Context: an optimization exercise on an open-source flow, tuned for small area. The choices shown serve that exercise and are no tape-out recipe. RTL that was checked went through simulation tests only; none was proved equivalent to the original. Some runs may be left out. An edit can pass the tests and still lose a function that they never use. For runs 3 and 9, only the layout was checked, not whether the RTL still works. Power and IR drop assume default switching activity.

==> flow/design.v <==
`timescale 1ns / 1ps
module PC(
	input	wire 		clk,
	input	wire		rst,
	input 	wire		Branch,   
	input 	wire[31:0] 	Addr,	  
	output 	reg 	 	ce,
	output	reg [31:0] 	PC
);
always @ (posedge clk) begin
	if (rst)
		ce <= 1'b0;
	else
		ce <= 1'b1;
end
always @ (posedge clk) begin
	if (rst)
		PC <= 32'b0;
	else if (Branch)
		PC <= Addr;
	else
		PC <= PC + 32'd4;  
end
endmodule
`timescale 1ns / 1ps
module ID(
    input   wire        rst,
    input   wire[31:0]  pc_i,
    input   wire[31:0]  inst_i,
    input   wire[31:0]  RegData1,
    input   wire[31:0]  RegData2,
    output  reg         RegRead1,      
    output  reg         RegRead2,      
    output  reg [4:0]   RegAddr1,
    output  reg [4:0]   RegAddr2,
    output  reg [4:0]   ALUop,
    output  reg [31:0]  Reg1,
    output  reg [31:0]  Reg2,
    output  reg [4:0]   WriteData,
    output  reg         WriteReg,      
    output  reg         Branch,        
    output  reg [31:0]  BranchAddr,    
    output  reg [31:0]  LinkAddr,      
    output  wire[31:0]  inst_o
);
    reg inst_valid;
    reg [31:0] imm;
    wire[31:0] pc_add_4;
    wire[31:0] pc_add_imm_B;
    wire[31:0] pc_add_imm_J;
    wire[4:0]  rs1_addr = inst_i[19:15];
    wire[4:0]  rs2_addr = inst_i[24:20];
    wire[4:0]  rd_addr  = inst_i[11:7];
    wire[31:0] imm_I = {{21{inst_i[31:31]}}, inst_i[30:20]};
    wire[31:0] imm_B = {{20{inst_i[31:31]}}, inst_i[ 7: 7], inst_i[30:25], inst_i[11:8], 1'b0};
    wire[31:0] imm_J = {{12{inst_i[31:31]}}, inst_i[19:12], inst_i[20:20], inst_i[30:25], inst_i[24:21], 1'b0};
    assign inst_o = inst_i;
    assign pc_add_4 = pc_i + 4;
    assign pc_add_imm_B = pc_i + imm_B;
    assign pc_add_imm_J = pc_i + imm_J;
always @ (*) begin
    if (rst)
        ALUop <= 5'b0;
    else begin
        casex (inst_i)
            32'bxxxxxxxxxxxxxxxxxxxxxxxxx1101111: ALUop <= 5'b10000;   
            32'bxxxxxxxxxxxxxxxxx000xxxxx1100011: ALUop <= 5'b10001;   
            32'bxxxxxxxxxxxxxxxxx100xxxxx1100011: ALUop <= 5'b10010;   
            32'bxxxxxxxxxxxxxxxxx010xxxxx0000011: ALUop <= 5'b10100;   
            32'bxxxxxxxxxxxxxxxxx010xxxxx0100011: ALUop <= 5'b10101;   
            32'bxxxxxxxxxxxxxxxxx000xxxxx0010011: ALUop <= 5'b01100;   
            32'b0000000xxxxxxxxxx000xxxxx0110011: ALUop <= 5'b01101;   
            32'b0100000xxxxxxxxxx000xxxxx0110011: ALUop <= 5'b01110;   
            32'b0000000xxxxxxxxxx001xxxxx0110011: ALUop <= 5'b01000;   
            32'b0000000xxxxxxxxxx100xxxxx0110011: ALUop <= 5'b00110;   
            32'b0000000xxxxxxxxxx101xxxxx0110011: ALUop <= 5'b01001;   
            32'b0000000xxxxxxxxxx110xxxxx0110011: ALUop <= 5'b00101;   
            32'b0000000xxxxxxxxxx111xxxxx0110011: ALUop <= 5'b00100;   
            default: ALUop <= 5'b0;
        endcase
    end
end
always @ (*) begin
    if (rst)
        WriteReg <= 1'b0;
    else begin
        casex (inst_i)
            32'bxxxxxxxxxxxxxxxxxxxxxxxxx1101111: WriteReg <= 1'b1;   
            32'bxxxxxxxxxxxxxxxxx000xxxxx1100011: WriteReg <= 1'b0;   
            32'bxxxxxxxxxxxxxxxxx100xxxxx1100011: WriteReg <= 1'b0;   
            32'bxxxxxxxxxxxxxxxxx010xxxxx0000011: WriteReg <= 1'b1;   
            32'bxxxxxxxxxxxxxxxxx010xxxxx0100011: WriteReg <= 1'b0;   
            32'bxxxxxxxxxxxxxxxxx000xxxxx0010011: WriteReg <= 1'b1;   
            32'b0000000xxxxxxxxxx000xxxxx0110011: WriteReg <= 1'b1;   
            32'b0100000xxxxxxxxxx000xxxxx0110011: WriteReg <= 1'b1;   
            32'b0000000xxxxxxxxxx001xxxxx0110011: WriteReg <= 1'b1;   
            32'b0000000xxxxxxxxxx100xxxxx0110011: WriteReg <= 1'b1;   
            32'b0000000xxxxxxxxxx101xxxxx0110011: WriteReg <= 1'b1;   
            32'b0000000xxxxxxxxxx110xxxxx0110011: WriteReg <= 1'b1;   
            32'b0000000xxxxxxxxxx111xxxxx0110011: WriteReg <= 1'b1;   
            default: WriteReg <= 1'b0;
        endcase
    end
end
always @ (*) begin
    if (rst)
        inst_valid <= 1'b0;
    else begin
        casex (inst_i)
            32'bxxxxxxxxxxxxxxxxxxxxxxxxx1101111: inst_valid <= 1'b0;   
            32'bxxxxxxxxxxxxxxxxx000xxxxx1100011: inst_valid <= 1'b0;   
            32'bxxxxxxxxxxxxxxxxx100xxxxx1100011: inst_valid <= 1'b0;   
            32'bxxxxxxxxxxxxxxxxx010xxxxx0000011: inst_valid <= 1'b0;   
            32'bxxxxxxxxxxxxxxxxx010xxxxx0100011: inst_valid <= 1'b0;   
            32'bxxxxxxxxxxxxxxxxx000xxxxx0010011: inst_valid <= 1'b0;   
            32'b0000000xxxxxxxxxx000xxxxx0110011: inst_valid <= 1'b0;   
            32'b0100000xxxxxxxxxx000xxxxx0110011: inst_valid <= 1'b0;   
            32'b0000000xxxxxxxxxx001xxxxx0110011: inst_valid <= 1'b0;   
            32'b0000000xxxxxxxxxx100xxxxx0110011: inst_valid <= 1'b0;   
            32'b0000000xxxxxxxxxx101xxxxx0110011: inst_valid <= 1'b0;   
            32'b0000000xxxxxxxxxx110xxxxx0110011: inst_valid <= 1'b0;   
            32'b0000000xxxxxxxxxx111xxxxx0110011: inst_valid <= 1'b0;   
            default: inst_valid <= 1'b1;
        endcase
    end
end
always @ (*) begin
    if (rst)
        RegRead1 <= 1'b0;
    else begin
        casex (inst_i)
            32'bxxxxxxxxxxxxxxxxxxxxxxxxx1101111: RegRead1 <= 1'b0;   
            32'bxxxxxxxxxxxxxxxxx000xxxxx1100011: RegRead1 <= 1'b1;   
            32'bxxxxxxxxxxxxxxxxx100xxxxx1100011: RegRead1 <= 1'b1;   
            32'bxxxxxxxxxxxxxxxxx010xxxxx0000011: RegRead1 <= 1'b1;   
            32'bxxxxxxxxxxxxxxxxx010xxxxx0100011: RegRead1 <= 1'b1;   
            32'bxxxxxxxxxxxxxxxxx000xxxxx0010011: RegRead1 <= 1'b1;   
            32'b0000000xxxxxxxxxx000xxxxx0110011: RegRead1 <= 1'b1;   
            32'b0100000xxxxxxxxxx000xxxxx0110011: RegRead1 <= 1'b1;   
            32'b0000000xxxxxxxxxx001xxxxx0110011: RegRead1 <= 1'b1;   
            32'b0000000xxxxxxxxxx100xxxxx0110011: RegRead1 <= 1'b1;   
            32'b0000000xxxxxxxxxx101xxxxx0110011: RegRead1 <= 1'b1;   
            32'b0000000xxxxxxxxxx110xxxxx0110011: RegRead1 <= 1'b1;   
            32'b0000000xxxxxxxxxx111xxxxx0110011: RegRead1 <= 1'b1;   
            default: RegRead1 <= 1'b0;
        endcase
    end
end
always @ (*) begin
    if (rst)
        RegRead2 <= 1'b0;
    else begin
        casex (inst_i)
            32'bxxxxxxxxxxxxxxxxxxxxxxxxx1101111: RegRead2 <= 1'b0;   
            32'bxxxxxxxxxxxxxxxxx000xxxxx1100011: RegRead2 <= 1'b1;   
            32'bxxxxxxxxxxxxxxxxx100xxxxx1100011: RegRead2 <= 1'b1;   
            32'bxxxxxxxxxxxxxxxxx010xxxxx0000011: RegRead2 <= 1'b0;   
            32'bxxxxxxxxxxxxxxxxx010xxxxx0100011: RegRead2 <= 1'b1;   
            32'bxxxxxxxxxxxxxxxxx000xxxxx0010011: RegRead2 <= 1'b0;   
            32'b0000000xxxxxxxxxx000xxxxx0110011: RegRead2 <= 1'b1;   
            32'b0100000xxxxxxxxxx000xxxxx0110011: RegRead2 <= 1'b1;   
            32'b0000000xxxxxxxxxx001xxxxx0110011: RegRead2 <= 1'b1;   
            32'b0000000xxxxxxxxxx100xxxxx0110011: RegRead2 <= 1'b1;   
            32'b0000000xxxxxxxxxx101xxxxx0110011: RegRead2 <= 1'b1;   
            32'b0000000xxxxxxxxxx110xxxxx0110011: RegRead2 <= 1'b1;   
            32'b0000000xxxxxxxxxx111xxxxx0110011: RegRead2 <= 1'b1;   
            default: RegRead2 <= 1'b0;
        endcase
    end
end
always @ (*) begin
    if (rst)
        imm <= 32'b0;
    else if (inst_i[14:12] == 3'b000 && inst_i[6:0] == 7'b0010011)   
        imm <= imm_I;
    else
        imm <= 32'b0;
end
always @ (*) begin
    if (rst)
        LinkAddr <= 32'b0;
    else if (inst_i[6:0] == 7'b1101111)   
        LinkAddr <= pc_add_4;  
    else
        LinkAddr <= 32'b0;
end
always @ (*) begin
    if (rst)
        BranchAddr <= 32'b0;
    else if (inst_i[6:0] == 7'b1101111)   
        BranchAddr <= pc_add_imm_J;  
    else if (inst_i[6:0] == 7'b1100011 && inst_i[13:12] == 2'b0) begin  
        if (inst_i[14] && $signed(RegData1) < $signed(RegData2)) begin        
            BranchAddr <= pc_add_imm_B;
        end
        else if (!inst_i[14] && RegData1 == RegData2) begin                    
            BranchAddr <= pc_add_imm_B;
        end
        else begin
            BranchAddr <= pc_add_4;
        end
    end
    else
        BranchAddr <= 32'b0;
end
always @ (*) begin
    if (rst)
        Branch <= 1'b0;
    else if (inst_i[6:0] == 7'b1101111 || (inst_i[6:0] == 7'b1100011 && inst_i[13:12] == 2'b0))   
        Branch <= 1'b1;
    else
        Branch <= 1'b0;
end
always @ (*) begin
    if (rst)
        WriteData <= 5'b0;
    else
        WriteData <= rd_addr;
end
always @ (*) begin
    if (rst)
        RegAddr1 <= 5'b0;
    else
        RegAddr1 <= rs1_addr;
end
always @ (*) begin
    if (rst)
        RegAddr2 <= 5'b0;
    else
        RegAddr2 <= rs2_addr;
end
always @ (*) begin
    if (rst)
        Reg1 <= 32'b0;
    else if (RegRead1)
        Reg1 <= RegData1;
    else
        Reg1 <= imm;
end
always @ (*) begin
    if (rst)
        Reg2 <=  32'b0;
    else if (RegRead2)
        Reg2 <= RegData2;
    else
        Reg2 <= imm;
end
endmodule
`timescale 1ns / 1ps
module EX(
	input	wire	    rst,
	input	wire[4:0]   ALUop_i,
    input   wire[31:0]  Oprend1,
    input   wire[31:0]  Oprend2,
    input   wire[4:0]   WriteDataNum_i,
	input 	wire		WriteReg_i,
	input	wire[31:0]  LinkAddr,
	input   wire[31:0]  inst_i,
	output	reg 		WriteReg_o,
	output	wire[4:0]	ALUop_o,
	output	reg [4:0]	WriteDataNum_o,
	output	reg [31:0]	WriteData_o,
    output  wire[31:0]  MemAddr_o,
    output  wire[31:0]  Result
);
always @ (*) begin
	if (rst)
		WriteDataNum_o <= 5'b0;
	else
    	WriteDataNum_o <= WriteDataNum_i;
end
always @ (*) begin
  if (rst)
    WriteReg_o <= 1'b0;
  else
    WriteReg_o <= WriteReg_i;
end
always @ (*) begin
  if (rst)
    WriteData_o <= 32'b0;
  else begin
    case (ALUop_i)
      5'b10000: WriteData_o <= LinkAddr; 					       
      5'b10001: WriteData_o <= LinkAddr; 				         
      5'b10010: WriteData_o <= LinkAddr; 					       
      5'b10100: WriteData_o <= 32'b0;                    
      5'b10101: WriteData_o <= 32'b0;                    
      5'b01100: WriteData_o <= Oprend1 +  Oprend2;  		 
      5'b01101: WriteData_o <= Oprend1 +  Oprend2;  		 
      5'b01110: WriteData_o <= Oprend1 -  Oprend2;  		 
      5'b01000: WriteData_o <= Oprend1 << Oprend2[4:0];	 
      5'b00110: WriteData_o <= Oprend1 ^  Oprend2; 		   
      5'b01001: WriteData_o <= Oprend1 >> Oprend2[4:0];  
      5'b00101: WriteData_o <= Oprend1 |  Oprend2;  		 
      5'b00100: WriteData_o <= Oprend1 &  Oprend2;  		 
      default:  WriteData_o <= 32'b0;
    endcase
  end
end
assign ALUop_o   = ALUop_i;
assign Result    = Oprend2;
assign MemAddr_o = Oprend1 + ((inst_i[6:0] == 7'b0000011) ? {{20{inst_i[31:31]}}, 
        inst_i[31:20]} :  {{20{inst_i[31:31]}}, inst_i[31:25], inst_i[11:7]});
endmodule
`timescale 1ns / 1ps
module MEM (
    input   wire        rst,
    input   wire        WriteReg_i,
    input   wire[4:0]   WriteDataAddr_i,
    input   wire[4:0]   ALUop_i,
    input   wire[31:0]  WriteData_i,
    input   wire[31:0]  MemAddr_i,
    input   wire[31:0]  Reg_i,
    input   wire[31:0]  MemData_i,
    output  wire        MemWE_o,
    output  reg         WriteReg_o,
    output  reg         MemCE_o,
    output  reg [4:0]   WriteDataAddr_o,
    output  reg [31:0]  WriteData_o,
    output  reg [31:0]  MemAddr_o,
    output  reg [31:0]  MemData_o
);
    reg mem_we;
    assign MemWE_o = mem_we;
always @ (*) begin
    if (rst)
        WriteDataAddr_o <= 5'b0;
    else
        WriteDataAddr_o <= WriteDataAddr_i;
end
always @ (*) begin
    if (rst)
        WriteReg_o <= 1'b0;
    else
        WriteReg_o <= WriteReg_i;
end
always @ (*) begin
    if (rst)
        MemData_o <= 32'b0;
    else if (ALUop_i == 5'b10101)   
        MemData_o <= Reg_i;
    else
        MemData_o <= 32'b0;
end
always @ (*) begin
    if (rst)
        WriteData_o <= 32'b0;
    else begin
        if (ALUop_i == 5'b10100)   
            WriteData_o <= MemData_i;
        else
            WriteData_o <= WriteData_i;
    end
end
always @ (*) begin
    if (rst)
        MemAddr_o <= 32'b0;
    else begin
        if (ALUop_i == 5'b10101 || ALUop_i ==5'b10100)   
            MemAddr_o <= MemAddr_i;  
        else
            MemAddr_o <= 32'b0;
    end
end
always @ (*) begin
    if (rst)
        MemCE_o <= 1'b0;
    else begin
        if (ALUop_i == 5'b10101 || ALUop_i==5'b10100)   
            MemCE_o <= 1'b1;
        else
            MemCE_o <= 1'b0;
    end
end
always @ (*) begin
    if (rst)
        mem_we <= 1'b0;
    else begin
        if (ALUop_i == 5'b10100)   
            mem_we <= 1'b0;
        else if (ALUop_i == 5'b10101)   
            mem_we <= 1'b1;
        else
            mem_we <= 1'b0;
    end
end
endmodule
`timescale 1ns / 1ps
module WB (
    input   wire        rst,
    input   wire[4:0]   MemWriteNum,
    input   wire        MemWriteReg,
    input   wire[31:0]  MemWriteData,
    output  reg [4:0]   WriteBackNum,
    output  reg         WriteBackReg,
    output  reg [31:0]  WriteBackData
);
always @ (*) begin
    if (rst)
        WriteBackNum <= 5'b0;
    else
        WriteBackNum <= MemWriteNum;
end
always @ (*) begin
    if (rst)
        WriteBackReg <= 1'b0;
    else
        WriteBackReg <= MemWriteReg;
end
always @ (*) begin
    if (rst)
        WriteBackData <= 32'b0;
    else
        WriteBackData <= MemWriteData;
end
endmodule
`timescale 1ns / 1ps
module Registers(
    input   wire clk, rst, we,
    input   wire[4:0]   WriteAddr,
    input   wire[31:0]  WriteData,
    input   wire ReadReg1, ReadReg2,
    input   wire[4:0]   ReadAddr1,
    input   wire[4:0]   ReadAddr2,
    output  reg [31:0]  ReadData1,
    output  reg [31:0]  ReadData2
    );
    integer i;
    reg [31:0] regFile [0:32];  
always @ (posedge clk) begin
    regFile[32'b0] <= 32'b0;  
    if (rst)
        for (i = 0; i < 32; i = i + 1)
            regFile[i] <= 32'b0;  
    if (!rst && we && WriteAddr != 5'h0) begin
        regFile[WriteAddr] <= WriteData;  
    end
end
always @ (*) begin
    if (rst || ReadAddr1 == 5'h0)
        ReadData1 <= 32'b0;
    else if (ReadReg1) begin
        ReadData1 <= regFile[ReadAddr1];
    end else
        ReadData1 <= 32'b0;
end
always @ (*) begin
    if (rst || ReadAddr2 == 5'h0)
        ReadData2 <= 32'b0;
    else if (ReadReg2) begin
        ReadData2 <= regFile[ReadAddr2];
    end else
        ReadData2 <= 32'b0;
end
endmodule
`timescale 1ns / 1ps
module riscv(
	input wire				 clk,
	input wire				 rst,          
	input wire[31:0]         inst_i,	   
	output wire[31:0]        inst_addr_o,  
	output wire              inst_ce_o,	   
	input wire[31:0]         data_i,       
	output wire              data_we_o,
    output wire              data_ce_o,
	output wire[31:0]        data_addr_o,
	output wire[31:0]        data_o        
);
	wire [4:0] 	id_ex_ALUop;
	wire [31:0] id_ex_Reg1;
	wire [31:0] id_ex_Reg2;
	wire        id_ex_WriteReg;
	wire [4:0] 	id_ex_WriteData;
	wire [31:0] id_ex_LinkAddress;	
	wire [31:0] id_ex_Inst;
	wire 		id_reg_Read1;
	wire 	    id_reg_Read2;
	wire [31:0] id_reg_Data1;
	wire [31:0] id_reg_Data2;
	wire [4:0] 	id_reg_Addr1;
	wire [4:0] 	id_reg_Addr2;
	wire 		ex_mem_WriteReg;
	wire [4:0]  ex_mem_WriteNum;
	wire [31:0] ex_mem_WriteData;
	wire [4:0]  ex_mem_ALUop;
	wire [31:0] ex_mem_Addr;
	wire [31:0] ex_mem_Reg;
	wire 		mem_wb_WriteReg;
	wire [4:0]  mem_wb_WriteNum;
	wire [31:0] mem_wb_WriteData;
	wire [4:0]  wb_reg_WriteAddr;
	wire 		wb_reg_we;
	wire [31:0] wb_reg_WriteData;
	wire 		pc_id_branch;
	wire [31:0] pc_id_address;
	PC pc(
		.clk(clk),
		.rst(rst),
		.Branch(pc_id_branch),
		.Addr(pc_id_address),
		.ce(inst_ce_o),
		.PC(inst_addr_o)
	);
	ID id(
		.rst(rst),
		.pc_i(inst_addr_o),
		.inst_i(inst_i),
		.RegData1(id_reg_Data1),
		.RegData2(id_reg_Data2),
		.RegRead1(id_reg_Read1),
		.RegRead2(id_reg_Read2),
		.RegAddr1(id_reg_Addr1),
		.RegAddr2(id_reg_Addr2),
		.ALUop(id_ex_ALUop),
		.Reg1(id_ex_Reg1),
		.Reg2(id_ex_Reg2),
		.WriteData(id_ex_WriteData),
		.WriteReg(id_ex_WriteReg),
		.Branch(pc_id_branch),
		.BranchAddr(pc_id_address),
		.LinkAddr(id_ex_LinkAddress),
		.inst_o(id_ex_Inst)
	);
	Registers registers(
		.clk(clk),
		.rst(rst),
		.we(wb_reg_we),
		.WriteAddr(wb_reg_WriteAddr),
		.WriteData(wb_reg_WriteData),
		.ReadReg1(id_reg_Read1),
		.ReadReg2(id_reg_Read2),
		.ReadAddr1(id_reg_Addr1),
		.ReadAddr2(id_reg_Addr2),
		.ReadData1(id_reg_Data1),
		.ReadData2(id_reg_Data2)
	);
	EX ex(
		.rst(rst),
		.ALUop_i(id_ex_ALUop),
		.Oprend1(id_ex_Reg1),
		.Oprend2(id_ex_Reg2),
		.WriteDataNum_i(id_ex_WriteData),
		.WriteReg_i(id_ex_WriteReg),
		.LinkAddr(id_ex_LinkAddress),
		.inst_i(id_ex_Inst),
		.WriteReg_o(ex_mem_WriteReg),
		.ALUop_o(ex_mem_ALUop),
		.WriteDataNum_o(ex_mem_WriteNum),
		.WriteData_o(ex_mem_WriteData),
		.MemAddr_o(ex_mem_Addr),
		.Result(ex_mem_Reg)
	);
	MEM mem(
		.rst(rst),
		.WriteReg_i(ex_mem_WriteReg),
		.WriteDataAddr_i(ex_mem_WriteNum),
		.ALUop_i(ex_mem_ALUop),
		.WriteData_i(ex_mem_WriteData),
		.MemAddr_i(ex_mem_Addr),
		.Reg_i(ex_mem_Reg),
		.MemData_i(data_i),
		.MemWE_o(data_we_o),
		.WriteReg_o(mem_wb_WriteReg),
		.MemCE_o(data_ce_o),
		.WriteDataAddr_o(mem_wb_WriteNum),
		.WriteData_o(mem_wb_WriteData),
		.MemAddr_o(data_addr_o),
		.MemData_o(data_o)
	);
	WB wb(
		.rst(rst),
		.MemWriteNum(mem_wb_WriteNum),
		.MemWriteReg(mem_wb_WriteReg),
		.MemWriteData(mem_wb_WriteData),
		.WriteBackNum(wb_reg_WriteAddr),
		.WriteBackReg(wb_reg_we),
		.WriteBackData(wb_reg_WriteData)
	);
endmodule
==> flow/run.sh <==
#!/bin/bash
# synth_recipe.tcl (not shown) runs the flow's synth.tcl, then flattens the netlist and writes it again
# the make line also repeats each setting of config.mk as NAME=value (left out here)
make -C /OpenROAD-flow-scripts/flow DESIGN_CONFIG=/design/flow/config.mk WORK_HOME=/design/flow/orfs CLKGATE_MAP_FILE= SYNTH_SCRIPT=/design/flow/synth_recipe.tcl finish
==> flow/config.mk <==
export PLATFORM = sky130hd
export DESIGN_NAME = riscv
export DESIGN_NICKNAME = riscv
export VERILOG_FILES = /design/flow/design.v
export SDC_FILE = /design/flow/constraint.sdc
export NUM_CORES = 4
export LEC_CHECK = 0
export CAP_MARGIN = 20
export CORE_MARGIN = 2
export CORE_UTILIZATION = 40
export SETUP_SLACK_MARGIN = 0.8
export SLEW_MARGIN = 20
==> flow/constraint.sdc <==
create_clock -name core_clock -period 10.0 [get_ports {clk}]
set_input_delay 2.0000 -clock core_clock [delete_from_list [all_inputs] [get_ports {clk}]]
set_output_delay 2.0000 -clock core_clock [all_outputs]
set_load 0.01 [all_outputs]
Figure 1. A small window of the routed layout (run 1).
Scale bar: 10 microns. Window x 201 to 226, y 286 to 311 microns. Cells in grey, sequential cells in the stronger grey; small squares are vias.
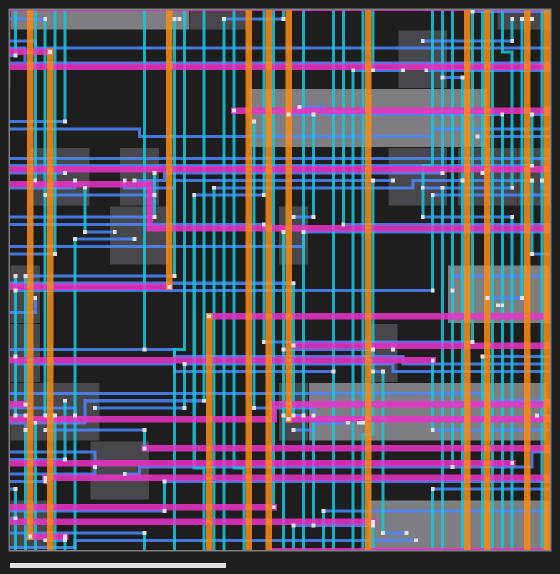
[blue] M1
[cyan] M2
[magenta] M3
[orange] M4
netlist names of flops here include: `registers.regFile` (3)
cells with their middle in the window: 17
most frequent: buf_4 (5), nor2_1 (3), edfxtp_1 (3)
sequential cells in the window: 3

Figure 2. Met2 routing (run 1).
Cells faint in the background.
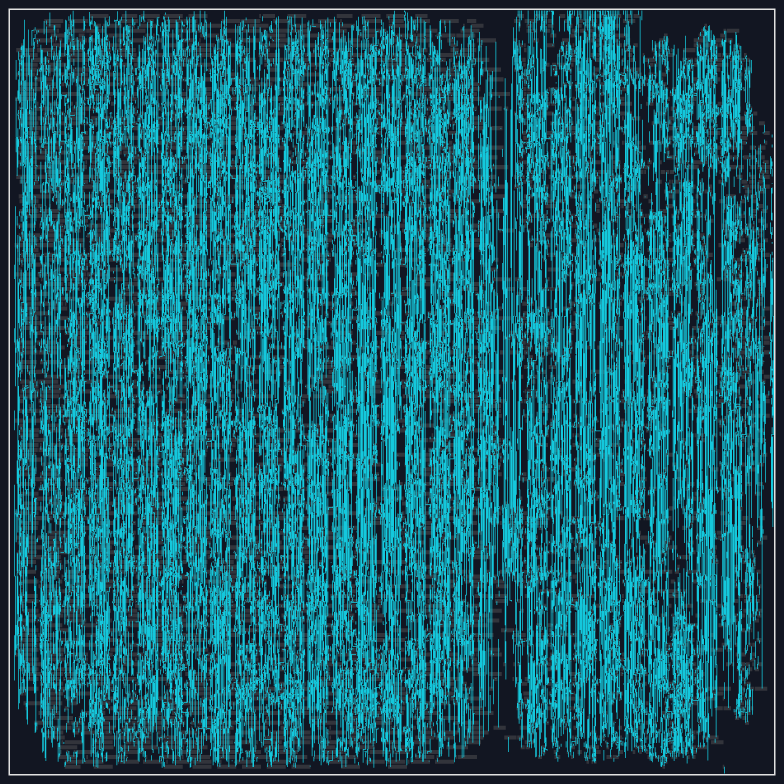
share of all routed wire: 43%
main direction: vertical
longest straight run: 305 microns

==> summary.md, run 1 <==
| Metric | Value |
|---|---|
| Grt ovf | 0 |
| Drt pass-1 iters | 9 |
| Share of post-route cells with drive strength above 1 | 0.251 |
| Antenna-violating nets left | 0 |
| Int Power | 0.00831 W |
| Worst rel slew slack | 0.168 |
| Initial Util | 0.401 |
| Drc violations | 0 |
| Footprint of the multi-input gates | 37400 sq um |
| Reported combinational group power | 0.00198 W |
| Top delay family on crit path | compound AO/OA/AOI/OAI gates |
| Clock buf count | 134 |
| Pre-CTS setup slack | -83.1 ps |
| Met1 usage | 0.555 |
| Synth top area share | 0.418 |
| CTS clock-pin slew for the worst setup and hold paths | 60 ps |
| Nets | 8243 |
| Buffer levels on the longest clock path | 3 |
| Detailed Place HPWL | 315 mm |
| WP buf/inv | 7 |
| Fraction of area in registers | 0.353 |
| Critical Path Stages | 20 |
| Most common cell after layout, fill and taps aside | nor2_1 |
| H-tree levels | 3 |
| Placed Cells incl. Taps | 10200 |
| Synth Area in Adders | 0.0367 |
| R2R depth | 33 |
| Commonest cells in the netlist | nor2_1 (1262), edfxtp_1 (992), nand2_1 (466), mux2i_1 (331), a21oi_1 (311) |
| Pleak | 33.2 nW |
| Crit Path Category | in2out |
| Status | timing/DRC/antenna clean |
| Detailed Route Iter0 Violations | 11200 |
| Top Registers | registers.regFile: 1024 flops, pc.PC: 31 flops, pc.ce: 1 flops |
| Top cells by area, synth | edfxtp_1 (42%), nor2_1 (6.6%), mux2i_1 (4.6%) |
| VDD IR max | 0.164 mV |
| Switch share | 0.291 |
Figure 3. Wires at chosen ports, followed through buffers (run 1).
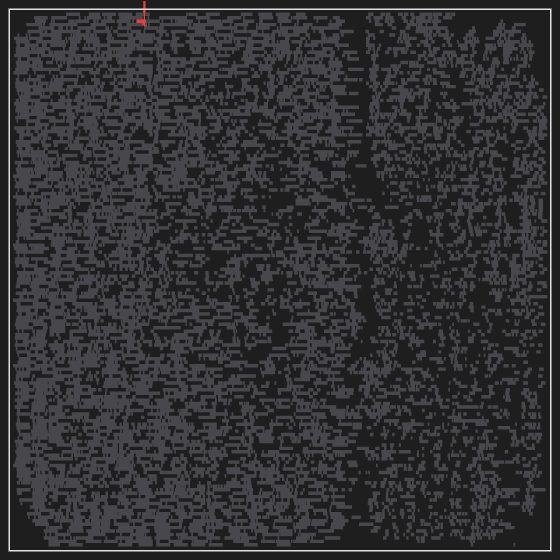
[red] `inst_ce_o` | direction: output | edge: north | end cells: 1 | buffers: 1 | wire: 19.3 microns

Figure 4. The whole layout, all layers (run 1).
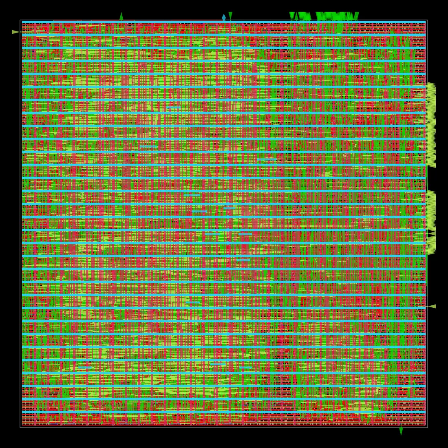
Boundary Pins: 165
die area: 182000 sq um
Cell Rows: 155
final core utilization: 0.496
chip width: 426 microns

Figure 5. Register map, names as in the netlist (run 1).
Other sequential cells in the stronger grey, the rest of the logic in the fainter grey.
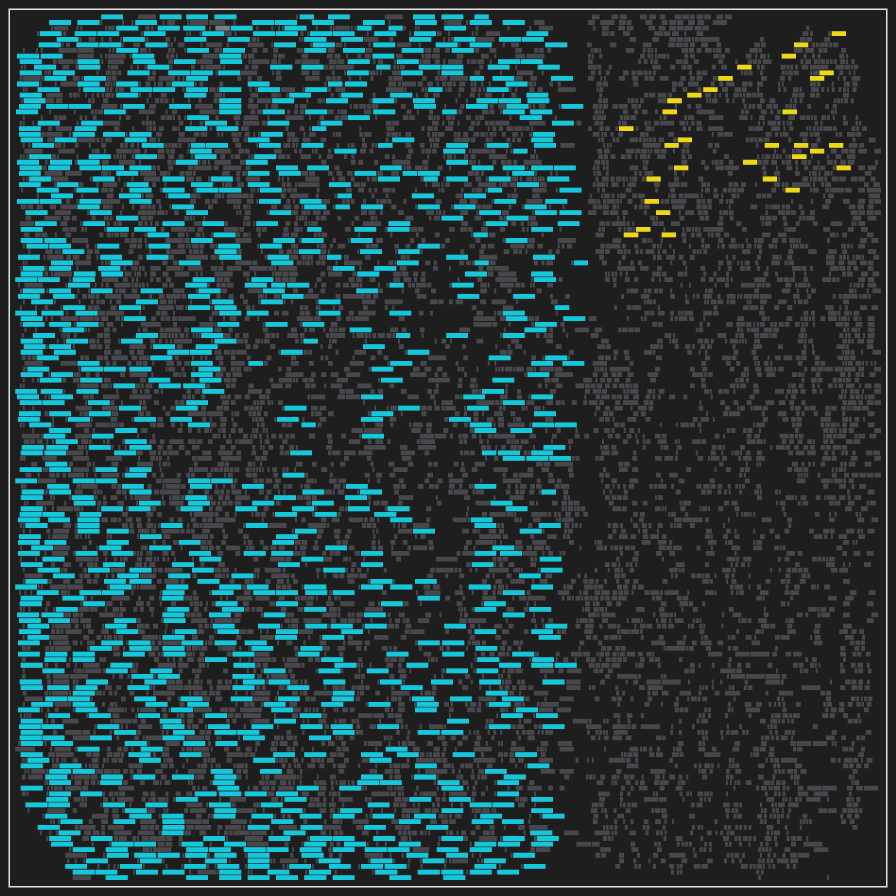

## Run 2: files that changed since run 1, shown whole
==> flow/design.v <==
`timescale 1ns / 1ps
module riscv(
    input  wire        clk,
    input  wire        rst,
    input  wire [31:0] inst_i,
    output wire [31:0] inst_addr_o,
    output reg         inst_ce_o,
    input  wire [31:0] data_i,
    output wire        data_we_o,
    output wire        data_ce_o,
    output wire [31:0] data_addr_o,
    output wire [31:0] data_o
);
always @(posedge clk) inst_ce_o <= ~rst;
reg  [2:0]  ph;
reg         clr;           
reg  [31:2] pc;
reg  [31:0] res;           
reg  [31:0] adr;           
reg         cy;            
reg         eqf;           
reg  [4:0]  sa;            
reg  [4:0]  sb;            
reg         wb_en, ld_p, st_p, srl_p;
reg  [4:0]  wb_rd;
wire ph0 = (ph == 3'd0);
wire ph1 = (ph == 3'd1);
wire ph7 = (ph == 3'd7);
wire [6:0] op = inst_i[6:0];
wire [2:0] f3 = inst_i[14:12];
wire [6:0] f7 = inst_i[31:25];
wire [4:0] rd  = inst_i[11:7];
wire [4:0] rs1 = inst_i[19:15];
wire [4:0] rs2 = inst_i[24:20];
wire is_jal  = (op == 7'b1101111);
wire is_br   = (op == 7'b1100011) && (f3[1:0] == 2'b00);
wire is_lw   = (op == 7'b0000011) && (f3 == 3'b010);
wire is_sw   = (op == 7'b0100011) && (f3 == 3'b010);
wire is_addi = (op == 7'b0010011) && (f3 == 3'b000);
wire r_op    = (op == 7'b0110011);
wire r_f7z   = (f7 == 7'b0000000);
wire is_add  = r_op && r_f7z && (f3 == 3'b000);
wire is_sub  = r_op && (f7 == 7'b0100000) && (f3 == 3'b000);
wire is_sll  = r_op && r_f7z && (f3 == 3'b001);
wire is_xor  = r_op && r_f7z && (f3 == 3'b100);
wire is_srl  = r_op && r_f7z && (f3 == 3'b101);
wire is_or   = r_op && r_f7z && (f3 == 3'b110);
wire is_and  = r_op && r_f7z && (f3 == 3'b111);
wire writes  = (is_jal | is_lw | is_addi | is_add | is_sub | is_sll | is_xor |
                is_srl | is_or | is_and) && (rd != 5'd0);
wire sub_op  = is_sub | is_br;
wire [3:0] wdata;
wire [3:0] wd = clr ? 4'd0 : wdata;
wire [3:0] tail [0:31];
assign tail[0] = 4'd0;
genvar r;
generate for (r = 1; r < 32; r = r + 1) begin : g_rf
    reg [31:0] q;
    wire we = clr | (wb_en && wb_rd == r);
    assign tail[r] = we ? wd : q[3:0];
    always @(posedge clk) q <= {tail[r], q[31:4]};
end endgenerate
wire [3:0] ra = tail[rs1];
wire [3:0] rb = tail[rs2];
wire [31:0] pcw   = {pc, 2'b00};
wire [3:0]  pcnib = pcw[{ph, 2'b00} +: 4];
wire [31:0] immI  = {{20{inst_i[31]}}, inst_i[31:20]};
wire [31:0] immS  = {{20{inst_i[31]}}, inst_i[31:25], inst_i[11:7]};
wire [31:0] immB  = {{20{inst_i[31]}}, inst_i[7], inst_i[30:25], inst_i[11:8], 1'b0};
wire [31:0] immJ  = {{12{inst_i[31]}}, inst_i[19:12], inst_i[20], inst_i[30:21], 1'b0};
wire [3:0]  iInib = immI[{ph, 2'b00} +: 4];
wire [3:0]  iSnib = immS[{ph, 2'b00} +: 4];
wire [3:0] a = is_jal ? pcnib : ra;
wire [3:0] b = (is_addi | is_lw) ? iInib :
               is_sw ? iSnib :
               is_jal ? {1'b0, ph0, 2'b00} :
               (is_sll | is_srl) ? 4'd0 : rb;
wire       cin = ph0 ? sub_op : cy;
wire [4:0] sum = {1'b0, a} + {1'b0, (sub_op ? ~b : b)} + {4'd0, cin};
wire       zero_now = (sum[3:0] == 4'd0) & (ph0 | eqf);
wire       lt = (a[3] ^ b[3]) ? a[3] : sum[3];
wire       taken = is_jal | (is_br & (f3[2] ? lt : zero_now));
wire [4:0] s_cur = ph0 ? {1'b0, rb} : ph1 ? {rb[0], sa[3:0]} : sa;
wire [35:0] vl  = {a, adr};
wire [35:0] shl = vl >> (6'd32 - {1'b0, s_cur});
wire [6:0]  kl  = {2'b00, ph, 2'b00} - {2'b00, s_cur};
wire [3:0]  win_l;
genvar j;
generate for (j = 0; j < 4; j = j + 1) begin : g_wl
    wire [6:0] m = {2'b00, ph, 2'b00} + j - {2'b00, s_cur};
    assign win_l[j] = shl[j] & ~m[6];
end endgenerate
wire [31:0] shr = adr >> sb;
wire [3:0]  win_r;
generate for (j = 0; j < 4; j = j + 1) begin : g_wr
    wire [6:0] m = {2'b00, ph, 2'b00} + j + {2'b00, sb};
    assign win_r[j] = shr[j] & ~m[5];
end endgenerate
wire [3:0] rnib = is_sw  ? rb :
                  is_sll ? win_l :
                  is_xor ? (a ^ b) :
                  is_or  ? (a | b) :
                  is_and ? (a & b) : sum[3:0];
wire ldin = ld_p & ph0;
assign wdata = ldin ? data_i[3:0] : srl_p ? win_r : res[3:0];
always @(posedge clk) begin
    cy  <= sum[4];
    eqf <= zero_now;
    adr <= {sum[3:0], adr[31:4]};
    res[31:28] <= rnib;
    res[27:24] <= ldin ? data_i[31:28] : (ph1 & is_sll & rb[0]) ? 4'd0 : res[31:28];
    res[23:0]  <= ldin ? data_i[27:4] : res[27:4];
    if (ph0) sa[3:0] <= rb;
    if (ph1) sa[4] <= rb[0];
end
wire [31:2] npc = pc + (taken ? (is_jal ? immJ[31:2] : immB[31:2]) : 30'd1);
always @(posedge clk) begin
    if (rst) begin
        ph    <= 3'd0;
        clr   <= 1'b1;
        pc    <= 30'd0;
        wb_en <= 1'b0;
        ld_p  <= 1'b0;
        st_p  <= 1'b0;
        srl_p <= 1'b0;
    end else begin
        ph <= ph + 3'd1;
        if (ph7) begin
            clr   <= 1'b0;
            pc    <= npc;
            wb_en <= writes;
            wb_rd <= rd;
            ld_p  <= is_lw;
            st_p  <= is_sw;
            srl_p <= is_srl;
            sb    <= s_cur;
        end
    end
end
assign inst_addr_o = {pc, 2'b00};
assign data_addr_o = adr;
assign data_o      = res;
assign data_ce_o   = ph0 & (ld_p | st_p);
assign data_we_o   = ph0 & st_p;
endmodule
Figure 6. Register map, names as in the netlist (run 2).
Other sequential cells in the stronger grey, the rest of the logic in the fainter grey.
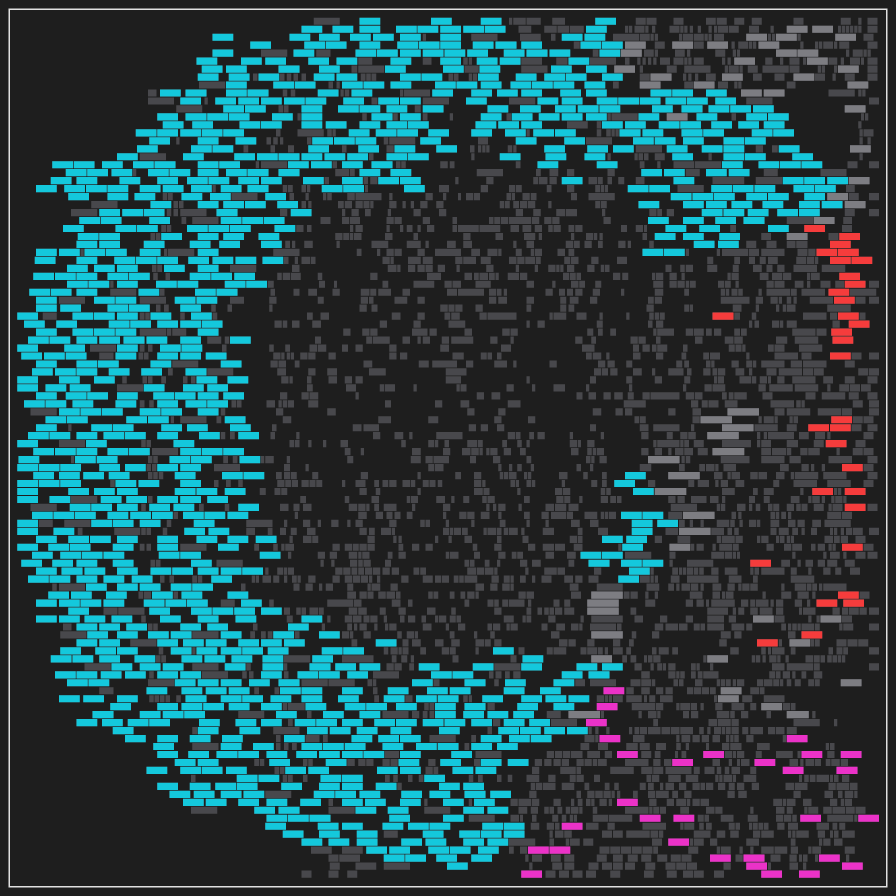
[cyan] `g_rf.q` | flops: 992 | where: widely spread
[red] `adr` | flops: 32
[magenta] `pc` | flops: 30 | where: south-east
not coloured: 58
sequential cell area: 22400 sq um
final core utilization: 0.504
fraction of area in registers: 0.514
P_seq: 0.00445 W

Figure 7. A small window of the routed layout (run 2).
Scale bar: 10 microns. Window x 137 to 162, y 197 to 222 microns. Cells in grey, sequential cells in the stronger grey; small squares are vias.
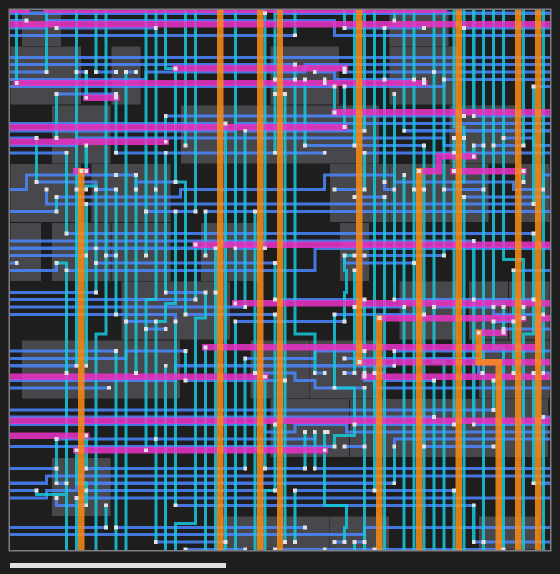

Figure 8. Met2 routing (run 2).
Cells faint in the background.
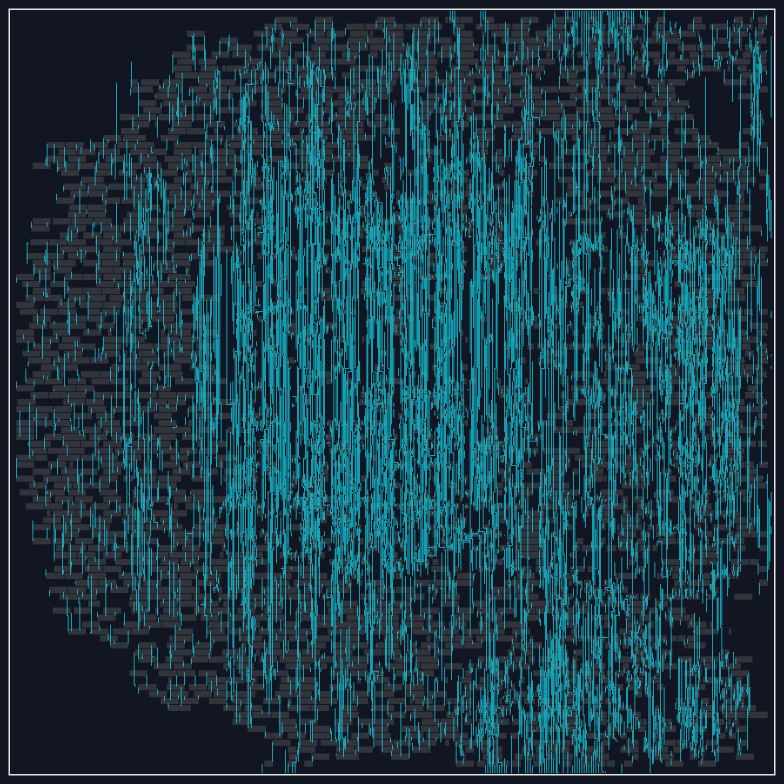
DRT Wirelength: 126 mm
vias: 25800
met2 Use GR: 0.424

==> run 2 against run 1 <==
Compared with the run above: first-iteration DRC count decreased by 79%; maximum frequency increased by 1.7%; die area decreased by 51%; synthesized area decreased by 51%; synthesized cell count decreased by 57%; non-clock buffer count decreased by 827; clock skew decreased by 37 ps; global-route usage decreased by 18 points; clock power decreased by 18%; sequential power decreased by 12%; power decreased by 26%; critical path depth increased by 19.
==> summary.md, run 2 <==
| Metric | Value |
|---|---|
| Int Power | 0.00675 W |
| Met1 usage | 0.359 |
| CTS clock-pin slew for the worst setup and hold paths | 70 ps |
| Top delay family on crit path | compound AO/OA/AOI/OAI gates |
| R2R depth | 34 |
| Status | timing/DRC/antenna clean |
| Share of post-route cells with drive strength above 1 | 0.180 |
| Top cells by area, synth | dfxtp_1 (63%), nand2_1 (3.0%), o21ai_0 (2.7%) |
| Placed Cells incl. Taps | 4525 |
| Top Registers | g_rf.q: 992 flops, adr: 32 flops, res: 32 flops |
| Grt ovf | 0 |
| VDD IR max | 0.210 mV |
| Synth Area in Adders | 0.0208 |
| HP Start | g_rf[11].q[16]$_DFF_P_ |
| Synth top area share | 0.631 |
| H-tree levels | 3 |
| Most common cell after layout, fill and taps aside | dfxtp_1 |
| Reported combinational group power | 0.000346 W |
| Antenna-violating nets left | 0 |
| Worst rel slew slack | 0.323 |
| Drt pass-1 iters | 6 |
| Footprint of the multi-input gates | 12000 sq um |
| Nets | 3613 |
| Initial Util | 0.402 |
| Pre-CTS setup slack | -332 ps |
| Crit Path Category | in2reg |
| Clock buf count | 151 |
| Pleak | 17.0 nW |
| Boundary Pins | 165 |
| Commonest cells in the netlist | dfxtp_1 (1097), nand2_1 (278), o21ai_0 (186), nand3_1 (152), nor2_1 (149) |
| Switch share | 0.216 |
| Die area | 89400 sq um |
| Detailed Place HPWL | 93.4 mm |
Figure 9. Wires at chosen ports, followed through buffers (run 2).
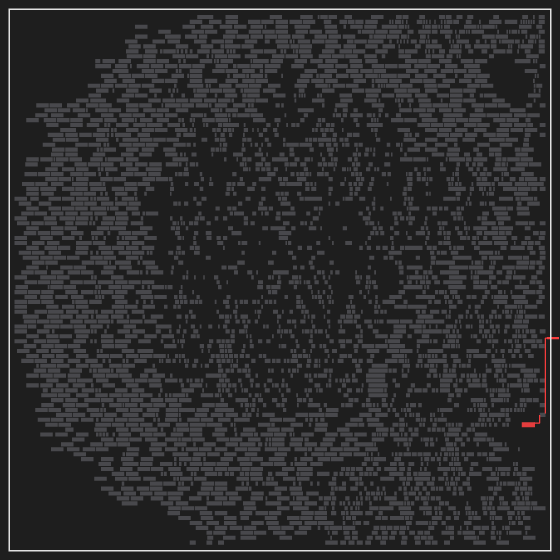

## Run 3: files that changed since run 2, shown whole
==> flow/design.v <==
`timescale 1ns / 1ps
module riscv(
    input  wire        clk,
    input  wire        rst,
    input  wire [31:0] inst_i,
    output wire [31:0] inst_addr_o,
    output reg         inst_ce_o,
    input  wire [31:0] data_i,
    output wire        data_we_o,
    output wire        data_ce_o,
    output wire [31:0] data_addr_o,
    output wire [31:0] data_o
);
always @(posedge clk) inst_ce_o <= ~rst;
reg  [2:0]  ph;
reg         clr;           
reg  [31:2] pc;
reg  [31:0] res;           
reg  [31:0] adr;           
reg         cy;            
reg         cy2;           
reg         eqf;           
reg  [4:0]  sa;            
reg  [4:0]  sb;            
reg         wb_en, srl_p;
reg  [4:0]  wb_rd;
wire ph0 = (ph == 3'd0);
wire ph1 = (ph == 3'd1);
wire ph7 = (ph == 3'd7);
wire [6:0] op = inst_i[6:0];
wire [2:0] f3 = inst_i[14:12];
wire [6:0] f7 = inst_i[31:25];
wire [4:0] rd  = inst_i[11:7];
wire [4:0] rs1 = inst_i[19:15];
wire [4:0] rs2 = inst_i[24:20];
wire is_jal  = (op == 7'b1101111);
wire is_br   = (op == 7'b1100011) && (f3[1:0] == 2'b00);
wire is_lw   = (op == 7'b0000011) && (f3 == 3'b010);
wire is_sw   = (op == 7'b0100011) && (f3 == 3'b010);
wire is_addi = (op == 7'b0010011) && (f3 == 3'b000);
wire r_op    = (op == 7'b0110011);
wire r_f7z   = (f7 == 7'b0000000);
wire is_add  = r_op && r_f7z && (f3 == 3'b000);
wire is_sub  = r_op && (f7 == 7'b0100000) && (f3 == 3'b000);
wire is_sll  = r_op && r_f7z && (f3 == 3'b001);
wire is_xor  = r_op && r_f7z && (f3 == 3'b100);
wire is_srl  = r_op && r_f7z && (f3 == 3'b101);
wire is_or   = r_op && r_f7z && (f3 == 3'b110);
wire is_and  = r_op && r_f7z && (f3 == 3'b111);
wire writes  = (is_jal | is_lw | is_addi | is_add | is_sub | is_sll | is_xor |
                is_srl | is_or | is_and) && (rd != 5'd0);
wire sub_op  = is_sub | is_br;
wire [3:0] wdata;
wire [3:0] wd = clr ? 4'd0 : wdata;
wire [3:0] head [0:31];
assign head[0] = 4'd0;
genvar r;
generate for (r = 1; r < 32; r = r + 1) begin : g_rf
    reg [31:0] q;
    wire we = clr | (wb_en && wb_rd == r);
    assign head[r] = q[3:0];
    always @(posedge clk) q <= {(we ? wd : q[3:0]), q[31:4]};
end endgenerate
wire [3:0] ra = (clr | (wb_en && wb_rd == rs1)) ? wd : head[rs1];
wire [3:0] rb = (clr | (wb_en && wb_rd == rs2)) ? wd : head[rs2];
wire [31:0] pcw   = {pc, 2'b00};
wire [3:0]  pcnib = pcw[{ph, 2'b00} +: 4];
wire [31:0] immI  = {{20{inst_i[31]}}, inst_i[31:20]};
wire [31:0] immS  = {{20{inst_i[31]}}, inst_i[31:25], inst_i[11:7]};
wire [31:0] immB  = {{20{inst_i[31]}}, inst_i[7], inst_i[30:25], inst_i[11:8], 1'b0};
wire [31:0] immJ  = {{12{inst_i[31]}}, inst_i[19:12], inst_i[20], inst_i[30:21], 1'b0};
wire [3:0]  iInib = immI[{ph, 2'b00} +: 4];
wire [3:0]  iSnib = immS[{ph, 2'b00} +: 4];
wire [3:0] a = is_jal ? pcnib : ra;
wire [3:0] b = (is_addi | is_lw) ? iInib :
               is_sw ? iSnib :
               is_jal ? {1'b0, ph0, 2'b00} :
               (is_sll | is_srl) ? 4'd0 : rb;
wire       cin = ph0 ? sub_op : cy;
wire [4:0] sum = {1'b0, a} + {1'b0, (sub_op ? ~b : b)} + {4'd0, cin};
wire       zero_now = (sum[3:0] == 4'd0) & (ph0 | eqf);
wire       lt = (a[3] ^ b[3]) ? a[3] : sum[3];
wire       taken = is_jal | (is_br & (f3[2] ? lt : zero_now));
wire [4:0] s_cur = ph0 ? {1'b0, rb} : ph1 ? {rb[0], sa[3:0]} : sa;
wire [35:0] vv = {a, adr};
wire [2:0] lc = s_cur[4:2];
wire [1:0] lf = s_cur[1:0];
reg  [3:0]  lsel;                                        
always @(*) case (lc)
    3'd0: lsel = a;
    3'd1: lsel = adr[31:28];
    3'd2: lsel = adr[27:24];
    3'd3: lsel = adr[23:20];
    3'd4: lsel = adr[19:16];
    3'd5: lsel = adr[15:12];
    3'd6: lsel = adr[11:8];
    default: lsel = adr[7:4];
endcase
wire [3:0]  l_hi = (ph < lc) ? 4'd0 : lsel;
reg  [3:1]  l_h;
wire [3:1]  l_lo = (ph <= lc) ? 3'd0 : l_h;
wire [6:0]  l_cat = {l_hi, l_lo};
wire [3:0]  win_l = l_cat[3 - lf +: 4];
wire [4:0]  s_r = ph7 ? sa : sb;
reg  [3:0]  r_hi_raw;                                    
always @(*) case (s_r[4:2])
    3'd0: r_hi_raw = adr[7:4];
    3'd1: r_hi_raw = adr[11:8];
    3'd2: r_hi_raw = adr[15:12];
    3'd3: r_hi_raw = adr[19:16];
    3'd4: r_hi_raw = adr[23:20];
    3'd5: r_hi_raw = adr[27:24];
    3'd6: r_hi_raw = adr[31:28];
    default: r_hi_raw = a;
endcase
reg  [3:0]  r_h;
wire [3:0]  r_add = {1'b0, ph} + {1'b0, sb[4:2]};
wire [3:0]  r_hi = (r_add >= 4'd7) ? 4'd0 : r_hi_raw;
wire [3:0]  r_lo = (r_add >= 4'd8) ? 4'd0 : r_h;
wire [7:0]  r_cat = {r_hi, r_lo};
wire [3:0]  win_r = r_cat[sb[1:0] +: 4];
always @(posedge clk) begin
    l_h <= l_hi[3:1];
    r_h <= r_hi_raw;
end
wire [3:0] rnib = is_lw  ? 4'd0 :
                  is_sw  ? rb :
                  is_sll ? win_l :
                  is_xor ? (a ^ b) :
                  is_or  ? (a | b) :
                  is_and ? (a & b) : sum[3:0];
assign wdata = srl_p ? win_r : res[3:0];
always @(posedge clk) begin
    cy  <= sum[4];
    eqf <= zero_now;
    adr <= {((is_jal | is_br) ? sum2[3:0] : sum[3:0]), adr[31:4]};
    cy2 <= sum2[4];
    res[31:28] <= rnib | data_i[31:28];
    res[27:24] <= ((ph1 & is_sll & rb[0]) ? 4'd0 : res[31:28]) | data_i[27:24];
    res[23:0]  <= res[27:4] | data_i[23:0];
    if (ph0) sa[3:0] <= rb;
    if (ph1) sa[4] <= rb[0];
end
wire [31:0] immBJ = is_jal ? immJ : immB;
wire [3:0]  bjnib = immBJ[{ph, 2'b00} +: 4];
wire [4:0]  sum2  = {1'b0, pcnib} + {1'b0, bjnib} + {4'd0, ~ph0 & cy2};
wire [31:2] tgt   = {sum2[3:0], adr[31:6]};
wire [31:2] inc = pc + 30'd1;
always @(posedge clk) begin
    if (rst) begin
        ph    <= 3'd0;
        clr   <= 1'b1;
        pc    <= 30'd0;
        wb_en <= 1'b0;
        srl_p <= 1'b0;
    end else begin
        ph <= ph + 3'd1;
        if (ph7) begin
            clr   <= 1'b0;
            pc    <= taken ? tgt : inc;
            wb_en <= writes;
            wb_rd <= rd;
            srl_p <= is_srl;
            sb    <= s_cur;
        end
    end
end
assign inst_addr_o = {pc, 2'b00};
assign data_addr_o = {sum[3:0], adr[31:4]};
assign data_o      = {rnib, res[31:4]};
assign data_ce_o   = ph7 & (is_lw | is_sw);
assign data_we_o   = ph7 & is_sw;
endmodule
==> flow/config.mk <==
export PLATFORM = sky130hd
export DESIGN_NAME = riscv
export DESIGN_NICKNAME = riscv
export VERILOG_FILES = /design/flow/design.v
export SDC_FILE = /design/flow/constraint.sdc
export NUM_CORES = 4
export LEC_CHECK = 0
export ABC_AREA = 1
export CAP_MARGIN = 20
export CORE_MARGIN = 2
export CORE_UTILIZATION = 45
export CTS_CLUSTER_DIAMETER = 100
export CTS_CLUSTER_SIZE = 24
export GPL_TIMING_DRIVEN = 0
export SETUP_SLACK_MARGIN = 0
export SLEW_MARGIN = 20
Figure 10. Wires at chosen ports, followed through buffers (run 3).
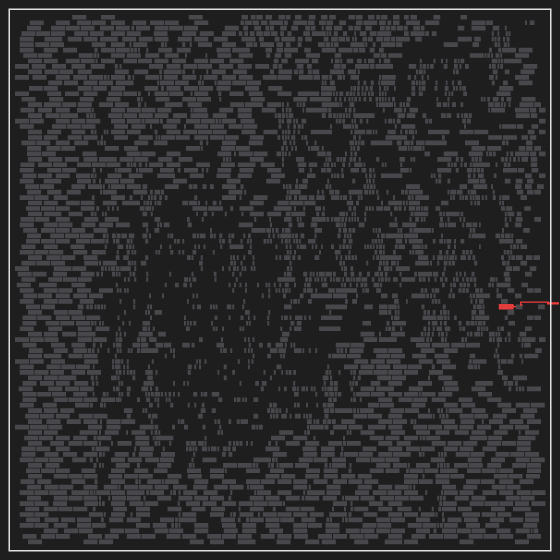
[red] `inst_ce_o` | direction: output | edge: east | end cells: 1 | buffers: 1 | wire: 19.2 microns
Port Buffers: 159

Figure 11. Met2 routing (run 3).
Cells faint in the background.
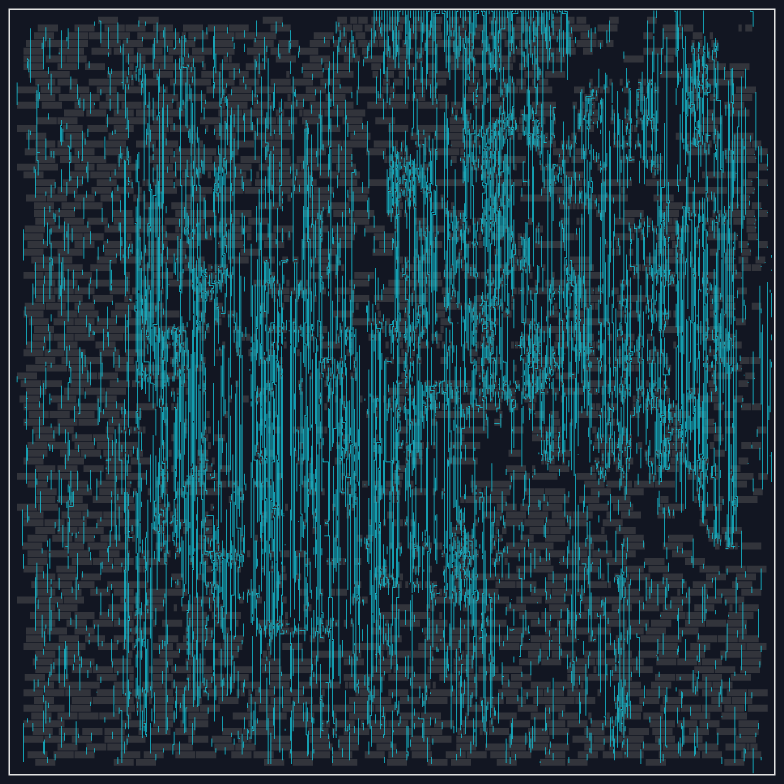
share of all routed wire: 45%
nets with wire on the layer: 2727
longest straight run: 138 microns
main direction: vertical
DRT Wirelength: 90.2 mm
vias: 20600

==> run 3 against run 2 <==
Compared with the run above: synthesized cell count down 4.0%; via count down 20%; critical endpoint is now data_o[28]; die area decreased by 19%; sequential share of layout area rose by 11 points; clock-buffer cell count is 95 lower; worst setup slack worse by 470 ps; clock power down 39%; highest routed layer unchanged; utilization grew 1.5 points; flip-flop and latch count up 2; final cell count decreased by 13%; power is 17% lower; still clean.
==> summary.md, run 3 <==
| Metric | Value |
|---|---|
| Status | timing/DRC/antenna clean |
| CTS clock-pin slew for the worst setup and hold paths | 100 ps |
| Commonest cells in the netlist | dfxtp_1 (1099), nand2_1 (470), inv_1 (259), o21ai_0 (207), nor2_1 (192) |
| R2R depth | 52 |
| Reg with most FFs | g_rf.q |
| Met1 usage | 0.347 |
| Pre-CTS setup slack | -1100 ps |
| Fraction of area in registers | 0.620 |
| Boundary Pins | 165 |
| Ys flop type | dfxtp_1 |
| Final Power | 0.00714 W |
| Worst rel slew slack | 0.234 |
| H-tree levels | 2 |
| P_seq | 0.00452 W |
| Synth cell types | 59 |
| WP buf/inv | 8 |
| Drt pass-1 iters | 9 |
| Crit Path Category | in2out |
| Reported combinational group power | 0.000284 W |
| HP Start | g_rf[15].q[6]$_DFF_P_ |
| Top cells by area, synth | dfxtp_1 (70%), nand2_1 (5.6%), o21ai_0 (3.3%) |
| Pleak | 14.5 nW |
| Int Power | 0.00559 W |
| Cell Rows | 97 |
| Met2 Use GR | 0.399 |
| Hold crit path type | reg2reg |
| Placed Cells incl. Taps | 4049 |
| Detailed Place HPWL | 69.3 mm |
| Final core utilization | 0.519 |
| Synth Area in Adders | 0.0131 |
| Clock buf count | 56 |
| Grt ovf | 0 |
| Most common cell after layout, fill and taps aside | dfxtp_1 |
| Drc violations | 0 |
| Synth top area share | 0.697 |
| Detailed Route Iter0 Violations | 1546 |
| Share of post-route cells with drive strength above 1 | 0.0828 |
| Comb_multi_in | 1466 |
| Buffers, non-clock | 268 |
| Nets | 3275 |
| Buffer levels on the longest clock path | 3 |
| Top Registers | g_rf.q: 992 flops, res: 32 flops, pc: 30 flops |
| Critical Path Stages | 42 |
Figure 12. The whole layout, all layers (run 3).
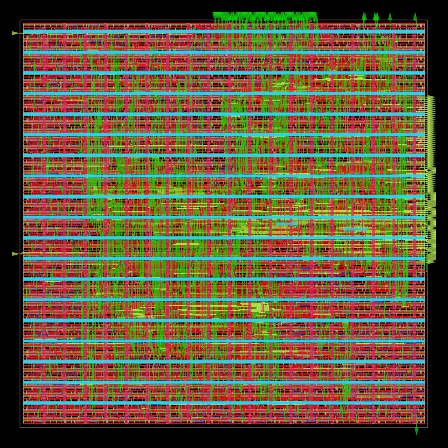
Final Instance Count excl. Fillers: 4137
die height: 269 microns
chip width: 269 microns
die area: 72300 sq um

Figure 13. Register map, names as in the netlist (run 3).
Other sequential cells in the stronger grey, the rest of the logic in the fainter grey.
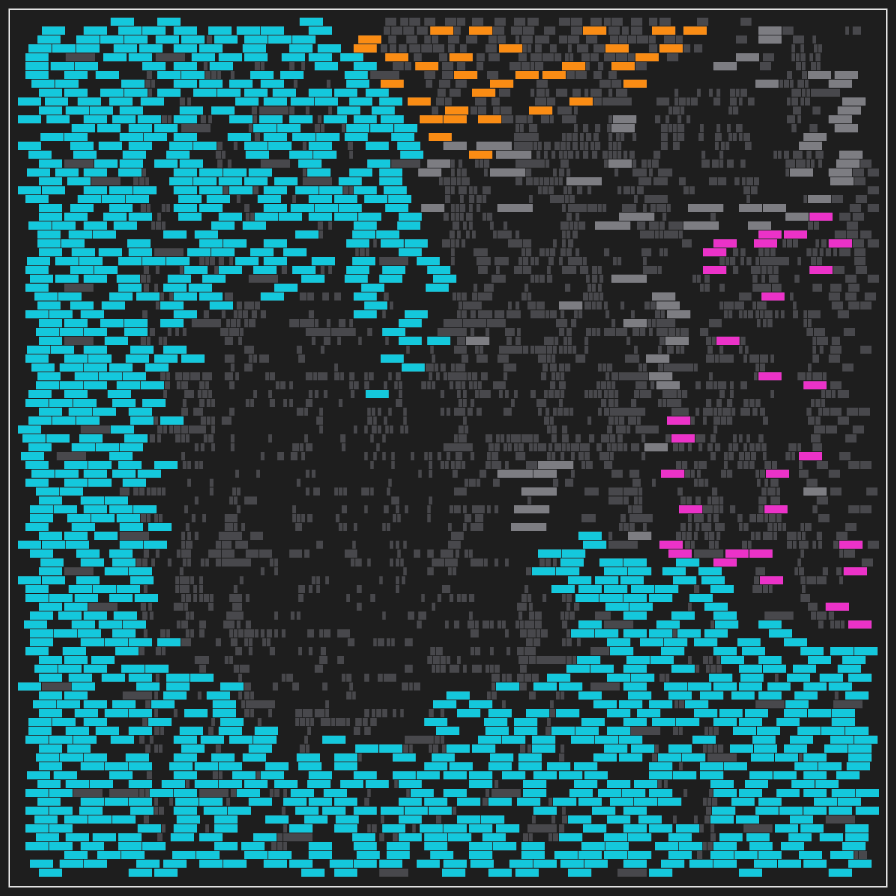

==> inputs of run 4 (changes only) <==
--- a/flow/design.v
+++ b/flow/design.v
@@ -22,7 +22,7 @@
 reg         eqf;           
 reg  [4:0]  sa;            
 reg  [4:0]  sb;            
-reg         wb_en, srl_p;
+reg         wb_en, ld_p, st_p, srl_p;
 reg  [4:0]  wb_rd;
 wire ph0 = (ph == 3'd0);
 wire ph1 = (ph == 3'd1);
@@ -111,7 +111,7 @@
     3'd4: r_hi_raw = adr[23:20];
     3'd5: r_hi_raw = adr[27:24];
     3'd6: r_hi_raw = adr[31:28];
-    default: r_hi_raw = a;
+    default: r_hi_raw = 4'd0;    
 endcase
 reg  [3:0]  r_h;
 wire [3:0]  r_add = {1'b0, ph} + {1'b0, sb[4:2]};
@@ -121,7 +121,7 @@
 wire [3:0]  win_r = r_cat[sb[1:0] +: 4];
 always @(posedge clk) begin
     l_h <= l_hi[3:1];
-    r_h <= r_hi_raw;
+    r_h <= (s_r[4:2] == 3'd7) ? a : r_hi_raw;
 end
 wire [3:0] rnib = is_lw  ? 4'd0 :
                   is_sw  ? rb :
@@ -129,15 +129,15 @@
                   is_xor ? (a ^ b) :
                   is_or  ? (a | b) :
                   is_and ? (a & b) : sum[3:0];
-assign wdata = srl_p ? win_r : res[3:0];
+assign wdata = srl_p ? win_r : (res[3:0] | data_i[3:0]);
 always @(posedge clk) begin
     cy  <= sum[4];
     eqf <= zero_now;
     adr <= {((is_jal | is_br) ? sum2[3:0] : sum[3:0]), adr[31:4]};
     cy2 <= sum2[4];
-    res[31:28] <= rnib | data_i[31:28];
-    res[27:24] <= ((ph1 & is_sll & rb[0]) ? 4'd0 : res[31:28]) | data_i[27:24];
-    res[23:0]  <= res[27:4] | data_i[23:0];
+    res[31:28] <= rnib;
+    res[27:24] <= ((ph1 & is_sll & rb[0]) ? 4'd0 : res[31:28]) | data_i[31:28];
+    res[23:0]  <= res[27:4] | data_i[27:4];
     if (ph0) sa[3:0] <= rb;
     if (ph1) sa[4] <= rb[0];
 end
@@ -152,6 +152,8 @@
         clr   <= 1'b1;
         pc    <= 30'd0;
         wb_en <= 1'b0;
+        ld_p  <= 1'b0;
+        st_p  <= 1'b0;
         srl_p <= 1'b0;
     end else begin
         ph <= ph + 3'd1;
@@ -159,6 +161,8 @@
             clr   <= 1'b0;
             pc    <= taken ? tgt : inc;
             wb_en <= writes;
+            ld_p  <= is_lw;
+            st_p  <= is_sw;
             wb_rd <= rd;
             srl_p <= is_srl;
             sb    <= s_cur;
@@ -166,8 +170,8 @@
     end
 end
 assign inst_addr_o = {pc, 2'b00};
-assign data_addr_o = {sum[3:0], adr[31:4]};
-assign data_o      = {rnib, res[31:4]};
-assign data_ce_o   = ph7 & (is_lw | is_sw);
-assign data_we_o   = ph7 & is_sw;
+assign data_addr_o = adr;
+assign data_o      = res;
+assign data_ce_o   = ph0 & (ld_p | st_p);
+assign data_we_o   = ph0 & st_p;
 endmodule
--- a/flow/config.mk
+++ b/flow/config.mk
@@ -9,8 +9,9 @@
 export CAP_MARGIN = 20
 export CORE_MARGIN = 2
 export CORE_UTILIZATION = 45
-export CTS_CLUSTER_DIAMETER = 100
-export CTS_CLUSTER_SIZE = 24
+export CTS_BUF_LIST = sky130_fd_sc_hd__clkbuf_8
+export CTS_CLUSTER_DIAMETER = 80
+export CTS_CLUSTER_SIZE = 16
 export GPL_TIMING_DRIVEN = 0
 export SETUP_SLACK_MARGIN = 0
 export SLEW_MARGIN = 20
Figure 14. Register map, names as in the netlist (run 4).
Other sequential cells in the stronger grey, the rest of the logic in the fainter grey.
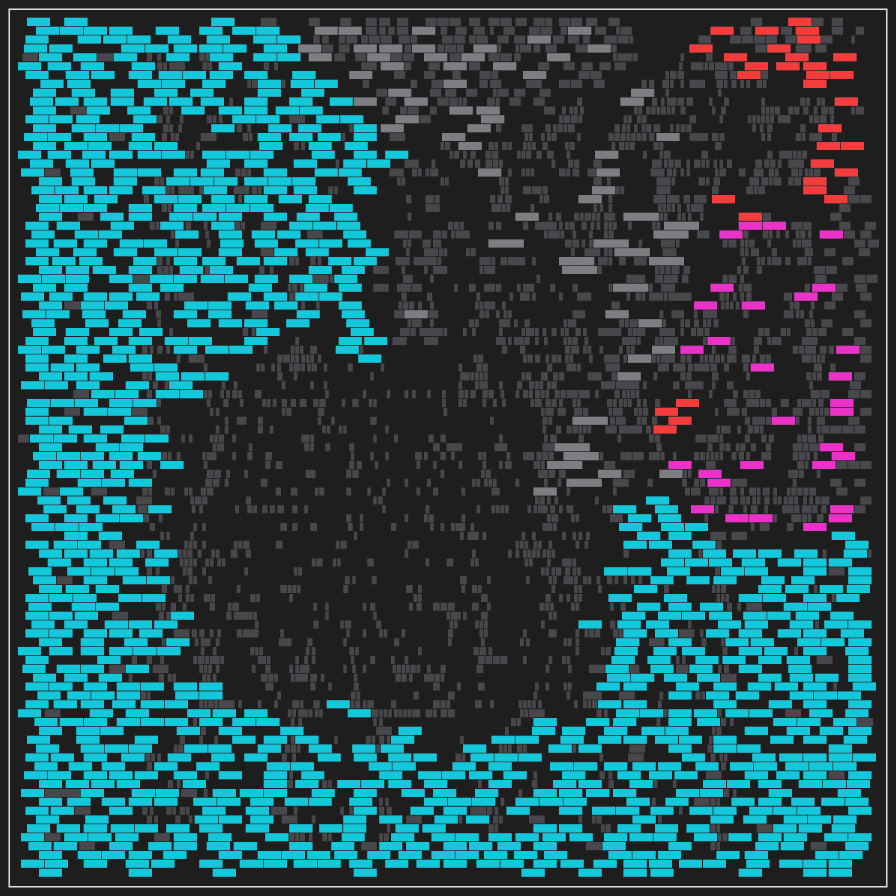
P_seq: 0.00454 W
fraction of area in registers: 0.632
final core utilization: 0.512
sequential cell area: 22600 sq um

Figure 15. A small window of the routed layout (run 4).
Scale bar: 10 microns. Window x 122 to 147, y 176 to 201 microns. Cells in grey, sequential cells in the stronger grey; small squares are vias.
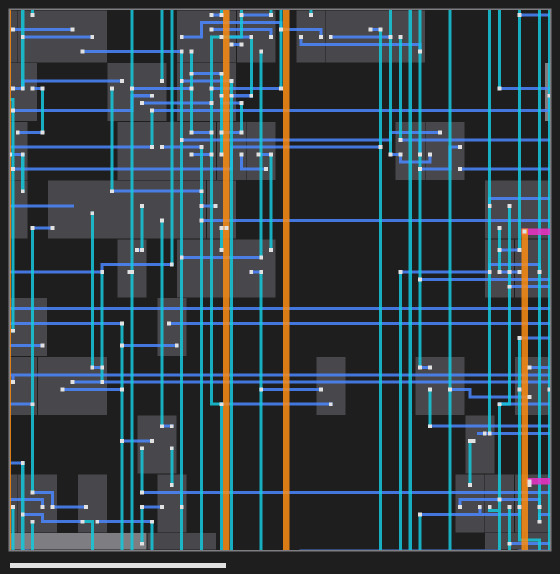
[cyan] M2
[magenta] M3
[blue] M1
[orange] M4
sequential cells in the window: 0
cells with their middle in the window: 32
most frequent: inv_1 (7), nand2_1 (6)

Figure 16. Wires at chosen ports, followed through buffers (run 4).
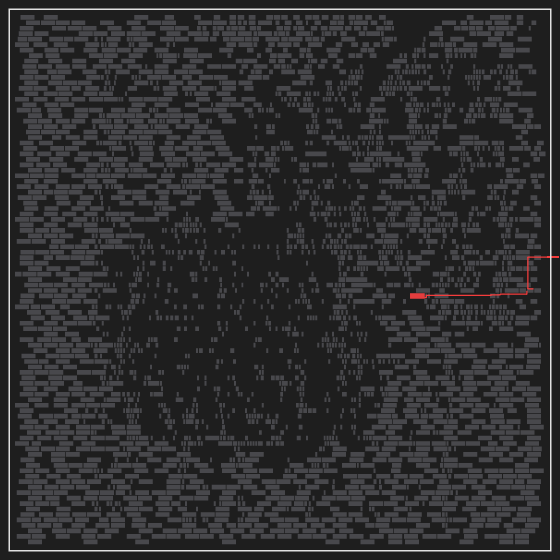
Port Buffers: 160

==> run 4 against run 3 <==
Compared with the run above: synthesized cell count grew 0.24%; power down 2.3%; clock skew is 2.3 ps higher; global-route usage is 0.32 points higher; hold slack better by 6.0 ps; wire length up 1.1%; register-to-register slack better by 360 ps; first-iteration DRC count increased by 11%; sequential power about the same; largest cell class unchanged; highest routed layer unchanged.
==> summary.md, run 4 <==
| Metric | Value |
|---|---|
| Status | timing/DRC/antenna clean |
| Reg with most FFs | g_rf.q |
| Pre-CTS setup slack | 2070 ps |
| Synth top area share | 0.701 |
| Share of post-route cells with drive strength above 1 | 0.0637 |
| H-tree levels | 3 |
| Boundary Pins | 165 |
| Drt pass-1 iters | 5 |
| Initial Util | 0.452 |
| Top delay family on crit path | simple AND/OR/NAND/NOR gates |
| Detailed Route Iter0 Violations | 1716 |
| Drc violations | 0 |
| Comb_multi_in | 1490 |
| Final Power | 0.00698 W |
| R2R depth | 28 |
| Met1 usage | 0.351 |
| DRT Wirelength | 91.2 mm |
| Crit Path Category | in2reg |
| Die area | 72300 sq um |
| Grt ovf | 0 |
| VDD IR max | 0.198 mV |
| Buffers, non-clock | 218 |
| Synth Area in Adders | 0.0131 |
| Synth cell types | 69 |
| Top Registers | g_rf.q: 992 flops, adr: 32 flops, res: 32 flops |
| Antenna-violating nets left | 0 |
| Switch share | 0.223 |
| Reported combinational group power | 0.000273 W |
| Clock buf count | 84 |
| Final Instance Count excl. Fillers | 4164 |
| Die height | 269 microns |
| Chip width | 269 microns |
| Top cells by area, synth | dfxtp_1 (70%), nand2_1 (6.2%), o21ai_0 (3.9%) |
| Pleak | 14.3 nW |
| Int Power | 0.00542 W |
| Worst rel slew slack | 0.306 |
| Commonest cells in the netlist | dfxtp_1 (1105), nand2_1 (523), inv_1 (280), o21ai_0 (244), nor2_1 (185) |
| Met2 Use GR | 0.393 |
| CTS clock-pin slew for the worst setup and hold paths | 90 ps |
| Placed Cells incl. Taps | 4058 |
| Critical Path Stages | 26 |
| Detailed Place HPWL | 71.1 mm |
| WP buf/inv | 7 |
| Footprint of the multi-input gates | 7570 sq um |
| Most common cell after layout, fill and taps aside | dfxtp_1 |
Figure 17. The whole layout, all layers (run 4).
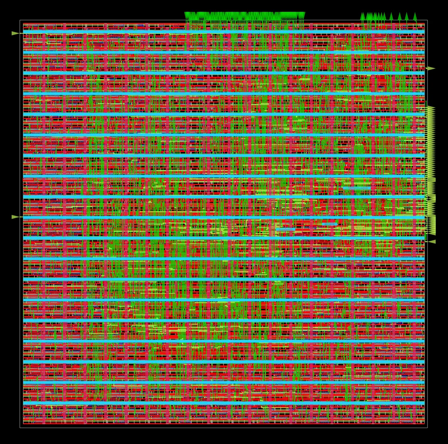

==> inputs of run 5 (changes only) <==
--- a/flow/config.mk
+++ b/flow/config.mk
@@ -9,9 +9,8 @@
 export CAP_MARGIN = 20
 export CORE_MARGIN = 2
 export CORE_UTILIZATION = 45
-export CTS_BUF_LIST = sky130_fd_sc_hd__clkbuf_8
-export CTS_CLUSTER_DIAMETER = 80
-export CTS_CLUSTER_SIZE = 16
+export CTS_CLUSTER_DIAMETER = 100
+export CTS_CLUSTER_SIZE = 24
 export GPL_TIMING_DRIVEN = 0
 export SETUP_SLACK_MARGIN = 0
 export SLEW_MARGIN = 20
Figure 18. The whole layout, all layers (run 5).
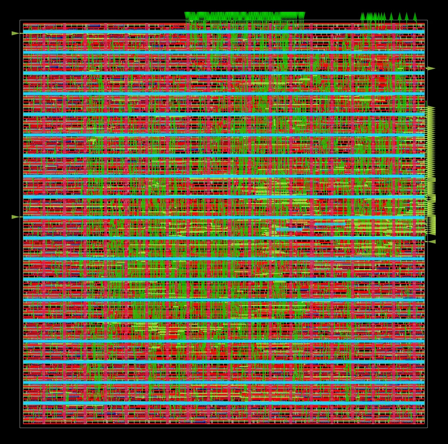
die height: 269 microns
Final Instance Count excl. Fillers: 4132
DRT Wirelength: 90.8 mm

Figure 19. Wires at chosen ports, followed through buffers (run 5).
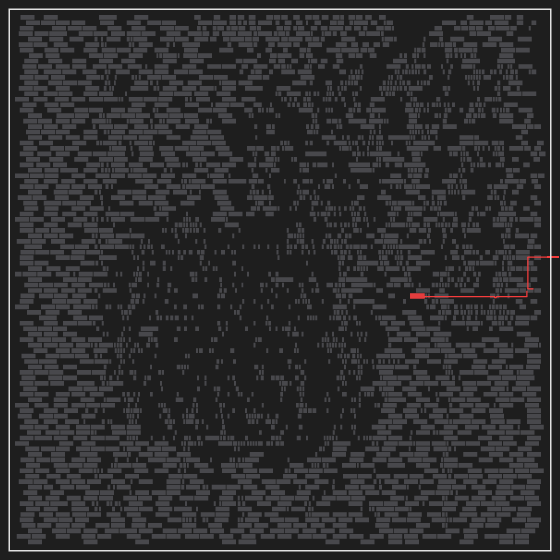

Figure 20. Met2 routing (run 5).
Cells faint in the background.
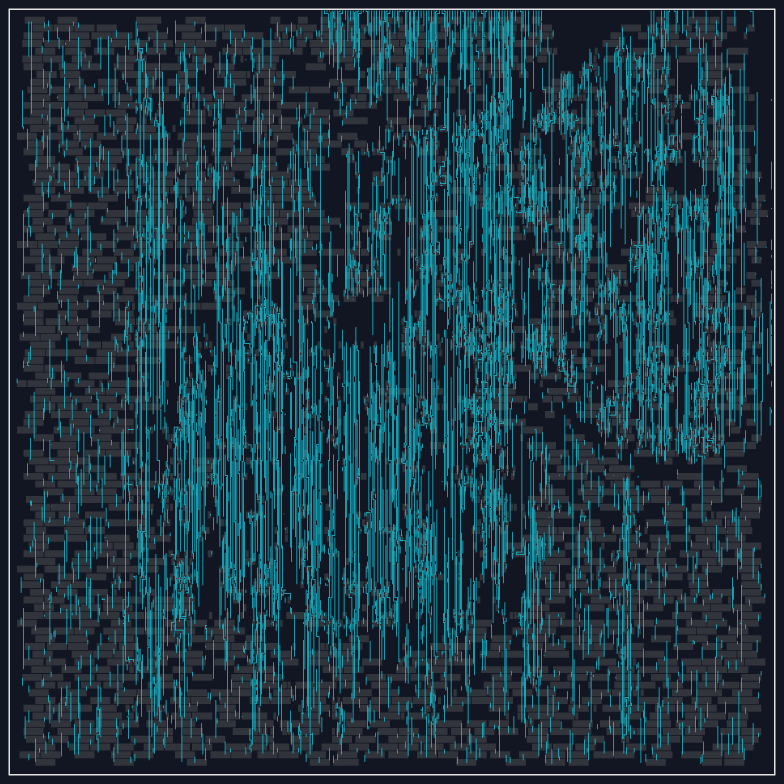
wire length on this layer: 40.6 mm
longest straight run: 134 microns
nets with wire on the layer: 2718
share of all routed wire: 45%

==> run 5 against run 4 <==
Compared with the run above: highest routed layer unchanged; critical endpoint unchanged; synthesized area is the same; still clean on timing, DRC and antenna; cell area grew 0.60%; sequential power hardly changed; wire length decreased by 0.36%.
==> summary.md, run 5 <==
| Metric | Value |
|---|---|
| Detailed Route Iter0 Violations | 1671 |
| HP Start | g_rf[28].q[21]$_DFF_P_ |
| Top delay family on crit path | simple AND/OR/NAND/NOR gates |
| Top Registers | g_rf.q: 992 flops, adr: 32 flops, res: 32 flops |
| Placed Cells incl. Taps | 4058 |
| Top cells by area, synth | dfxtp_1 (70%), nand2_1 (6.2%), o21ai_0 (3.9%) |
| Drc violations | 0 |
| Synth cell types | 69 |
| Sequential cell area | 22600 sq um |
| Met1 usage | 0.350 |
| Reported combinational group power | 0.000272 W |
| H-tree levels | 2 |
| Switch share | 0.217 |
| Met2 Use GR | 0.394 |
| VDD IR max | 0.183 mV |
| Drt pass-1 iters | 5 |
| Int Power | 0.00563 W |
| Status | timing/DRC/antenna clean |
| CTS clock-pin slew for the worst setup and hold paths | 90 ps |
| Nets | 3271 |
| Antenna-violating nets left | 0 |
| Grt ovf | 0 |
| Detailed Place HPWL | 71.1 mm |
| Commonest cells in the netlist | dfxtp_1 (1105), nand2_1 (523), inv_1 (280), o21ai_0 (244), nor2_1 (185) |
| Cell Rows | 97 |
Figure 21. Register map, names as in the netlist (run 5).
Other sequential cells in the stronger grey, the rest of the logic in the fainter grey.
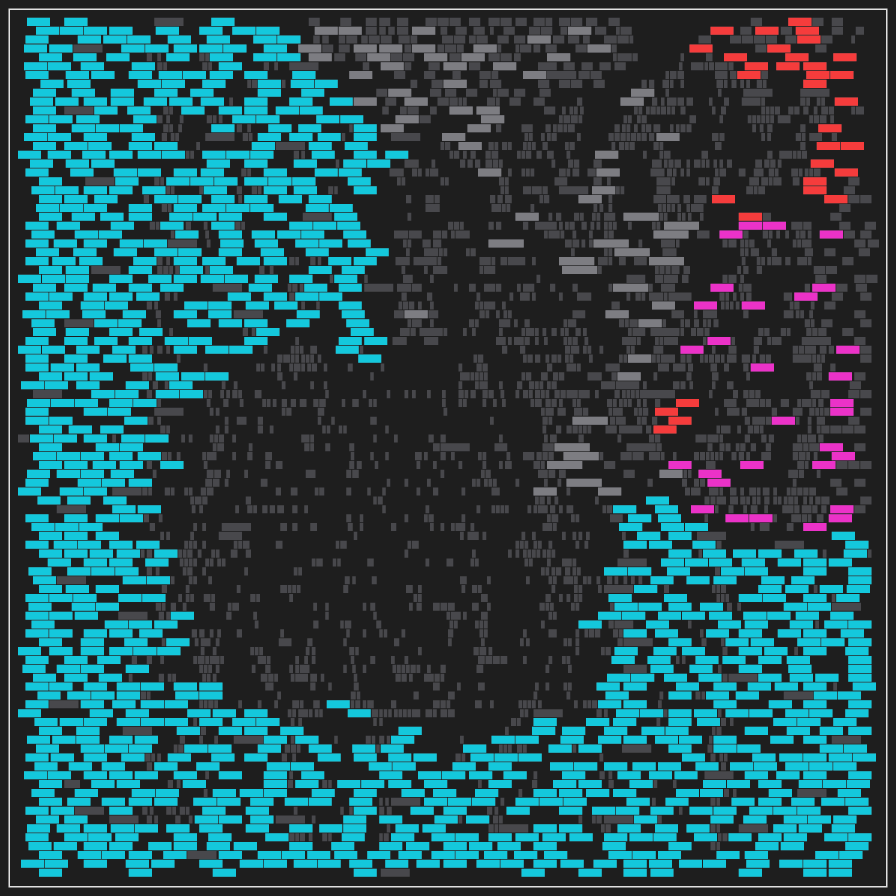

==> inputs of run 6 (changes only) <==
==> flow/flow/run.sh (new file) <==
#!/bin/bash
# The standard layout (standard.sh), except that:
#  - synthesis maps the logic with an area-only ABC script
#    (flow/abc_area.script) in place of ORFS's abc_area.script; everything
#    else in synthesis is ORFS's unchanged, so the registers keep the
#    standard synthesis's names and cells;
#  - clock tree synthesis inserts no dummy loads and clusters up to 24 sinks.
set -euo pipefail
W=$(pwd)
rm -rf "$W/scripts_mod"
cp -r "$FLOW_HOME/scripts" "$W/scripts_mod"
cp "$W/flow/abc_area.script" "$W/scripts_mod/abc_area.script"
SCRIPTS_DIR="$W/scripts_mod" bash "$W/standard.sh" synth > "$W/synth.log" 2>&1
export CTS_ARGS="-sink_clustering_enable -repair_clock_nets -dont_use_dummy_load -sink_clustering_size 24 -sink_clustering_max_diameter 100"
bash "$W/standard.sh" finish > "$W/layout.log" 2>&1
==> flow/flow/abc_area.script (new file) <==
strash
dch -f
map -a
topo
==> flow/standard.sh (new file) <==
#!/bin/bash
# synth_recipe.tcl (not shown) runs the flow's synth.tcl, then flattens the netlist and writes it again
# the make line also repeats each setting of config.mk as NAME=value (left out here)
make -C /OpenROAD-flow-scripts/flow DESIGN_CONFIG=/design/flow/config.mk WORK_HOME=/design/flow/orfs CLKGATE_MAP_FILE= SYNTH_SCRIPT=/design/flow/synth_recipe.tcl "${@:-finish}"
--- a/flow/config.mk
+++ b/flow/config.mk
@@ -9,8 +9,6 @@
 export CAP_MARGIN = 20
 export CORE_MARGIN = 2
 export CORE_UTILIZATION = 45
-export CTS_CLUSTER_DIAMETER = 100
-export CTS_CLUSTER_SIZE = 24
 export GPL_TIMING_DRIVEN = 0
 export SETUP_SLACK_MARGIN = 0
 export SLEW_MARGIN = 20
removed: flow/run.sh
Figure 22. Register map, names as in the netlist (run 6).
Other sequential cells in the stronger grey, the rest of the logic in the fainter grey.
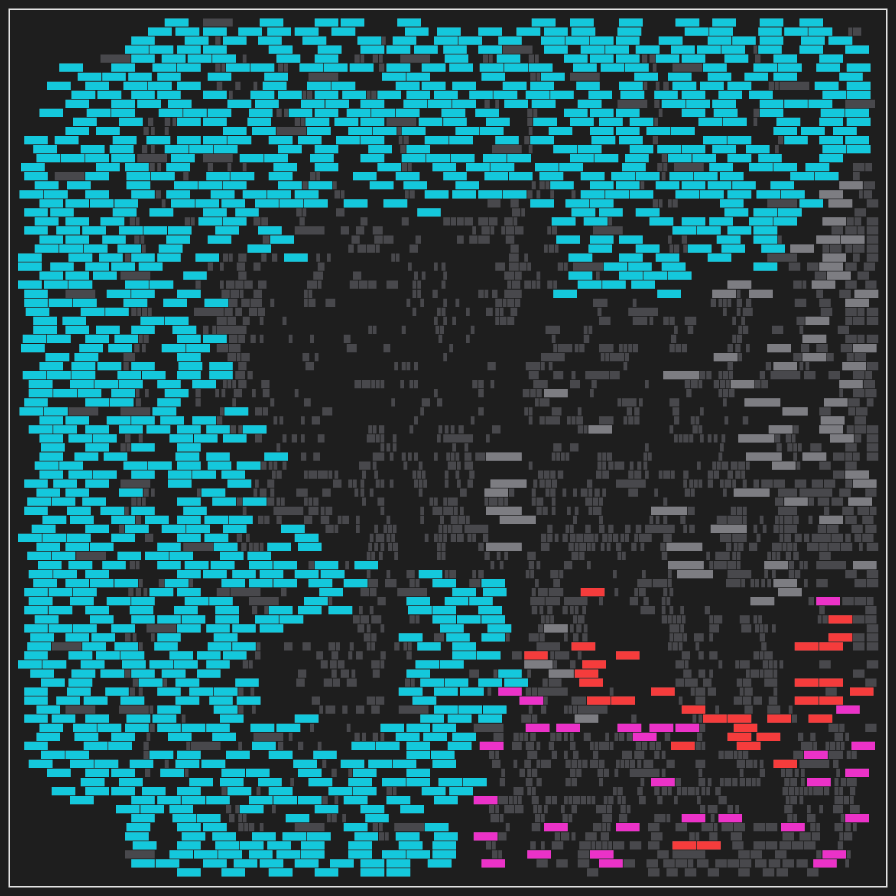
[cyan] `g_rf.q` | flops: 992 | where: widely spread
[magenta] `pc` | flops: 30
[red] `adr` | flops: 32 | where: south-east
final core utilization: 0.518
P_seq: 0.00455 W
sequential cell area: 22600 sq um
fraction of area in registers: 0.652

Figure 23. The whole layout, all layers (run 6).
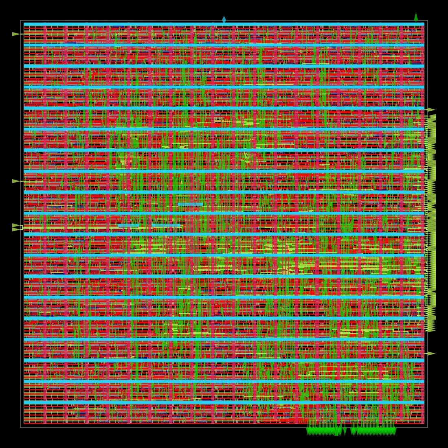
die area: 69400 sq um
Final Cell Area: 34600 sq um
chip width: 264 microns

==> run 6 against run 5 <==
Compared with the run above: still clean; clock power fell by 5%; clock-buffer cell count fell by 4; via count fell by 5.8%; sequential power barely moved; flip-flop and latch count did not move; largest power group unchanged.
==> summary.md, run 6 <==
| Metric | Value |
|---|---|
| Status | timing/DRC/antenna clean |
| Drc violations | 0 |
| Footprint of the multi-input gates | 6990 sq um |
| Ys flop type | dfxtp_1 |
| VDD IR max | 0.177 mV |
| Int Power | 0.00558 W |
| Placed Cells incl. Taps | 3682 |
| Synth Warn # | 1 |
| Most common cell after layout, fill and taps aside | dfxtp_1 |
| Antenna-violating nets left | 0 |
| CTS clock-pin slew for the worst setup and hold paths | 90 ps |
| Hold crit path type | reg2reg |
| Top delay family on crit path | compound AO/OA/AOI/OAI gates |
| Grt ovf | 0 |
| Clock buf count | 55 |
| Reg with most FFs | g_rf.q |
| H-tree levels | 2 |
| Drt pass-1 iters | 6 |
| Synth Area in Adders | 0.0136 |
| Pre-CTS setup slack | -1610 ps |
| Nets | 2962 |
| R2R depth | 36 |
| Buffers, non-clock | 175 |
| Detailed Route Iter0 Violations | 1288 |
| Critical Path Stages | 30 |
| Detailed Place HPWL | 60.8 mm |
| Comb_multi_in | 1300 |
| Top cells by area, synth | dfxtp_1 (73%), nand2_1 (4.0%), o21ai_0 (3.7%) |
| Worst rel slew slack | 0.270 |
| Synth cell types | 43 |
| Commonest cells in the netlist | dfxtp_1 (1105), nand2_1 (320), o21ai_0 (226), nor2_1 (216), clkinv_1 (214) |
| Reported combinational group power | 0.000235 W |
| Share of post-route cells with drive strength above 1 | 0.0440 |
| Crit Path Category | in2reg |
| Met1 usage | 0.317 |
Figure 24. Met2 routing (run 6).
Cells faint in the background.
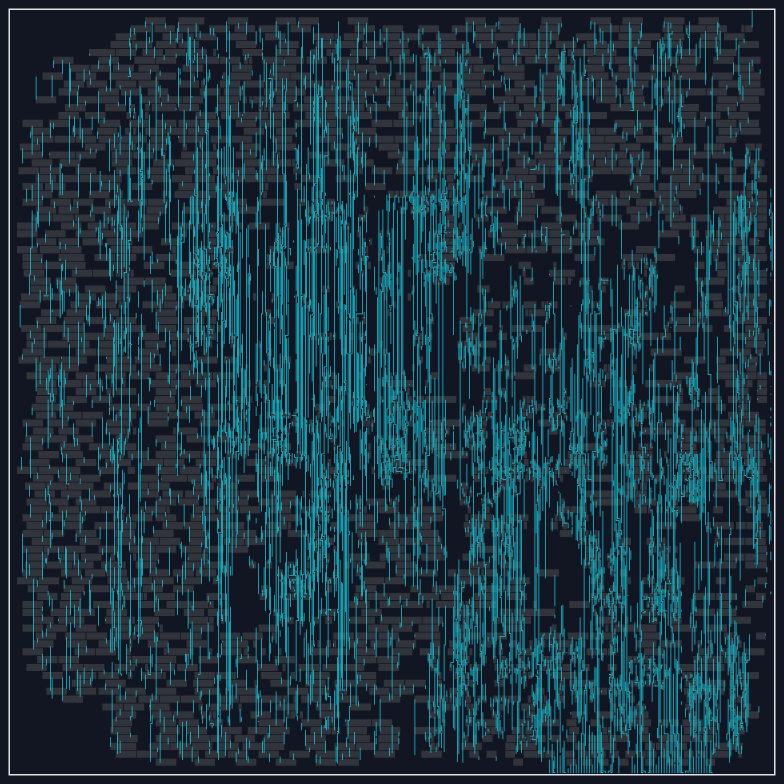
wire length on this layer: 35.6 mm
nets with wire on the layer: 2492
DRT Wirelength: 81.0 mm
vias: 19300
met2 Use GR: 0.363

Figure 25. Wires at chosen ports, followed through buffers (run 6).
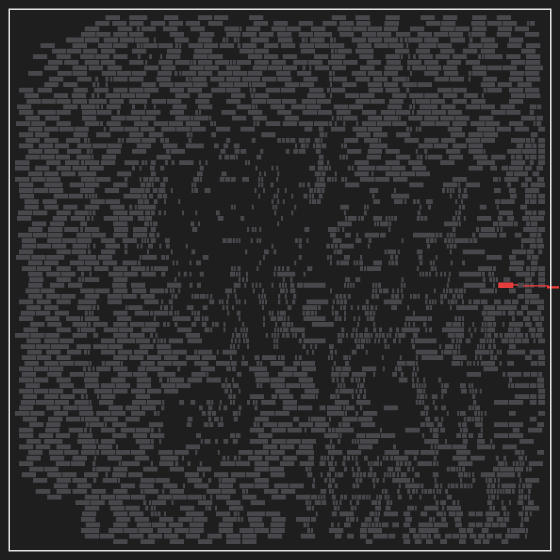

==> inputs of run 7 (changes only) <==
==> flow/flow/run.sh (replaced) <==
#!/bin/bash
# The standard layout (standard.sh), except that:
#  - synthesis maps the logic with an area-only ABC script
#    (flow/abc_area.script) in place of ORFS's abc_area.script; everything
#    else in synthesis is ORFS's unchanged, so the registers keep the
#    standard synthesis's names and cells;
#  - clock tree synthesis inserts no dummy loads and clusters up to 24 sinks;
#  - every input and output port still gets its own buffer, but a
#    sky130_fd_sc_hd__buf_1 rather than the buffer buffer_ports picks itself.
set -euo pipefail
W=$(pwd)
rm -rf "$W/scripts_mod"
cp -r "$FLOW_HOME/scripts" "$W/scripts_mod"
cp "$W/flow/abc_area.script" "$W/scripts_mod/abc_area.script"
SCRIPTS_DIR="$W/scripts_mod" bash "$W/standard.sh" synth > "$W/synth.log" 2>&1
export BUFFER_PORTS_ARGS="-buffer_cell sky130_fd_sc_hd__buf_1"
export CTS_ARGS="-sink_clustering_enable -repair_clock_nets -dont_use_dummy_load -sink_clustering_size 24 -sink_clustering_max_diameter 100"
bash "$W/standard.sh" finish > "$W/layout.log" 2>&1
Figure 26. Wires at chosen ports, followed through buffers (run 7).
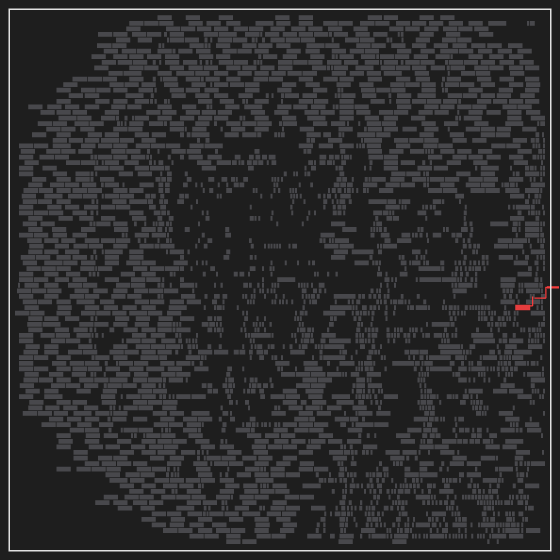
[red] `inst_ce_o` | direction: output | edge: east | end cells: 1 | buffers: 1 | wire: 18.2 microns

Figure 27. Met2 routing (run 7).
Cells faint in the background.
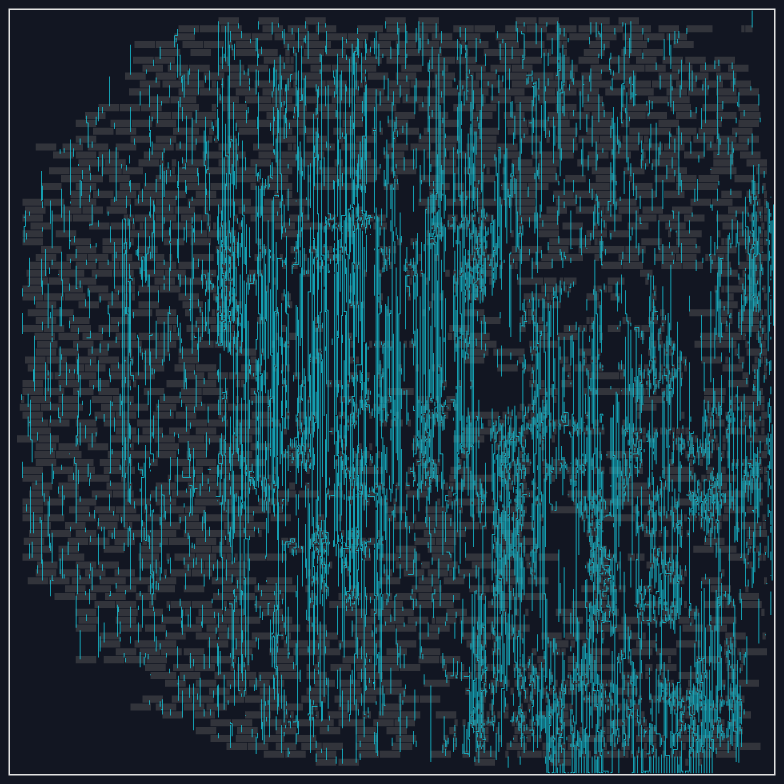
DRT Wirelength: 78.0 mm
vias: 19300
met2 Use GR: 0.353

==> run 7 against run 6 <==
Compared with the run above: critical path depth unchanged; wire length down 3.7%; first-iteration DRC count up 25%; cell area down 3.1%; hold slack better by 40 ps; flip-flop and latch count unchanged; largest cell class unchanged.
==> summary.md, run 7 <==
| Metric | Value |
|---|---|
| Buffer levels on the longest clock path | 3 |
| Met1 usage | 0.309 |
| CTS clock-pin slew for the worst setup and hold paths | 90 ps |
| Final Cell Area | 33600 sq um |
| Commonest cells in the netlist | dfxtp_1 (1105), nand2_1 (320), o21ai_0 (226), nor2_1 (216), clkinv_1 (214) |
| Placed Cells incl. Taps | 3680 |
| H-tree levels | 2 |
| Buffers, non-clock | 174 |
| Status | timing/DRC/antenna clean |
| Most common cell after layout, fill and taps aside | dfxtp_1 |
| Footprint of the multi-input gates | 7000 sq um |
| Critical Path Stages | 30 |
| Sequential cell area | 22600 sq um |
| Pre-CTS setup slack | -1820 ps |
| Switch share | 0.206 |
| Pleak | 12.4 nW |
| Reg with most FFs | g_rf.q |
| Worst rel slew slack | 0.165 |
| Nets | 2959 |
| Drc violations | 0 |
| Share of post-route cells with drive strength above 1 | 0.0426 |
| Final Power | 0.00695 W |
| Top delay family on crit path | simple AND/OR/NAND/NOR gates |
| Comb_multi_in | 1300 |
| Fraction of area in registers | 0.672 |
| P_seq | 0.00455 W |
| Reported combinational group power | 0.000204 W |
| Die area | 69400 sq um |
| Top cells by area, synth | dfxtp_1 (73%), nand2_1 (4.0%), o21ai_0 (3.7%) |
| Ys flop type | dfxtp_1 |
| Synth top area share | 0.730 |
| Hold crit path type | reg2reg |
| Cell Rows | 95 |
| Initial Util | 0.453 |
| Port Buffers | 162 |
Figure 28. Register map, names as in the netlist (run 7).
Other sequential cells in the stronger grey, the rest of the logic in the fainter grey.
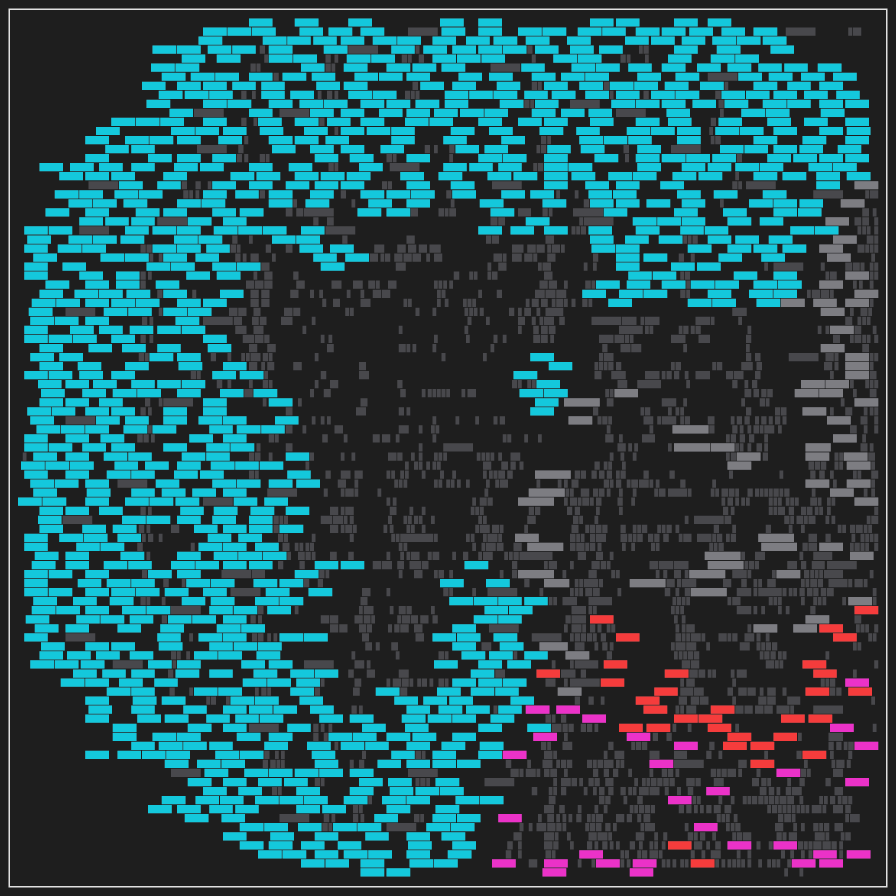
[cyan] `g_rf.q` | flops: 992 | where: widely spread
[red] `adr` | flops: 32 | where: south-east
[magenta] `pc` | flops: 30

Figure 29. The whole layout, all layers (run 7).
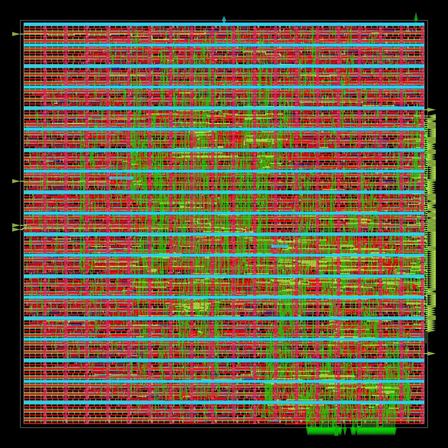

==> inputs of run 8 (changes only) <==
==> flow/flow/run.sh (replaced) <==
#!/bin/bash
# The standard layout (standard.sh), except that:
#  - synthesis maps the logic with an area-only ABC script
#    (flow/abc_area.script) in place of ORFS's abc_area.script; everything
#    else in synthesis is ORFS's unchanged, so the registers keep the
#    standard synthesis's names and cells;
#  - clock tree synthesis inserts no dummy loads and clusters up to 16 sinks, buffered with sky130_fd_sc_hd__clkbuf_8;
#  - every input and output port still gets its own buffer, but a
#    sky130_fd_sc_hd__buf_1 rather than the buffer buffer_ports picks itself.
set -euo pipefail
W=$(pwd)
rm -rf "$W/scripts_mod"
cp -r "$FLOW_HOME/scripts" "$W/scripts_mod"
cp "$W/flow/abc_area.script" "$W/scripts_mod/abc_area.script"
SCRIPTS_DIR="$W/scripts_mod" bash "$W/standard.sh" synth > "$W/synth.log" 2>&1
export BUFFER_PORTS_ARGS="-buffer_cell sky130_fd_sc_hd__buf_1"
export CTS_ARGS="-sink_clustering_enable -repair_clock_nets -dont_use_dummy_load -sink_clustering_size 16 -sink_clustering_max_diameter 80 -buf_list sky130_fd_sc_hd__clkbuf_8"
bash "$W/standard.sh" finish > "$W/layout.log" 2>&1
Figure 30. The whole layout, all layers (run 8).
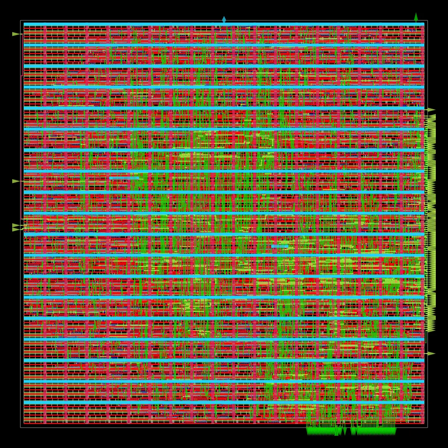
die height: 264 microns
Cell Rows: 95
Final Cell Area: 33400 sq um
final core utilization: 0.499
DRT Wirelength: 78.3 mm

Figure 31. Wires at chosen ports, followed through buffers (run 8).
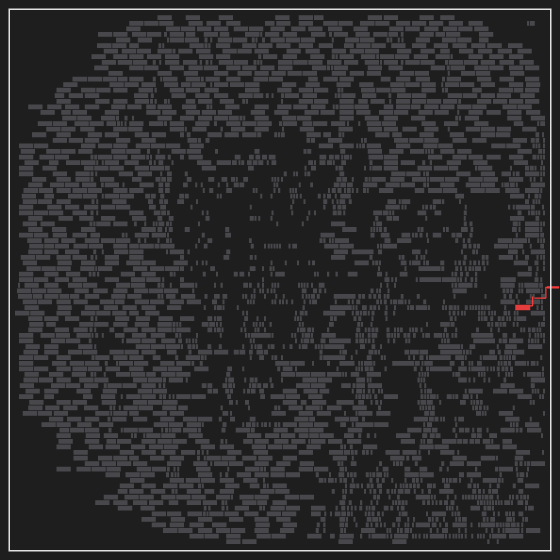
[red] `inst_ce_o` | direction: output | edge: east | end cells: 1 | buffers: 1 | wire: 18.2 microns
Port Buffers: 162

Figure 32. Register map, names as in the netlist (run 8).
Other sequential cells in the stronger grey, the rest of the logic in the fainter grey.
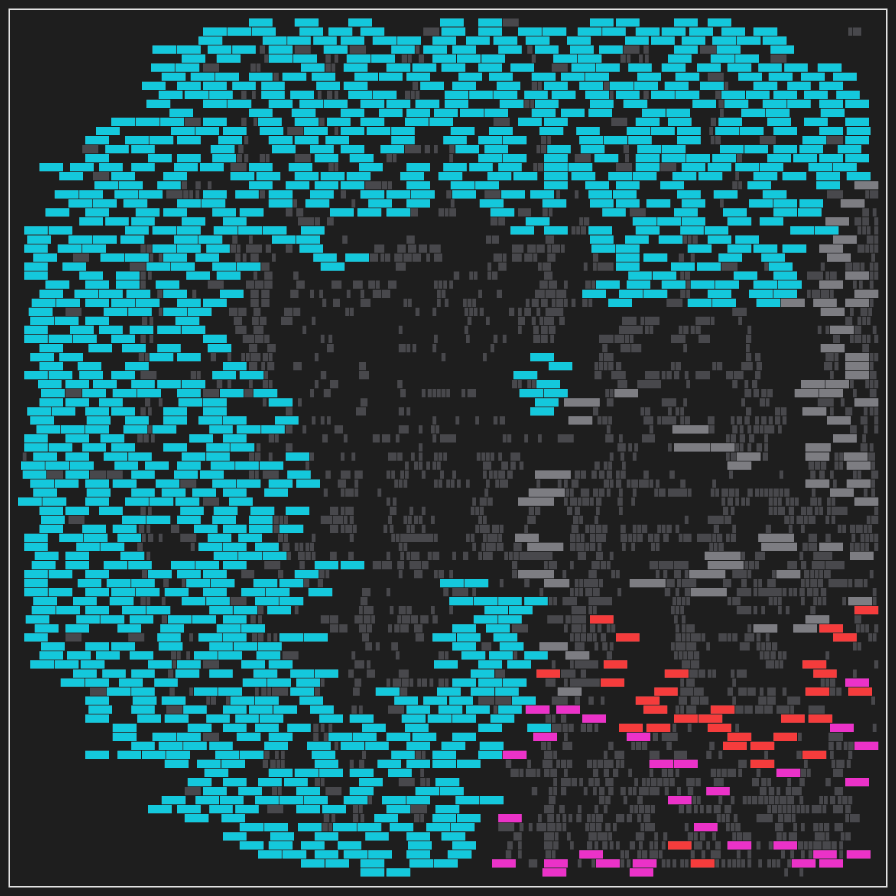
[red] `adr` | flops: 32 | where: south-east
[magenta] `pc` | flops: 30
[cyan] `g_rf.q` | flops: 992 | where: widely spread

==> run 8 against run 7 <==
Compared with the run above: synthesized cell count is the same; hold slack worse by 12 ps; global-route usage is 0.24 points higher; largest power group unchanged; highest routed layer unchanged.
==> summary.md, run 8 <==
| Metric | Value |
|---|---|
| Status | timing/DRC/antenna clean |
| Footprint of the multi-input gates | 7000 sq um |
| Clk sink count | 1120 |
| Int Power | 0.00530 W |
| Boundary Pins | 165 |
| Die area | 69400 sq um |
| Buffers, non-clock | 174 |
| Chip width | 264 microns |
| HP Start | g_rf[25].q[25]$_DFF_P_ |
| Buffer levels on the longest clock path | 3 |
| Switch share | 0.213 |
| VDD IR max | 0.209 mV |
| Reg with most FFs | g_rf.q |
| Clock buf count | 81 |
| Pre-CTS setup slack | -1820 ps |
| Most common cell after layout, fill and taps aside | dfxtp_1 |
| Ys flop type | dfxtp_1 |
| Synth cell types | 43 |
| Max reg flops | 992 |
| Final Instance Count excl. Fillers | 3766 |
| Placed Cells incl. Taps | 3680 |
| R2R depth | 37 |
| Share of post-route cells with drive strength above 1 | 0.0519 |
| Worst rel slew slack | 0.217 |
| Fraction of area in registers | 0.677 |
| Vias | 19300 |
| H-tree levels | 3 |
| Hold crit path type | reg2reg |
| Grt ovf | 0 |
| WP buf/inv | 10 |
| Nets | 2987 |
| Critical Path Stages | 37 |
| Synth Warn # | 1 |
| Reported combinational group power | 0.000203 W |
| Met2 Use GR | 0.353 |
| Sequential Power Share | 0.675 |
| Synth top area share | 0.730 |
| Antenna-violating nets left | 0 |
| Commonest cells in the netlist | dfxtp_1 (1105), nand2_1 (320), o21ai_0 (226), nor2_1 (216), clkinv_1 (214) |
| Final Power | 0.00674 W |
| Initial Util | 0.453 |
| CTS clock-pin slew for the worst setup and hold paths | 90 ps |
| Top cells by area, synth | dfxtp_1 (73%), nand2_1 (4.0%), o21ai_0 (3.7%) |
| Crit Path Category | reg2reg |
| Synth Area in Adders | 0.0136 |
Figure 33. Met2 routing (run 8).
Cells faint in the background.
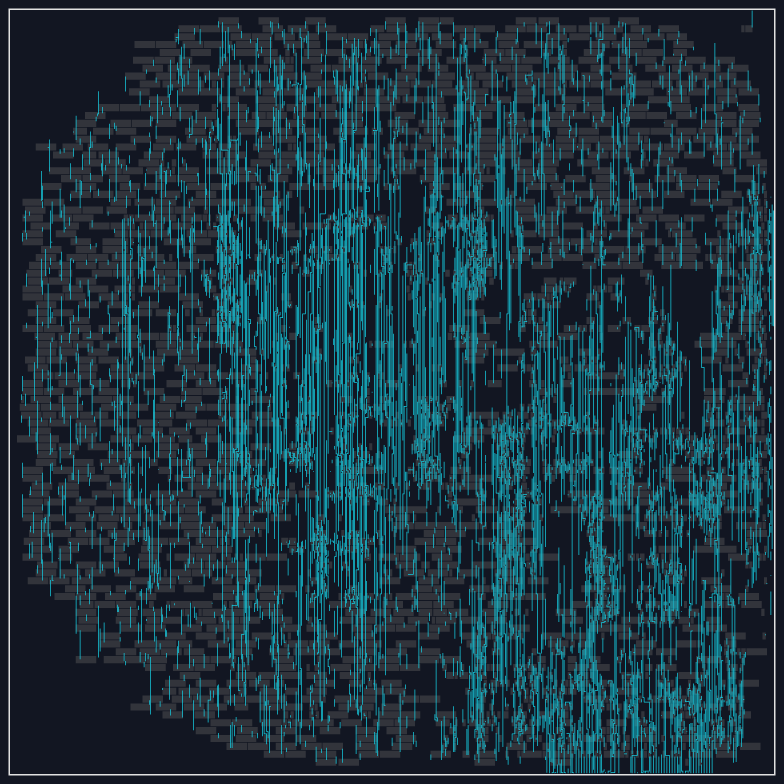

==> inputs of run 9 (changes only) <==
--- a/flow/design.v
+++ b/flow/design.v
@@ -52,17 +52,26 @@
 wire sub_op  = is_sub | is_br;
 wire [3:0] wdata;
 wire [3:0] wd = clr ? 4'd0 : wdata;
-wire [3:0] head [0:31];
-assign head[0] = 4'd0;
+wire [3:0] w_hi = clr ? 4'hf : wb_en ? (4'd1 << wb_rd[4:3]) : 4'd0;
+wire [7:0] w_lo = clr ? 8'hff : (8'd1 << wb_rd[2:0]);
+wire [3:0] a_hi = 4'd1 << rs1[4:3];
+wire [7:0] a_lo = 8'd1 << rs1[2:0];
+wire [3:0] b_hi = 4'd1 << rs2[4:3];
+wire [7:0] b_lo = 8'd1 << rs2[2:0];
+wire [3:0] pa [0:31];
+wire [3:0] pb [0:31];
+assign pa[0] = 4'd0;
+assign pb[0] = 4'd0;
 genvar r;
 generate for (r = 1; r < 32; r = r + 1) begin : g_rf
     reg [31:0] q;
-    wire we = clr | (wb_en && wb_rd == r);
-    assign head[r] = q[3:0];
+    wire we = w_hi[r / 8] & w_lo[r % 8];
     always @(posedge clk) q <= {(we ? wd : q[3:0]), q[31:4]};
+    assign pa[r] = pa[r-1] | (q[3:0] & {4{a_hi[r / 8] & a_lo[r % 8]}});
+    assign pb[r] = pb[r-1] | (q[3:0] & {4{b_hi[r / 8] & b_lo[r % 8]}});
 end endgenerate
-wire [3:0] ra = (clr | (wb_en && wb_rd == rs1)) ? wd : head[rs1];
-wire [3:0] rb = (clr | (wb_en && wb_rd == rs2)) ? wd : head[rs2];
+wire [3:0] ra = (clr | (wb_en && wb_rd == rs1)) ? wd : pa[31];
+wire [3:0] rb = (clr | (wb_en && wb_rd == rs2)) ? wd : pb[31];
 wire [31:0] pcw   = {pc, 2'b00};
 wire [3:0]  pcnib = pcw[{ph, 2'b00} +: 4];
 wire [31:0] immI  = {{20{inst_i[31]}}, inst_i[31:20]};
==> flow/flow/abc_area.script (replaced) <==
strash
dch -f
map -a
strash
dch -f
map -a
strash
dch -f
map -a
topo
Figure 34. Met2 routing (run 9).
Cells faint in the background.
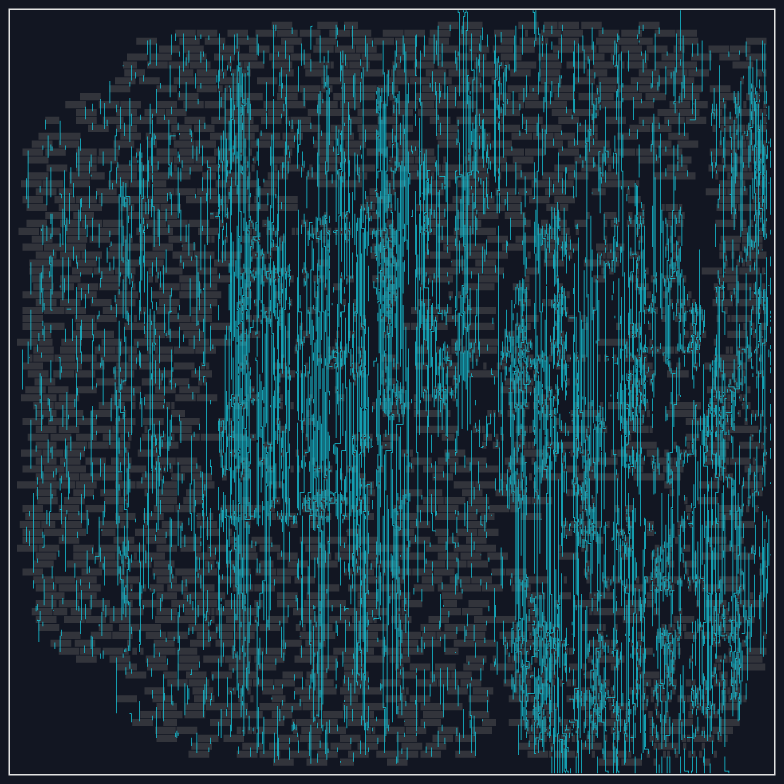
met2 Use GR: 0.373
vias: 19000
DRT Wirelength: 79.2 mm

Figure 35. The whole layout, all layers (run 9).
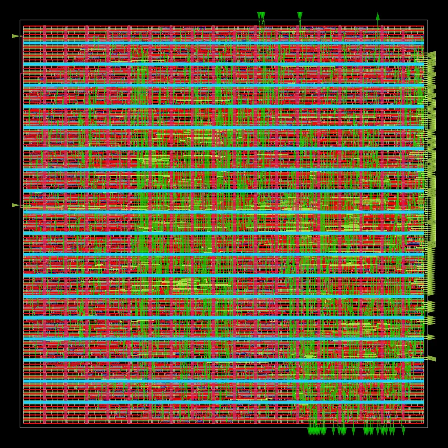
Final Cell Area: 33200 sq um
die area: 68800 sq um
chip width: 262 microns

==> run 9 against run 8 <==
Compared with the run above: non-clock buffer count up 6; power about the same; first-iteration DRC count down 12%; final cell count down 1.9%; critical path type is now in2reg; critical endpoint is now pc[23]$_SDFFE_PP0N_.
==> summary.md, run 9 <==
| Metric | Value |
|---|---|
| WP buf/inv | 4 |
| CTS clock-pin slew for the worst setup and hold paths | 90 ps |
| Ys flop type | dfxtp_1 |
| Top cells by area, synth | dfxtp_1 (74%), nand2_1 (4.0%), o21ai_0 (3.9%) |
| Critical Path Stages | 26 |
| Gpl congestion | 0.984 |
| Boundary Pins | 165 |
| Max reg flops | 992 |
| Share of total power in the clock network | 0.292 |
| P_seq | 0.00455 W |
| Share of post-route cells with drive strength above 1 | 0.0587 |
| Crit Path Category | in2reg |
| Post-CTS sizing | 5 |
| Pre-CTS setup slack | -1050 ps |
| Clock buf count | 81 |
| Drc violations | 0 |
| Hold path depth | 0 |
| Sequential Power Share | 0.675 |
| Top delay family on crit path | simple AND/OR/NAND/NOR gates |
| Detailed Place HPWL | 58.6 mm |
| Met1 usage | 0.308 |
| Most frequent cells in the layout | dfxtp_1 (1103), nand2_1 (317), o21ai_0 (227) |
| Placed Cells incl. Taps | 3612 |
| Initial antenna violation count | 1 |
| Synth Area in Adders | 0.0138 |
| Yosys reg bits | 1120 |
| Reg with most FFs | g_rf.q |
| Final Power | 0.00674 W |
| Nets | 2928 |
| Commonest cells in the netlist | dfxtp_1 (1105), nand2_1 (318), o21ai_0 (231), nor2_1 (211), clkinv_1 (165) |
| Fraction of area in multi-input gates | 0.209 |
| First-pass GRT wire length | 118 mm |
| Initial Util | 0.456 |
| H-tree levels | 3 |
| Int Power | 0.00531 W |
| Detailed Route Iter0 Violations | 1399 |
| Footprint of the multi-input gates | 6940 sq um |
| Synth Warn # | 1 |
| Synth top area share | 0.737 |
| Status | timing/DRC/antenna clean |
| Cell Rows | 94 |
| Reported combinational group power | 0.000218 W |
| Most common cell after layout, fill and taps aside | dfxtp_1 |
| Clk root buf | clkbuf_8 |
| Pleak | 12.5 nW |
| Comb_multi_in | 1284 |
| Hold crit path type | reg2reg |
| Final Instance Count excl. Fillers | 3695 |
| Worst rel slew slack | 0.204 |
| Synth cell types | 41 |
| WL per Instance | 21.4 microns |
| Port Buffers | 162 |
| Drt pass-1 iters | 8 |
| Num CTS Buffers | 81 |
| Top Registers | g_rf.q: 992 flops, adr: 32 flops, res: 32 flops |
| Buffers, non-clock | 180 |
| Clk sink count | 1120 |
| Grt ovf | 0 |
| Antenna-violating nets left | 0 |
Figure 36. Register map, names as in the netlist (run 9).
Other sequential cells in the stronger grey, the rest of the logic in the fainter grey.
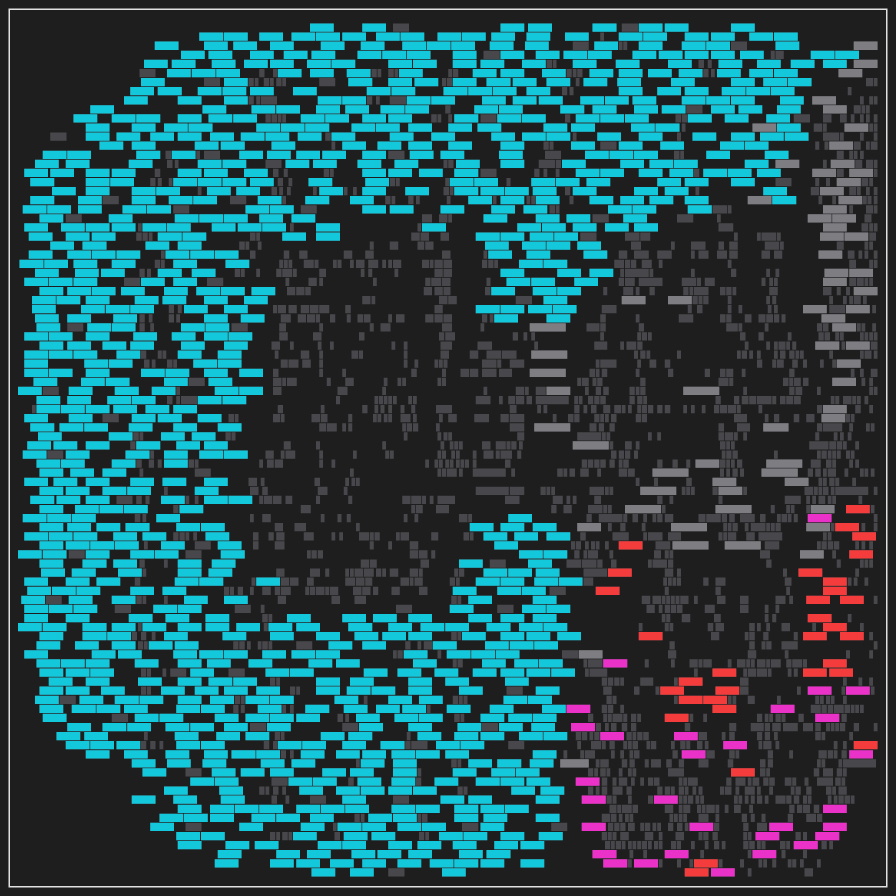
[red] `adr` | flops: 32
[cyan] `g_rf.q` | flops: 992 | where: widely spread
[magenta] `pc` | flops: 30 | where: south-east
not coloured: 66
fraction of area in registers: 0.680
sequential cell area: 22600 sq um
final core utilization: 0.504

Figure 37. Wires at chosen ports, followed through buffers (run 9).
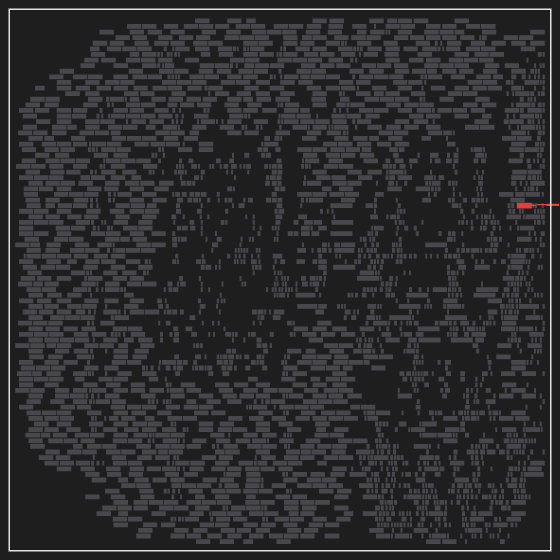

==> inputs of run 10 (changes only) <==
--- a/flow/design.v
+++ b/flow/design.v
@@ -154,7 +154,7 @@
 wire [3:0]  bjnib = immBJ[{ph, 2'b00} +: 4];
 wire [4:0]  sum2  = {1'b0, pcnib} + {1'b0, bjnib} + {4'd0, ~ph0 & cy2};
 wire [31:2] tgt   = {sum2[3:0], adr[31:6]};
-wire [31:2] inc = pc + 30'd1;
+wire [31:2] inc = pc + {29'd0, ph7};
 always @(posedge clk) begin
     if (rst) begin
         ph    <= 3'd0;
@@ -166,9 +166,9 @@
         srl_p <= 1'b0;
     end else begin
         ph <= ph + 3'd1;
+        pc <= (ph7 & taken) ? tgt : inc;
         if (ph7) begin
             clr   <= 1'b0;
-            pc    <= taken ? tgt : inc;
             wb_en <= writes;
             ld_p  <= is_lw;
             st_p  <= is_sw;
Figure 38. Wires at chosen ports, followed through buffers (run 10).
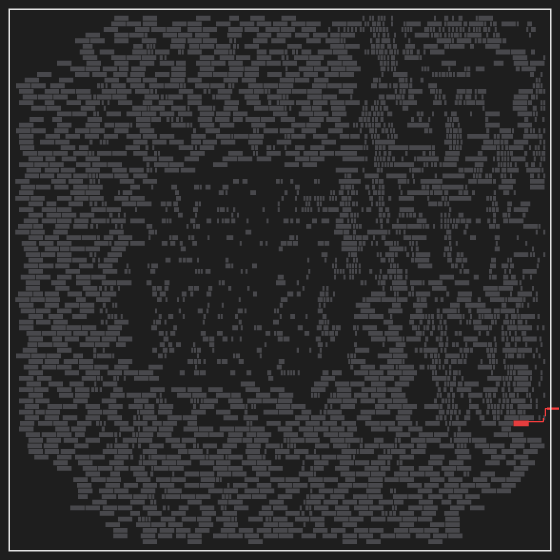
[red] `inst_ce_o` | direction: output | edge: east | end cells: 1 | buffers: 1 | wire: 14.7 microns

Figure 39. Met2 routing (run 10).
Cells faint in the background.
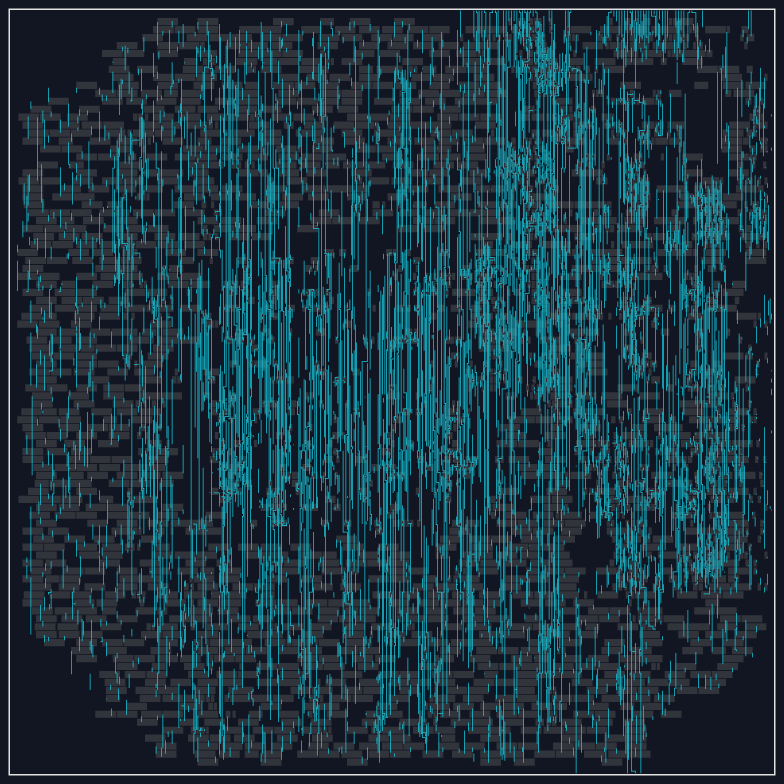
share of all routed wire: 46%
nets with wire on the layer: 2428
vias: 18800
met2 Use GR: 0.388
DRT Wirelength: 81.6 mm

==> run 10 against run 9 <==
Compared with the run above: synthesized area decreased by 0.99%; worst setup slack got worse by 270 ps; critical endpoint is now pc[8]$_SDFF_PP0_; clock-buffer cell count is the same; critical path type unchanged.
==> summary.md, run 10 <==
| Metric | Value |
|---|---|
| Die height | 261 microns |
| Synth Area in Adders | 0.0143 |
| Max reg flops | 992 |
| Reg with most FFs | g_rf.q |
| Yosys reg bits | 1120 |
| Gpl congestion | 0.940 |
| Buffer levels on the longest clock path | 3 |
| Footprint of the multi-input gates | 6700 sq um |
| Final Cell Area | 32900 sq um |
| Ys flop type | dfxtp_1 |
| Num CTS Buffers | 81 |
| Met1 usage | 0.311 |
| Detailed Place HPWL | 60.9 mm |
| Initial antenna violation count | 4 |
| Top delay family on crit path | compound AO/OA/AOI/OAI gates |
| Comb_multi_in | 1231 |
| Status | timing/DRC/antenna clean |
| Final Power | 0.00673 W |
| Crit Path Category | in2reg |
| First-pass GRT wire length | 117 mm |
| Grt ovf | 0 |
| Antenna-violating nets left | 0 |
| Share of total power in the clock network | 0.293 |
| HP Start | g_rf[5].q[7]$_DFF_P_ |
| Nets | 2862 |
| Synth cell types | 43 |
| Die area | 68100 sq um |
| R2R depth | 35 |
| Most common cell after layout, fill and taps aside | dfxtp_1 |
| Post-CTS sizing | 1 |
| Clk sink count | 1120 |
| Most frequent cells in the layout | dfxtp_1 (1103), nand2_1 (296), o21ai_0 (233) |
| Switch share | 0.212 |
| Drt pass-1 iters | 8 |
| Commonest cells in the netlist | dfxtp_1 (1105), nand2_1 (297), o21ai_0 (241), nor2_1 (203), clkinv_1 (152) |
| H-tree levels | 3 |
| P_seq | 0.00455 W |
| Final core utilization | 0.502 |
| Top cells by area, synth | dfxtp_1 (74%), o21ai_0 (4.1%), nand2_1 (3.8%) |
Figure 40. A small window of the routed layout (run 10).
Scale bar: 10 microns. Window x 118 to 143, y 170 to 195 microns. Cells in grey, sequential cells in the stronger grey; small squares are vias.
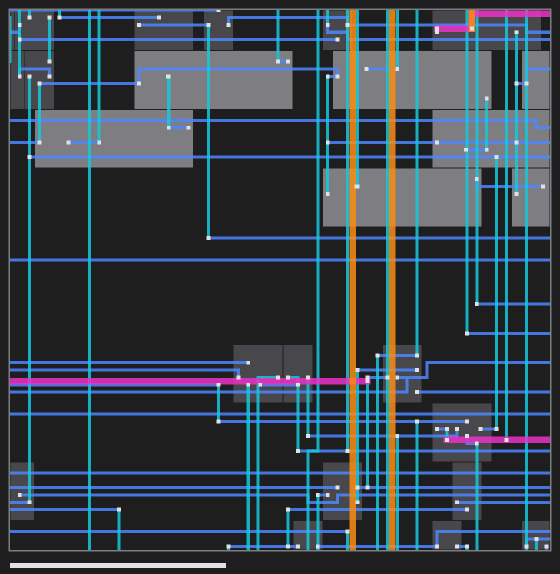


==> gallery <==
A small window of the routed layout.
shot_01.png
Scale bar: 10 microns. Window x 119 to 144, y 172 to 197 microns. Cells in grey, sequential cells in the stronger grey; small squares are vias.
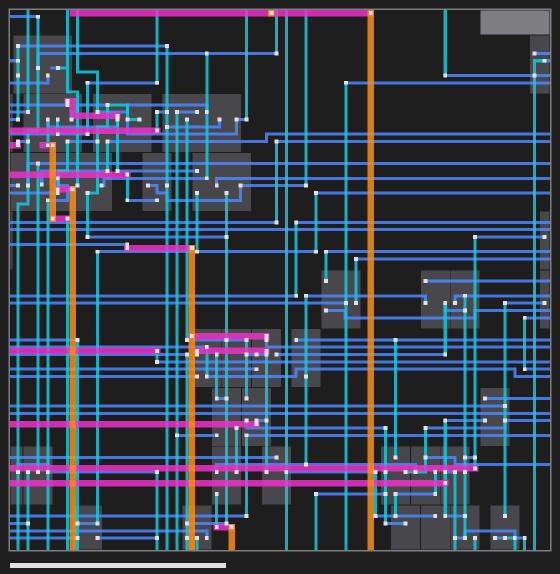
shot_02.png
Scale bar: 10 microns. Window x 119 to 144, y 172 to 197 microns. Cells in grey, sequential cells in the stronger grey; small squares are vias.
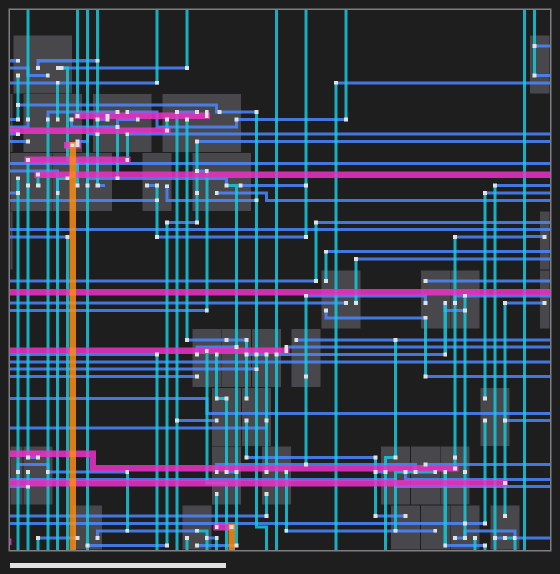
shot_03.png
Scale bar: 10 microns. Window x 119 to 144, y 172 to 197 microns. Cells in grey, sequential cells in the stronger grey; small squares are vias.
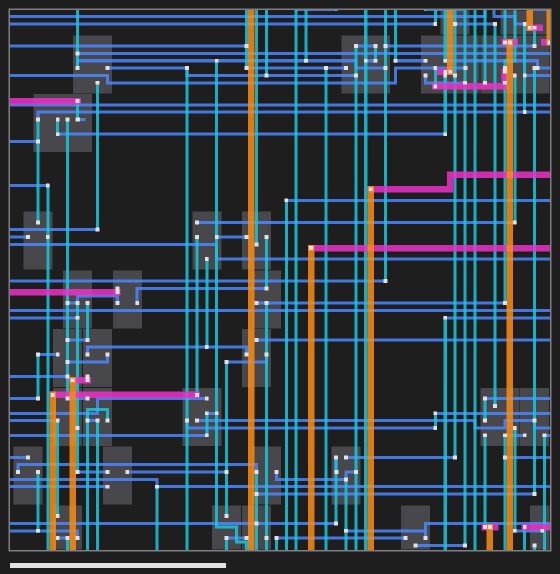
shot_04.png
Scale bar: 10 microns. Window x 122 to 147, y 176 to 201 microns. Cells in grey, sequential cells in the stronger grey; small squares are vias.
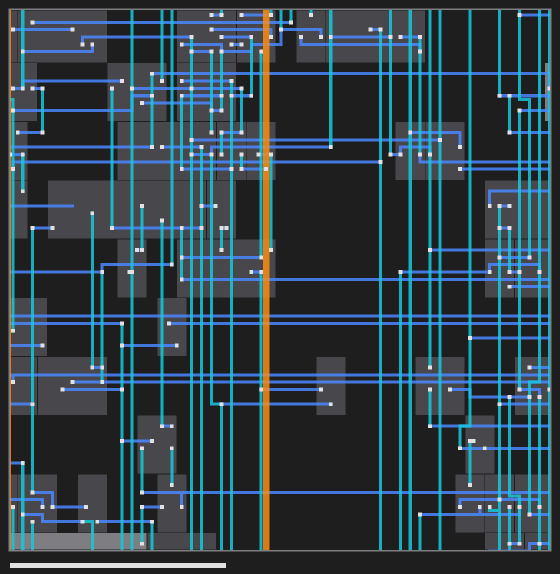
shot_05.png
Scale bar: 10 microns. Window x 119 to 144, y 171 to 196 microns. Cells in grey, sequential cells in the stronger grey; small squares are vias.
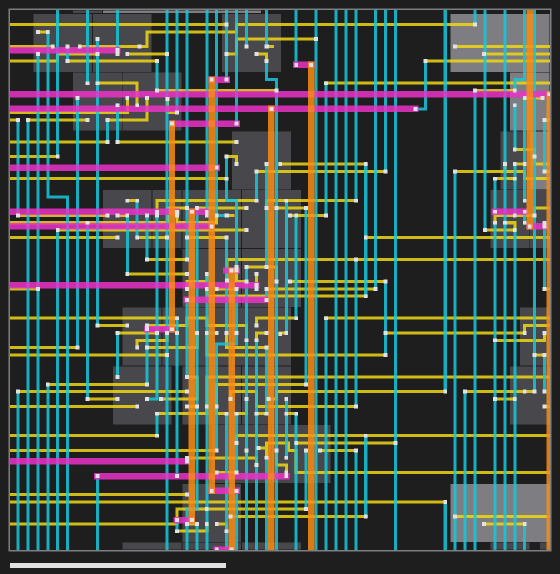
shot_06.png
Scale bar: 10 microns. Window x 122 to 147, y 176 to 201 microns. Cells in grey, sequential cells in the stronger grey; small squares are vias.
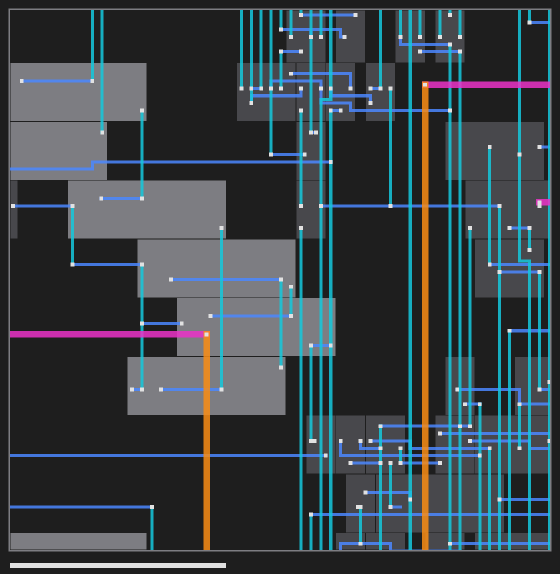
- shot_06.png = run 3
- shot_05.png = run 9
- shot_04.png = run 5
- shot_03.png = run 6
- shot_01.png = run 7
- shot_02.png = run 8

Key to shot_01.png:
[blue] M1
[magenta] M3
[cyan] M2
[orange] M4
most frequent: nor2_1 (12), a22oi_1 (6), clkinv_1 (6)
sequential cells in the window: 0
cells with their middle in the window: 31

## port drivers added, routing unchanged
How much do the figures lean on ideal ports? The routed layouts below were timed once more, with nothing changed but the port constraints. Step 1 assumes that a clkbuf_16 drives the clock port and a buf_2 every other input. Step 2 adds t to the input delays and takes it off the output delays; t is the mean of the earliest and latest rising clock arrival at the registers after step 1. Input paths then give back, and output paths get back, about the clock's delay inside the block. Slacks: ideal / step 1 / step 2; pairs: ideal / step 1.
| run | shift t [ns] | setup WS [ns] | slew at the worst register clock pin (ns) |
|---|---|---|---|
| run 1 | 0.867 | 0.731 / 0.657 / 0.112 | 0.07 / 0.07 |
| run 2 | 0.730 | 0.885 / 0.930 / 0.199 | 0.07 / 0.07 |
| run 3 | 0.705 | 0.411 / 0.265 / 0.265 | 0.10 / 0.10 |
| run 4 | 0.774 | 2.550 / 2.511 / 1.737 | 0.11 / 0.11 |
| run 5 | 0.708 | 2.554 / 2.533 / 1.825 | 0.10 / 0.10 |
| run 6 | 0.675 | 0.601 / 0.622 / -0.053 | 0.10 / 0.10 |
| run 7 | 0.656 | 0.848 / 0.852 / 0.196 | 0.10 / 0.10 |
| run 8 | 0.729 | 0.892 / 0.892 / 0.309 | 0.11 / 0.11 |
| run 9 | 0.703 | 0.643 / 0.667 / -0.036 | 0.11 / 0.11 |
| run 10 | 0.722 | 0.371 / 0.334 / -0.388 | 0.11 / 0.11 |
With both steps, setup timing fails in run 6, run 9 and run 10, where it was met with ideal ports. The setup slack of run 4, which loses most, moves by -0.039 ns with the drivers and by -0.813 ns with both steps.
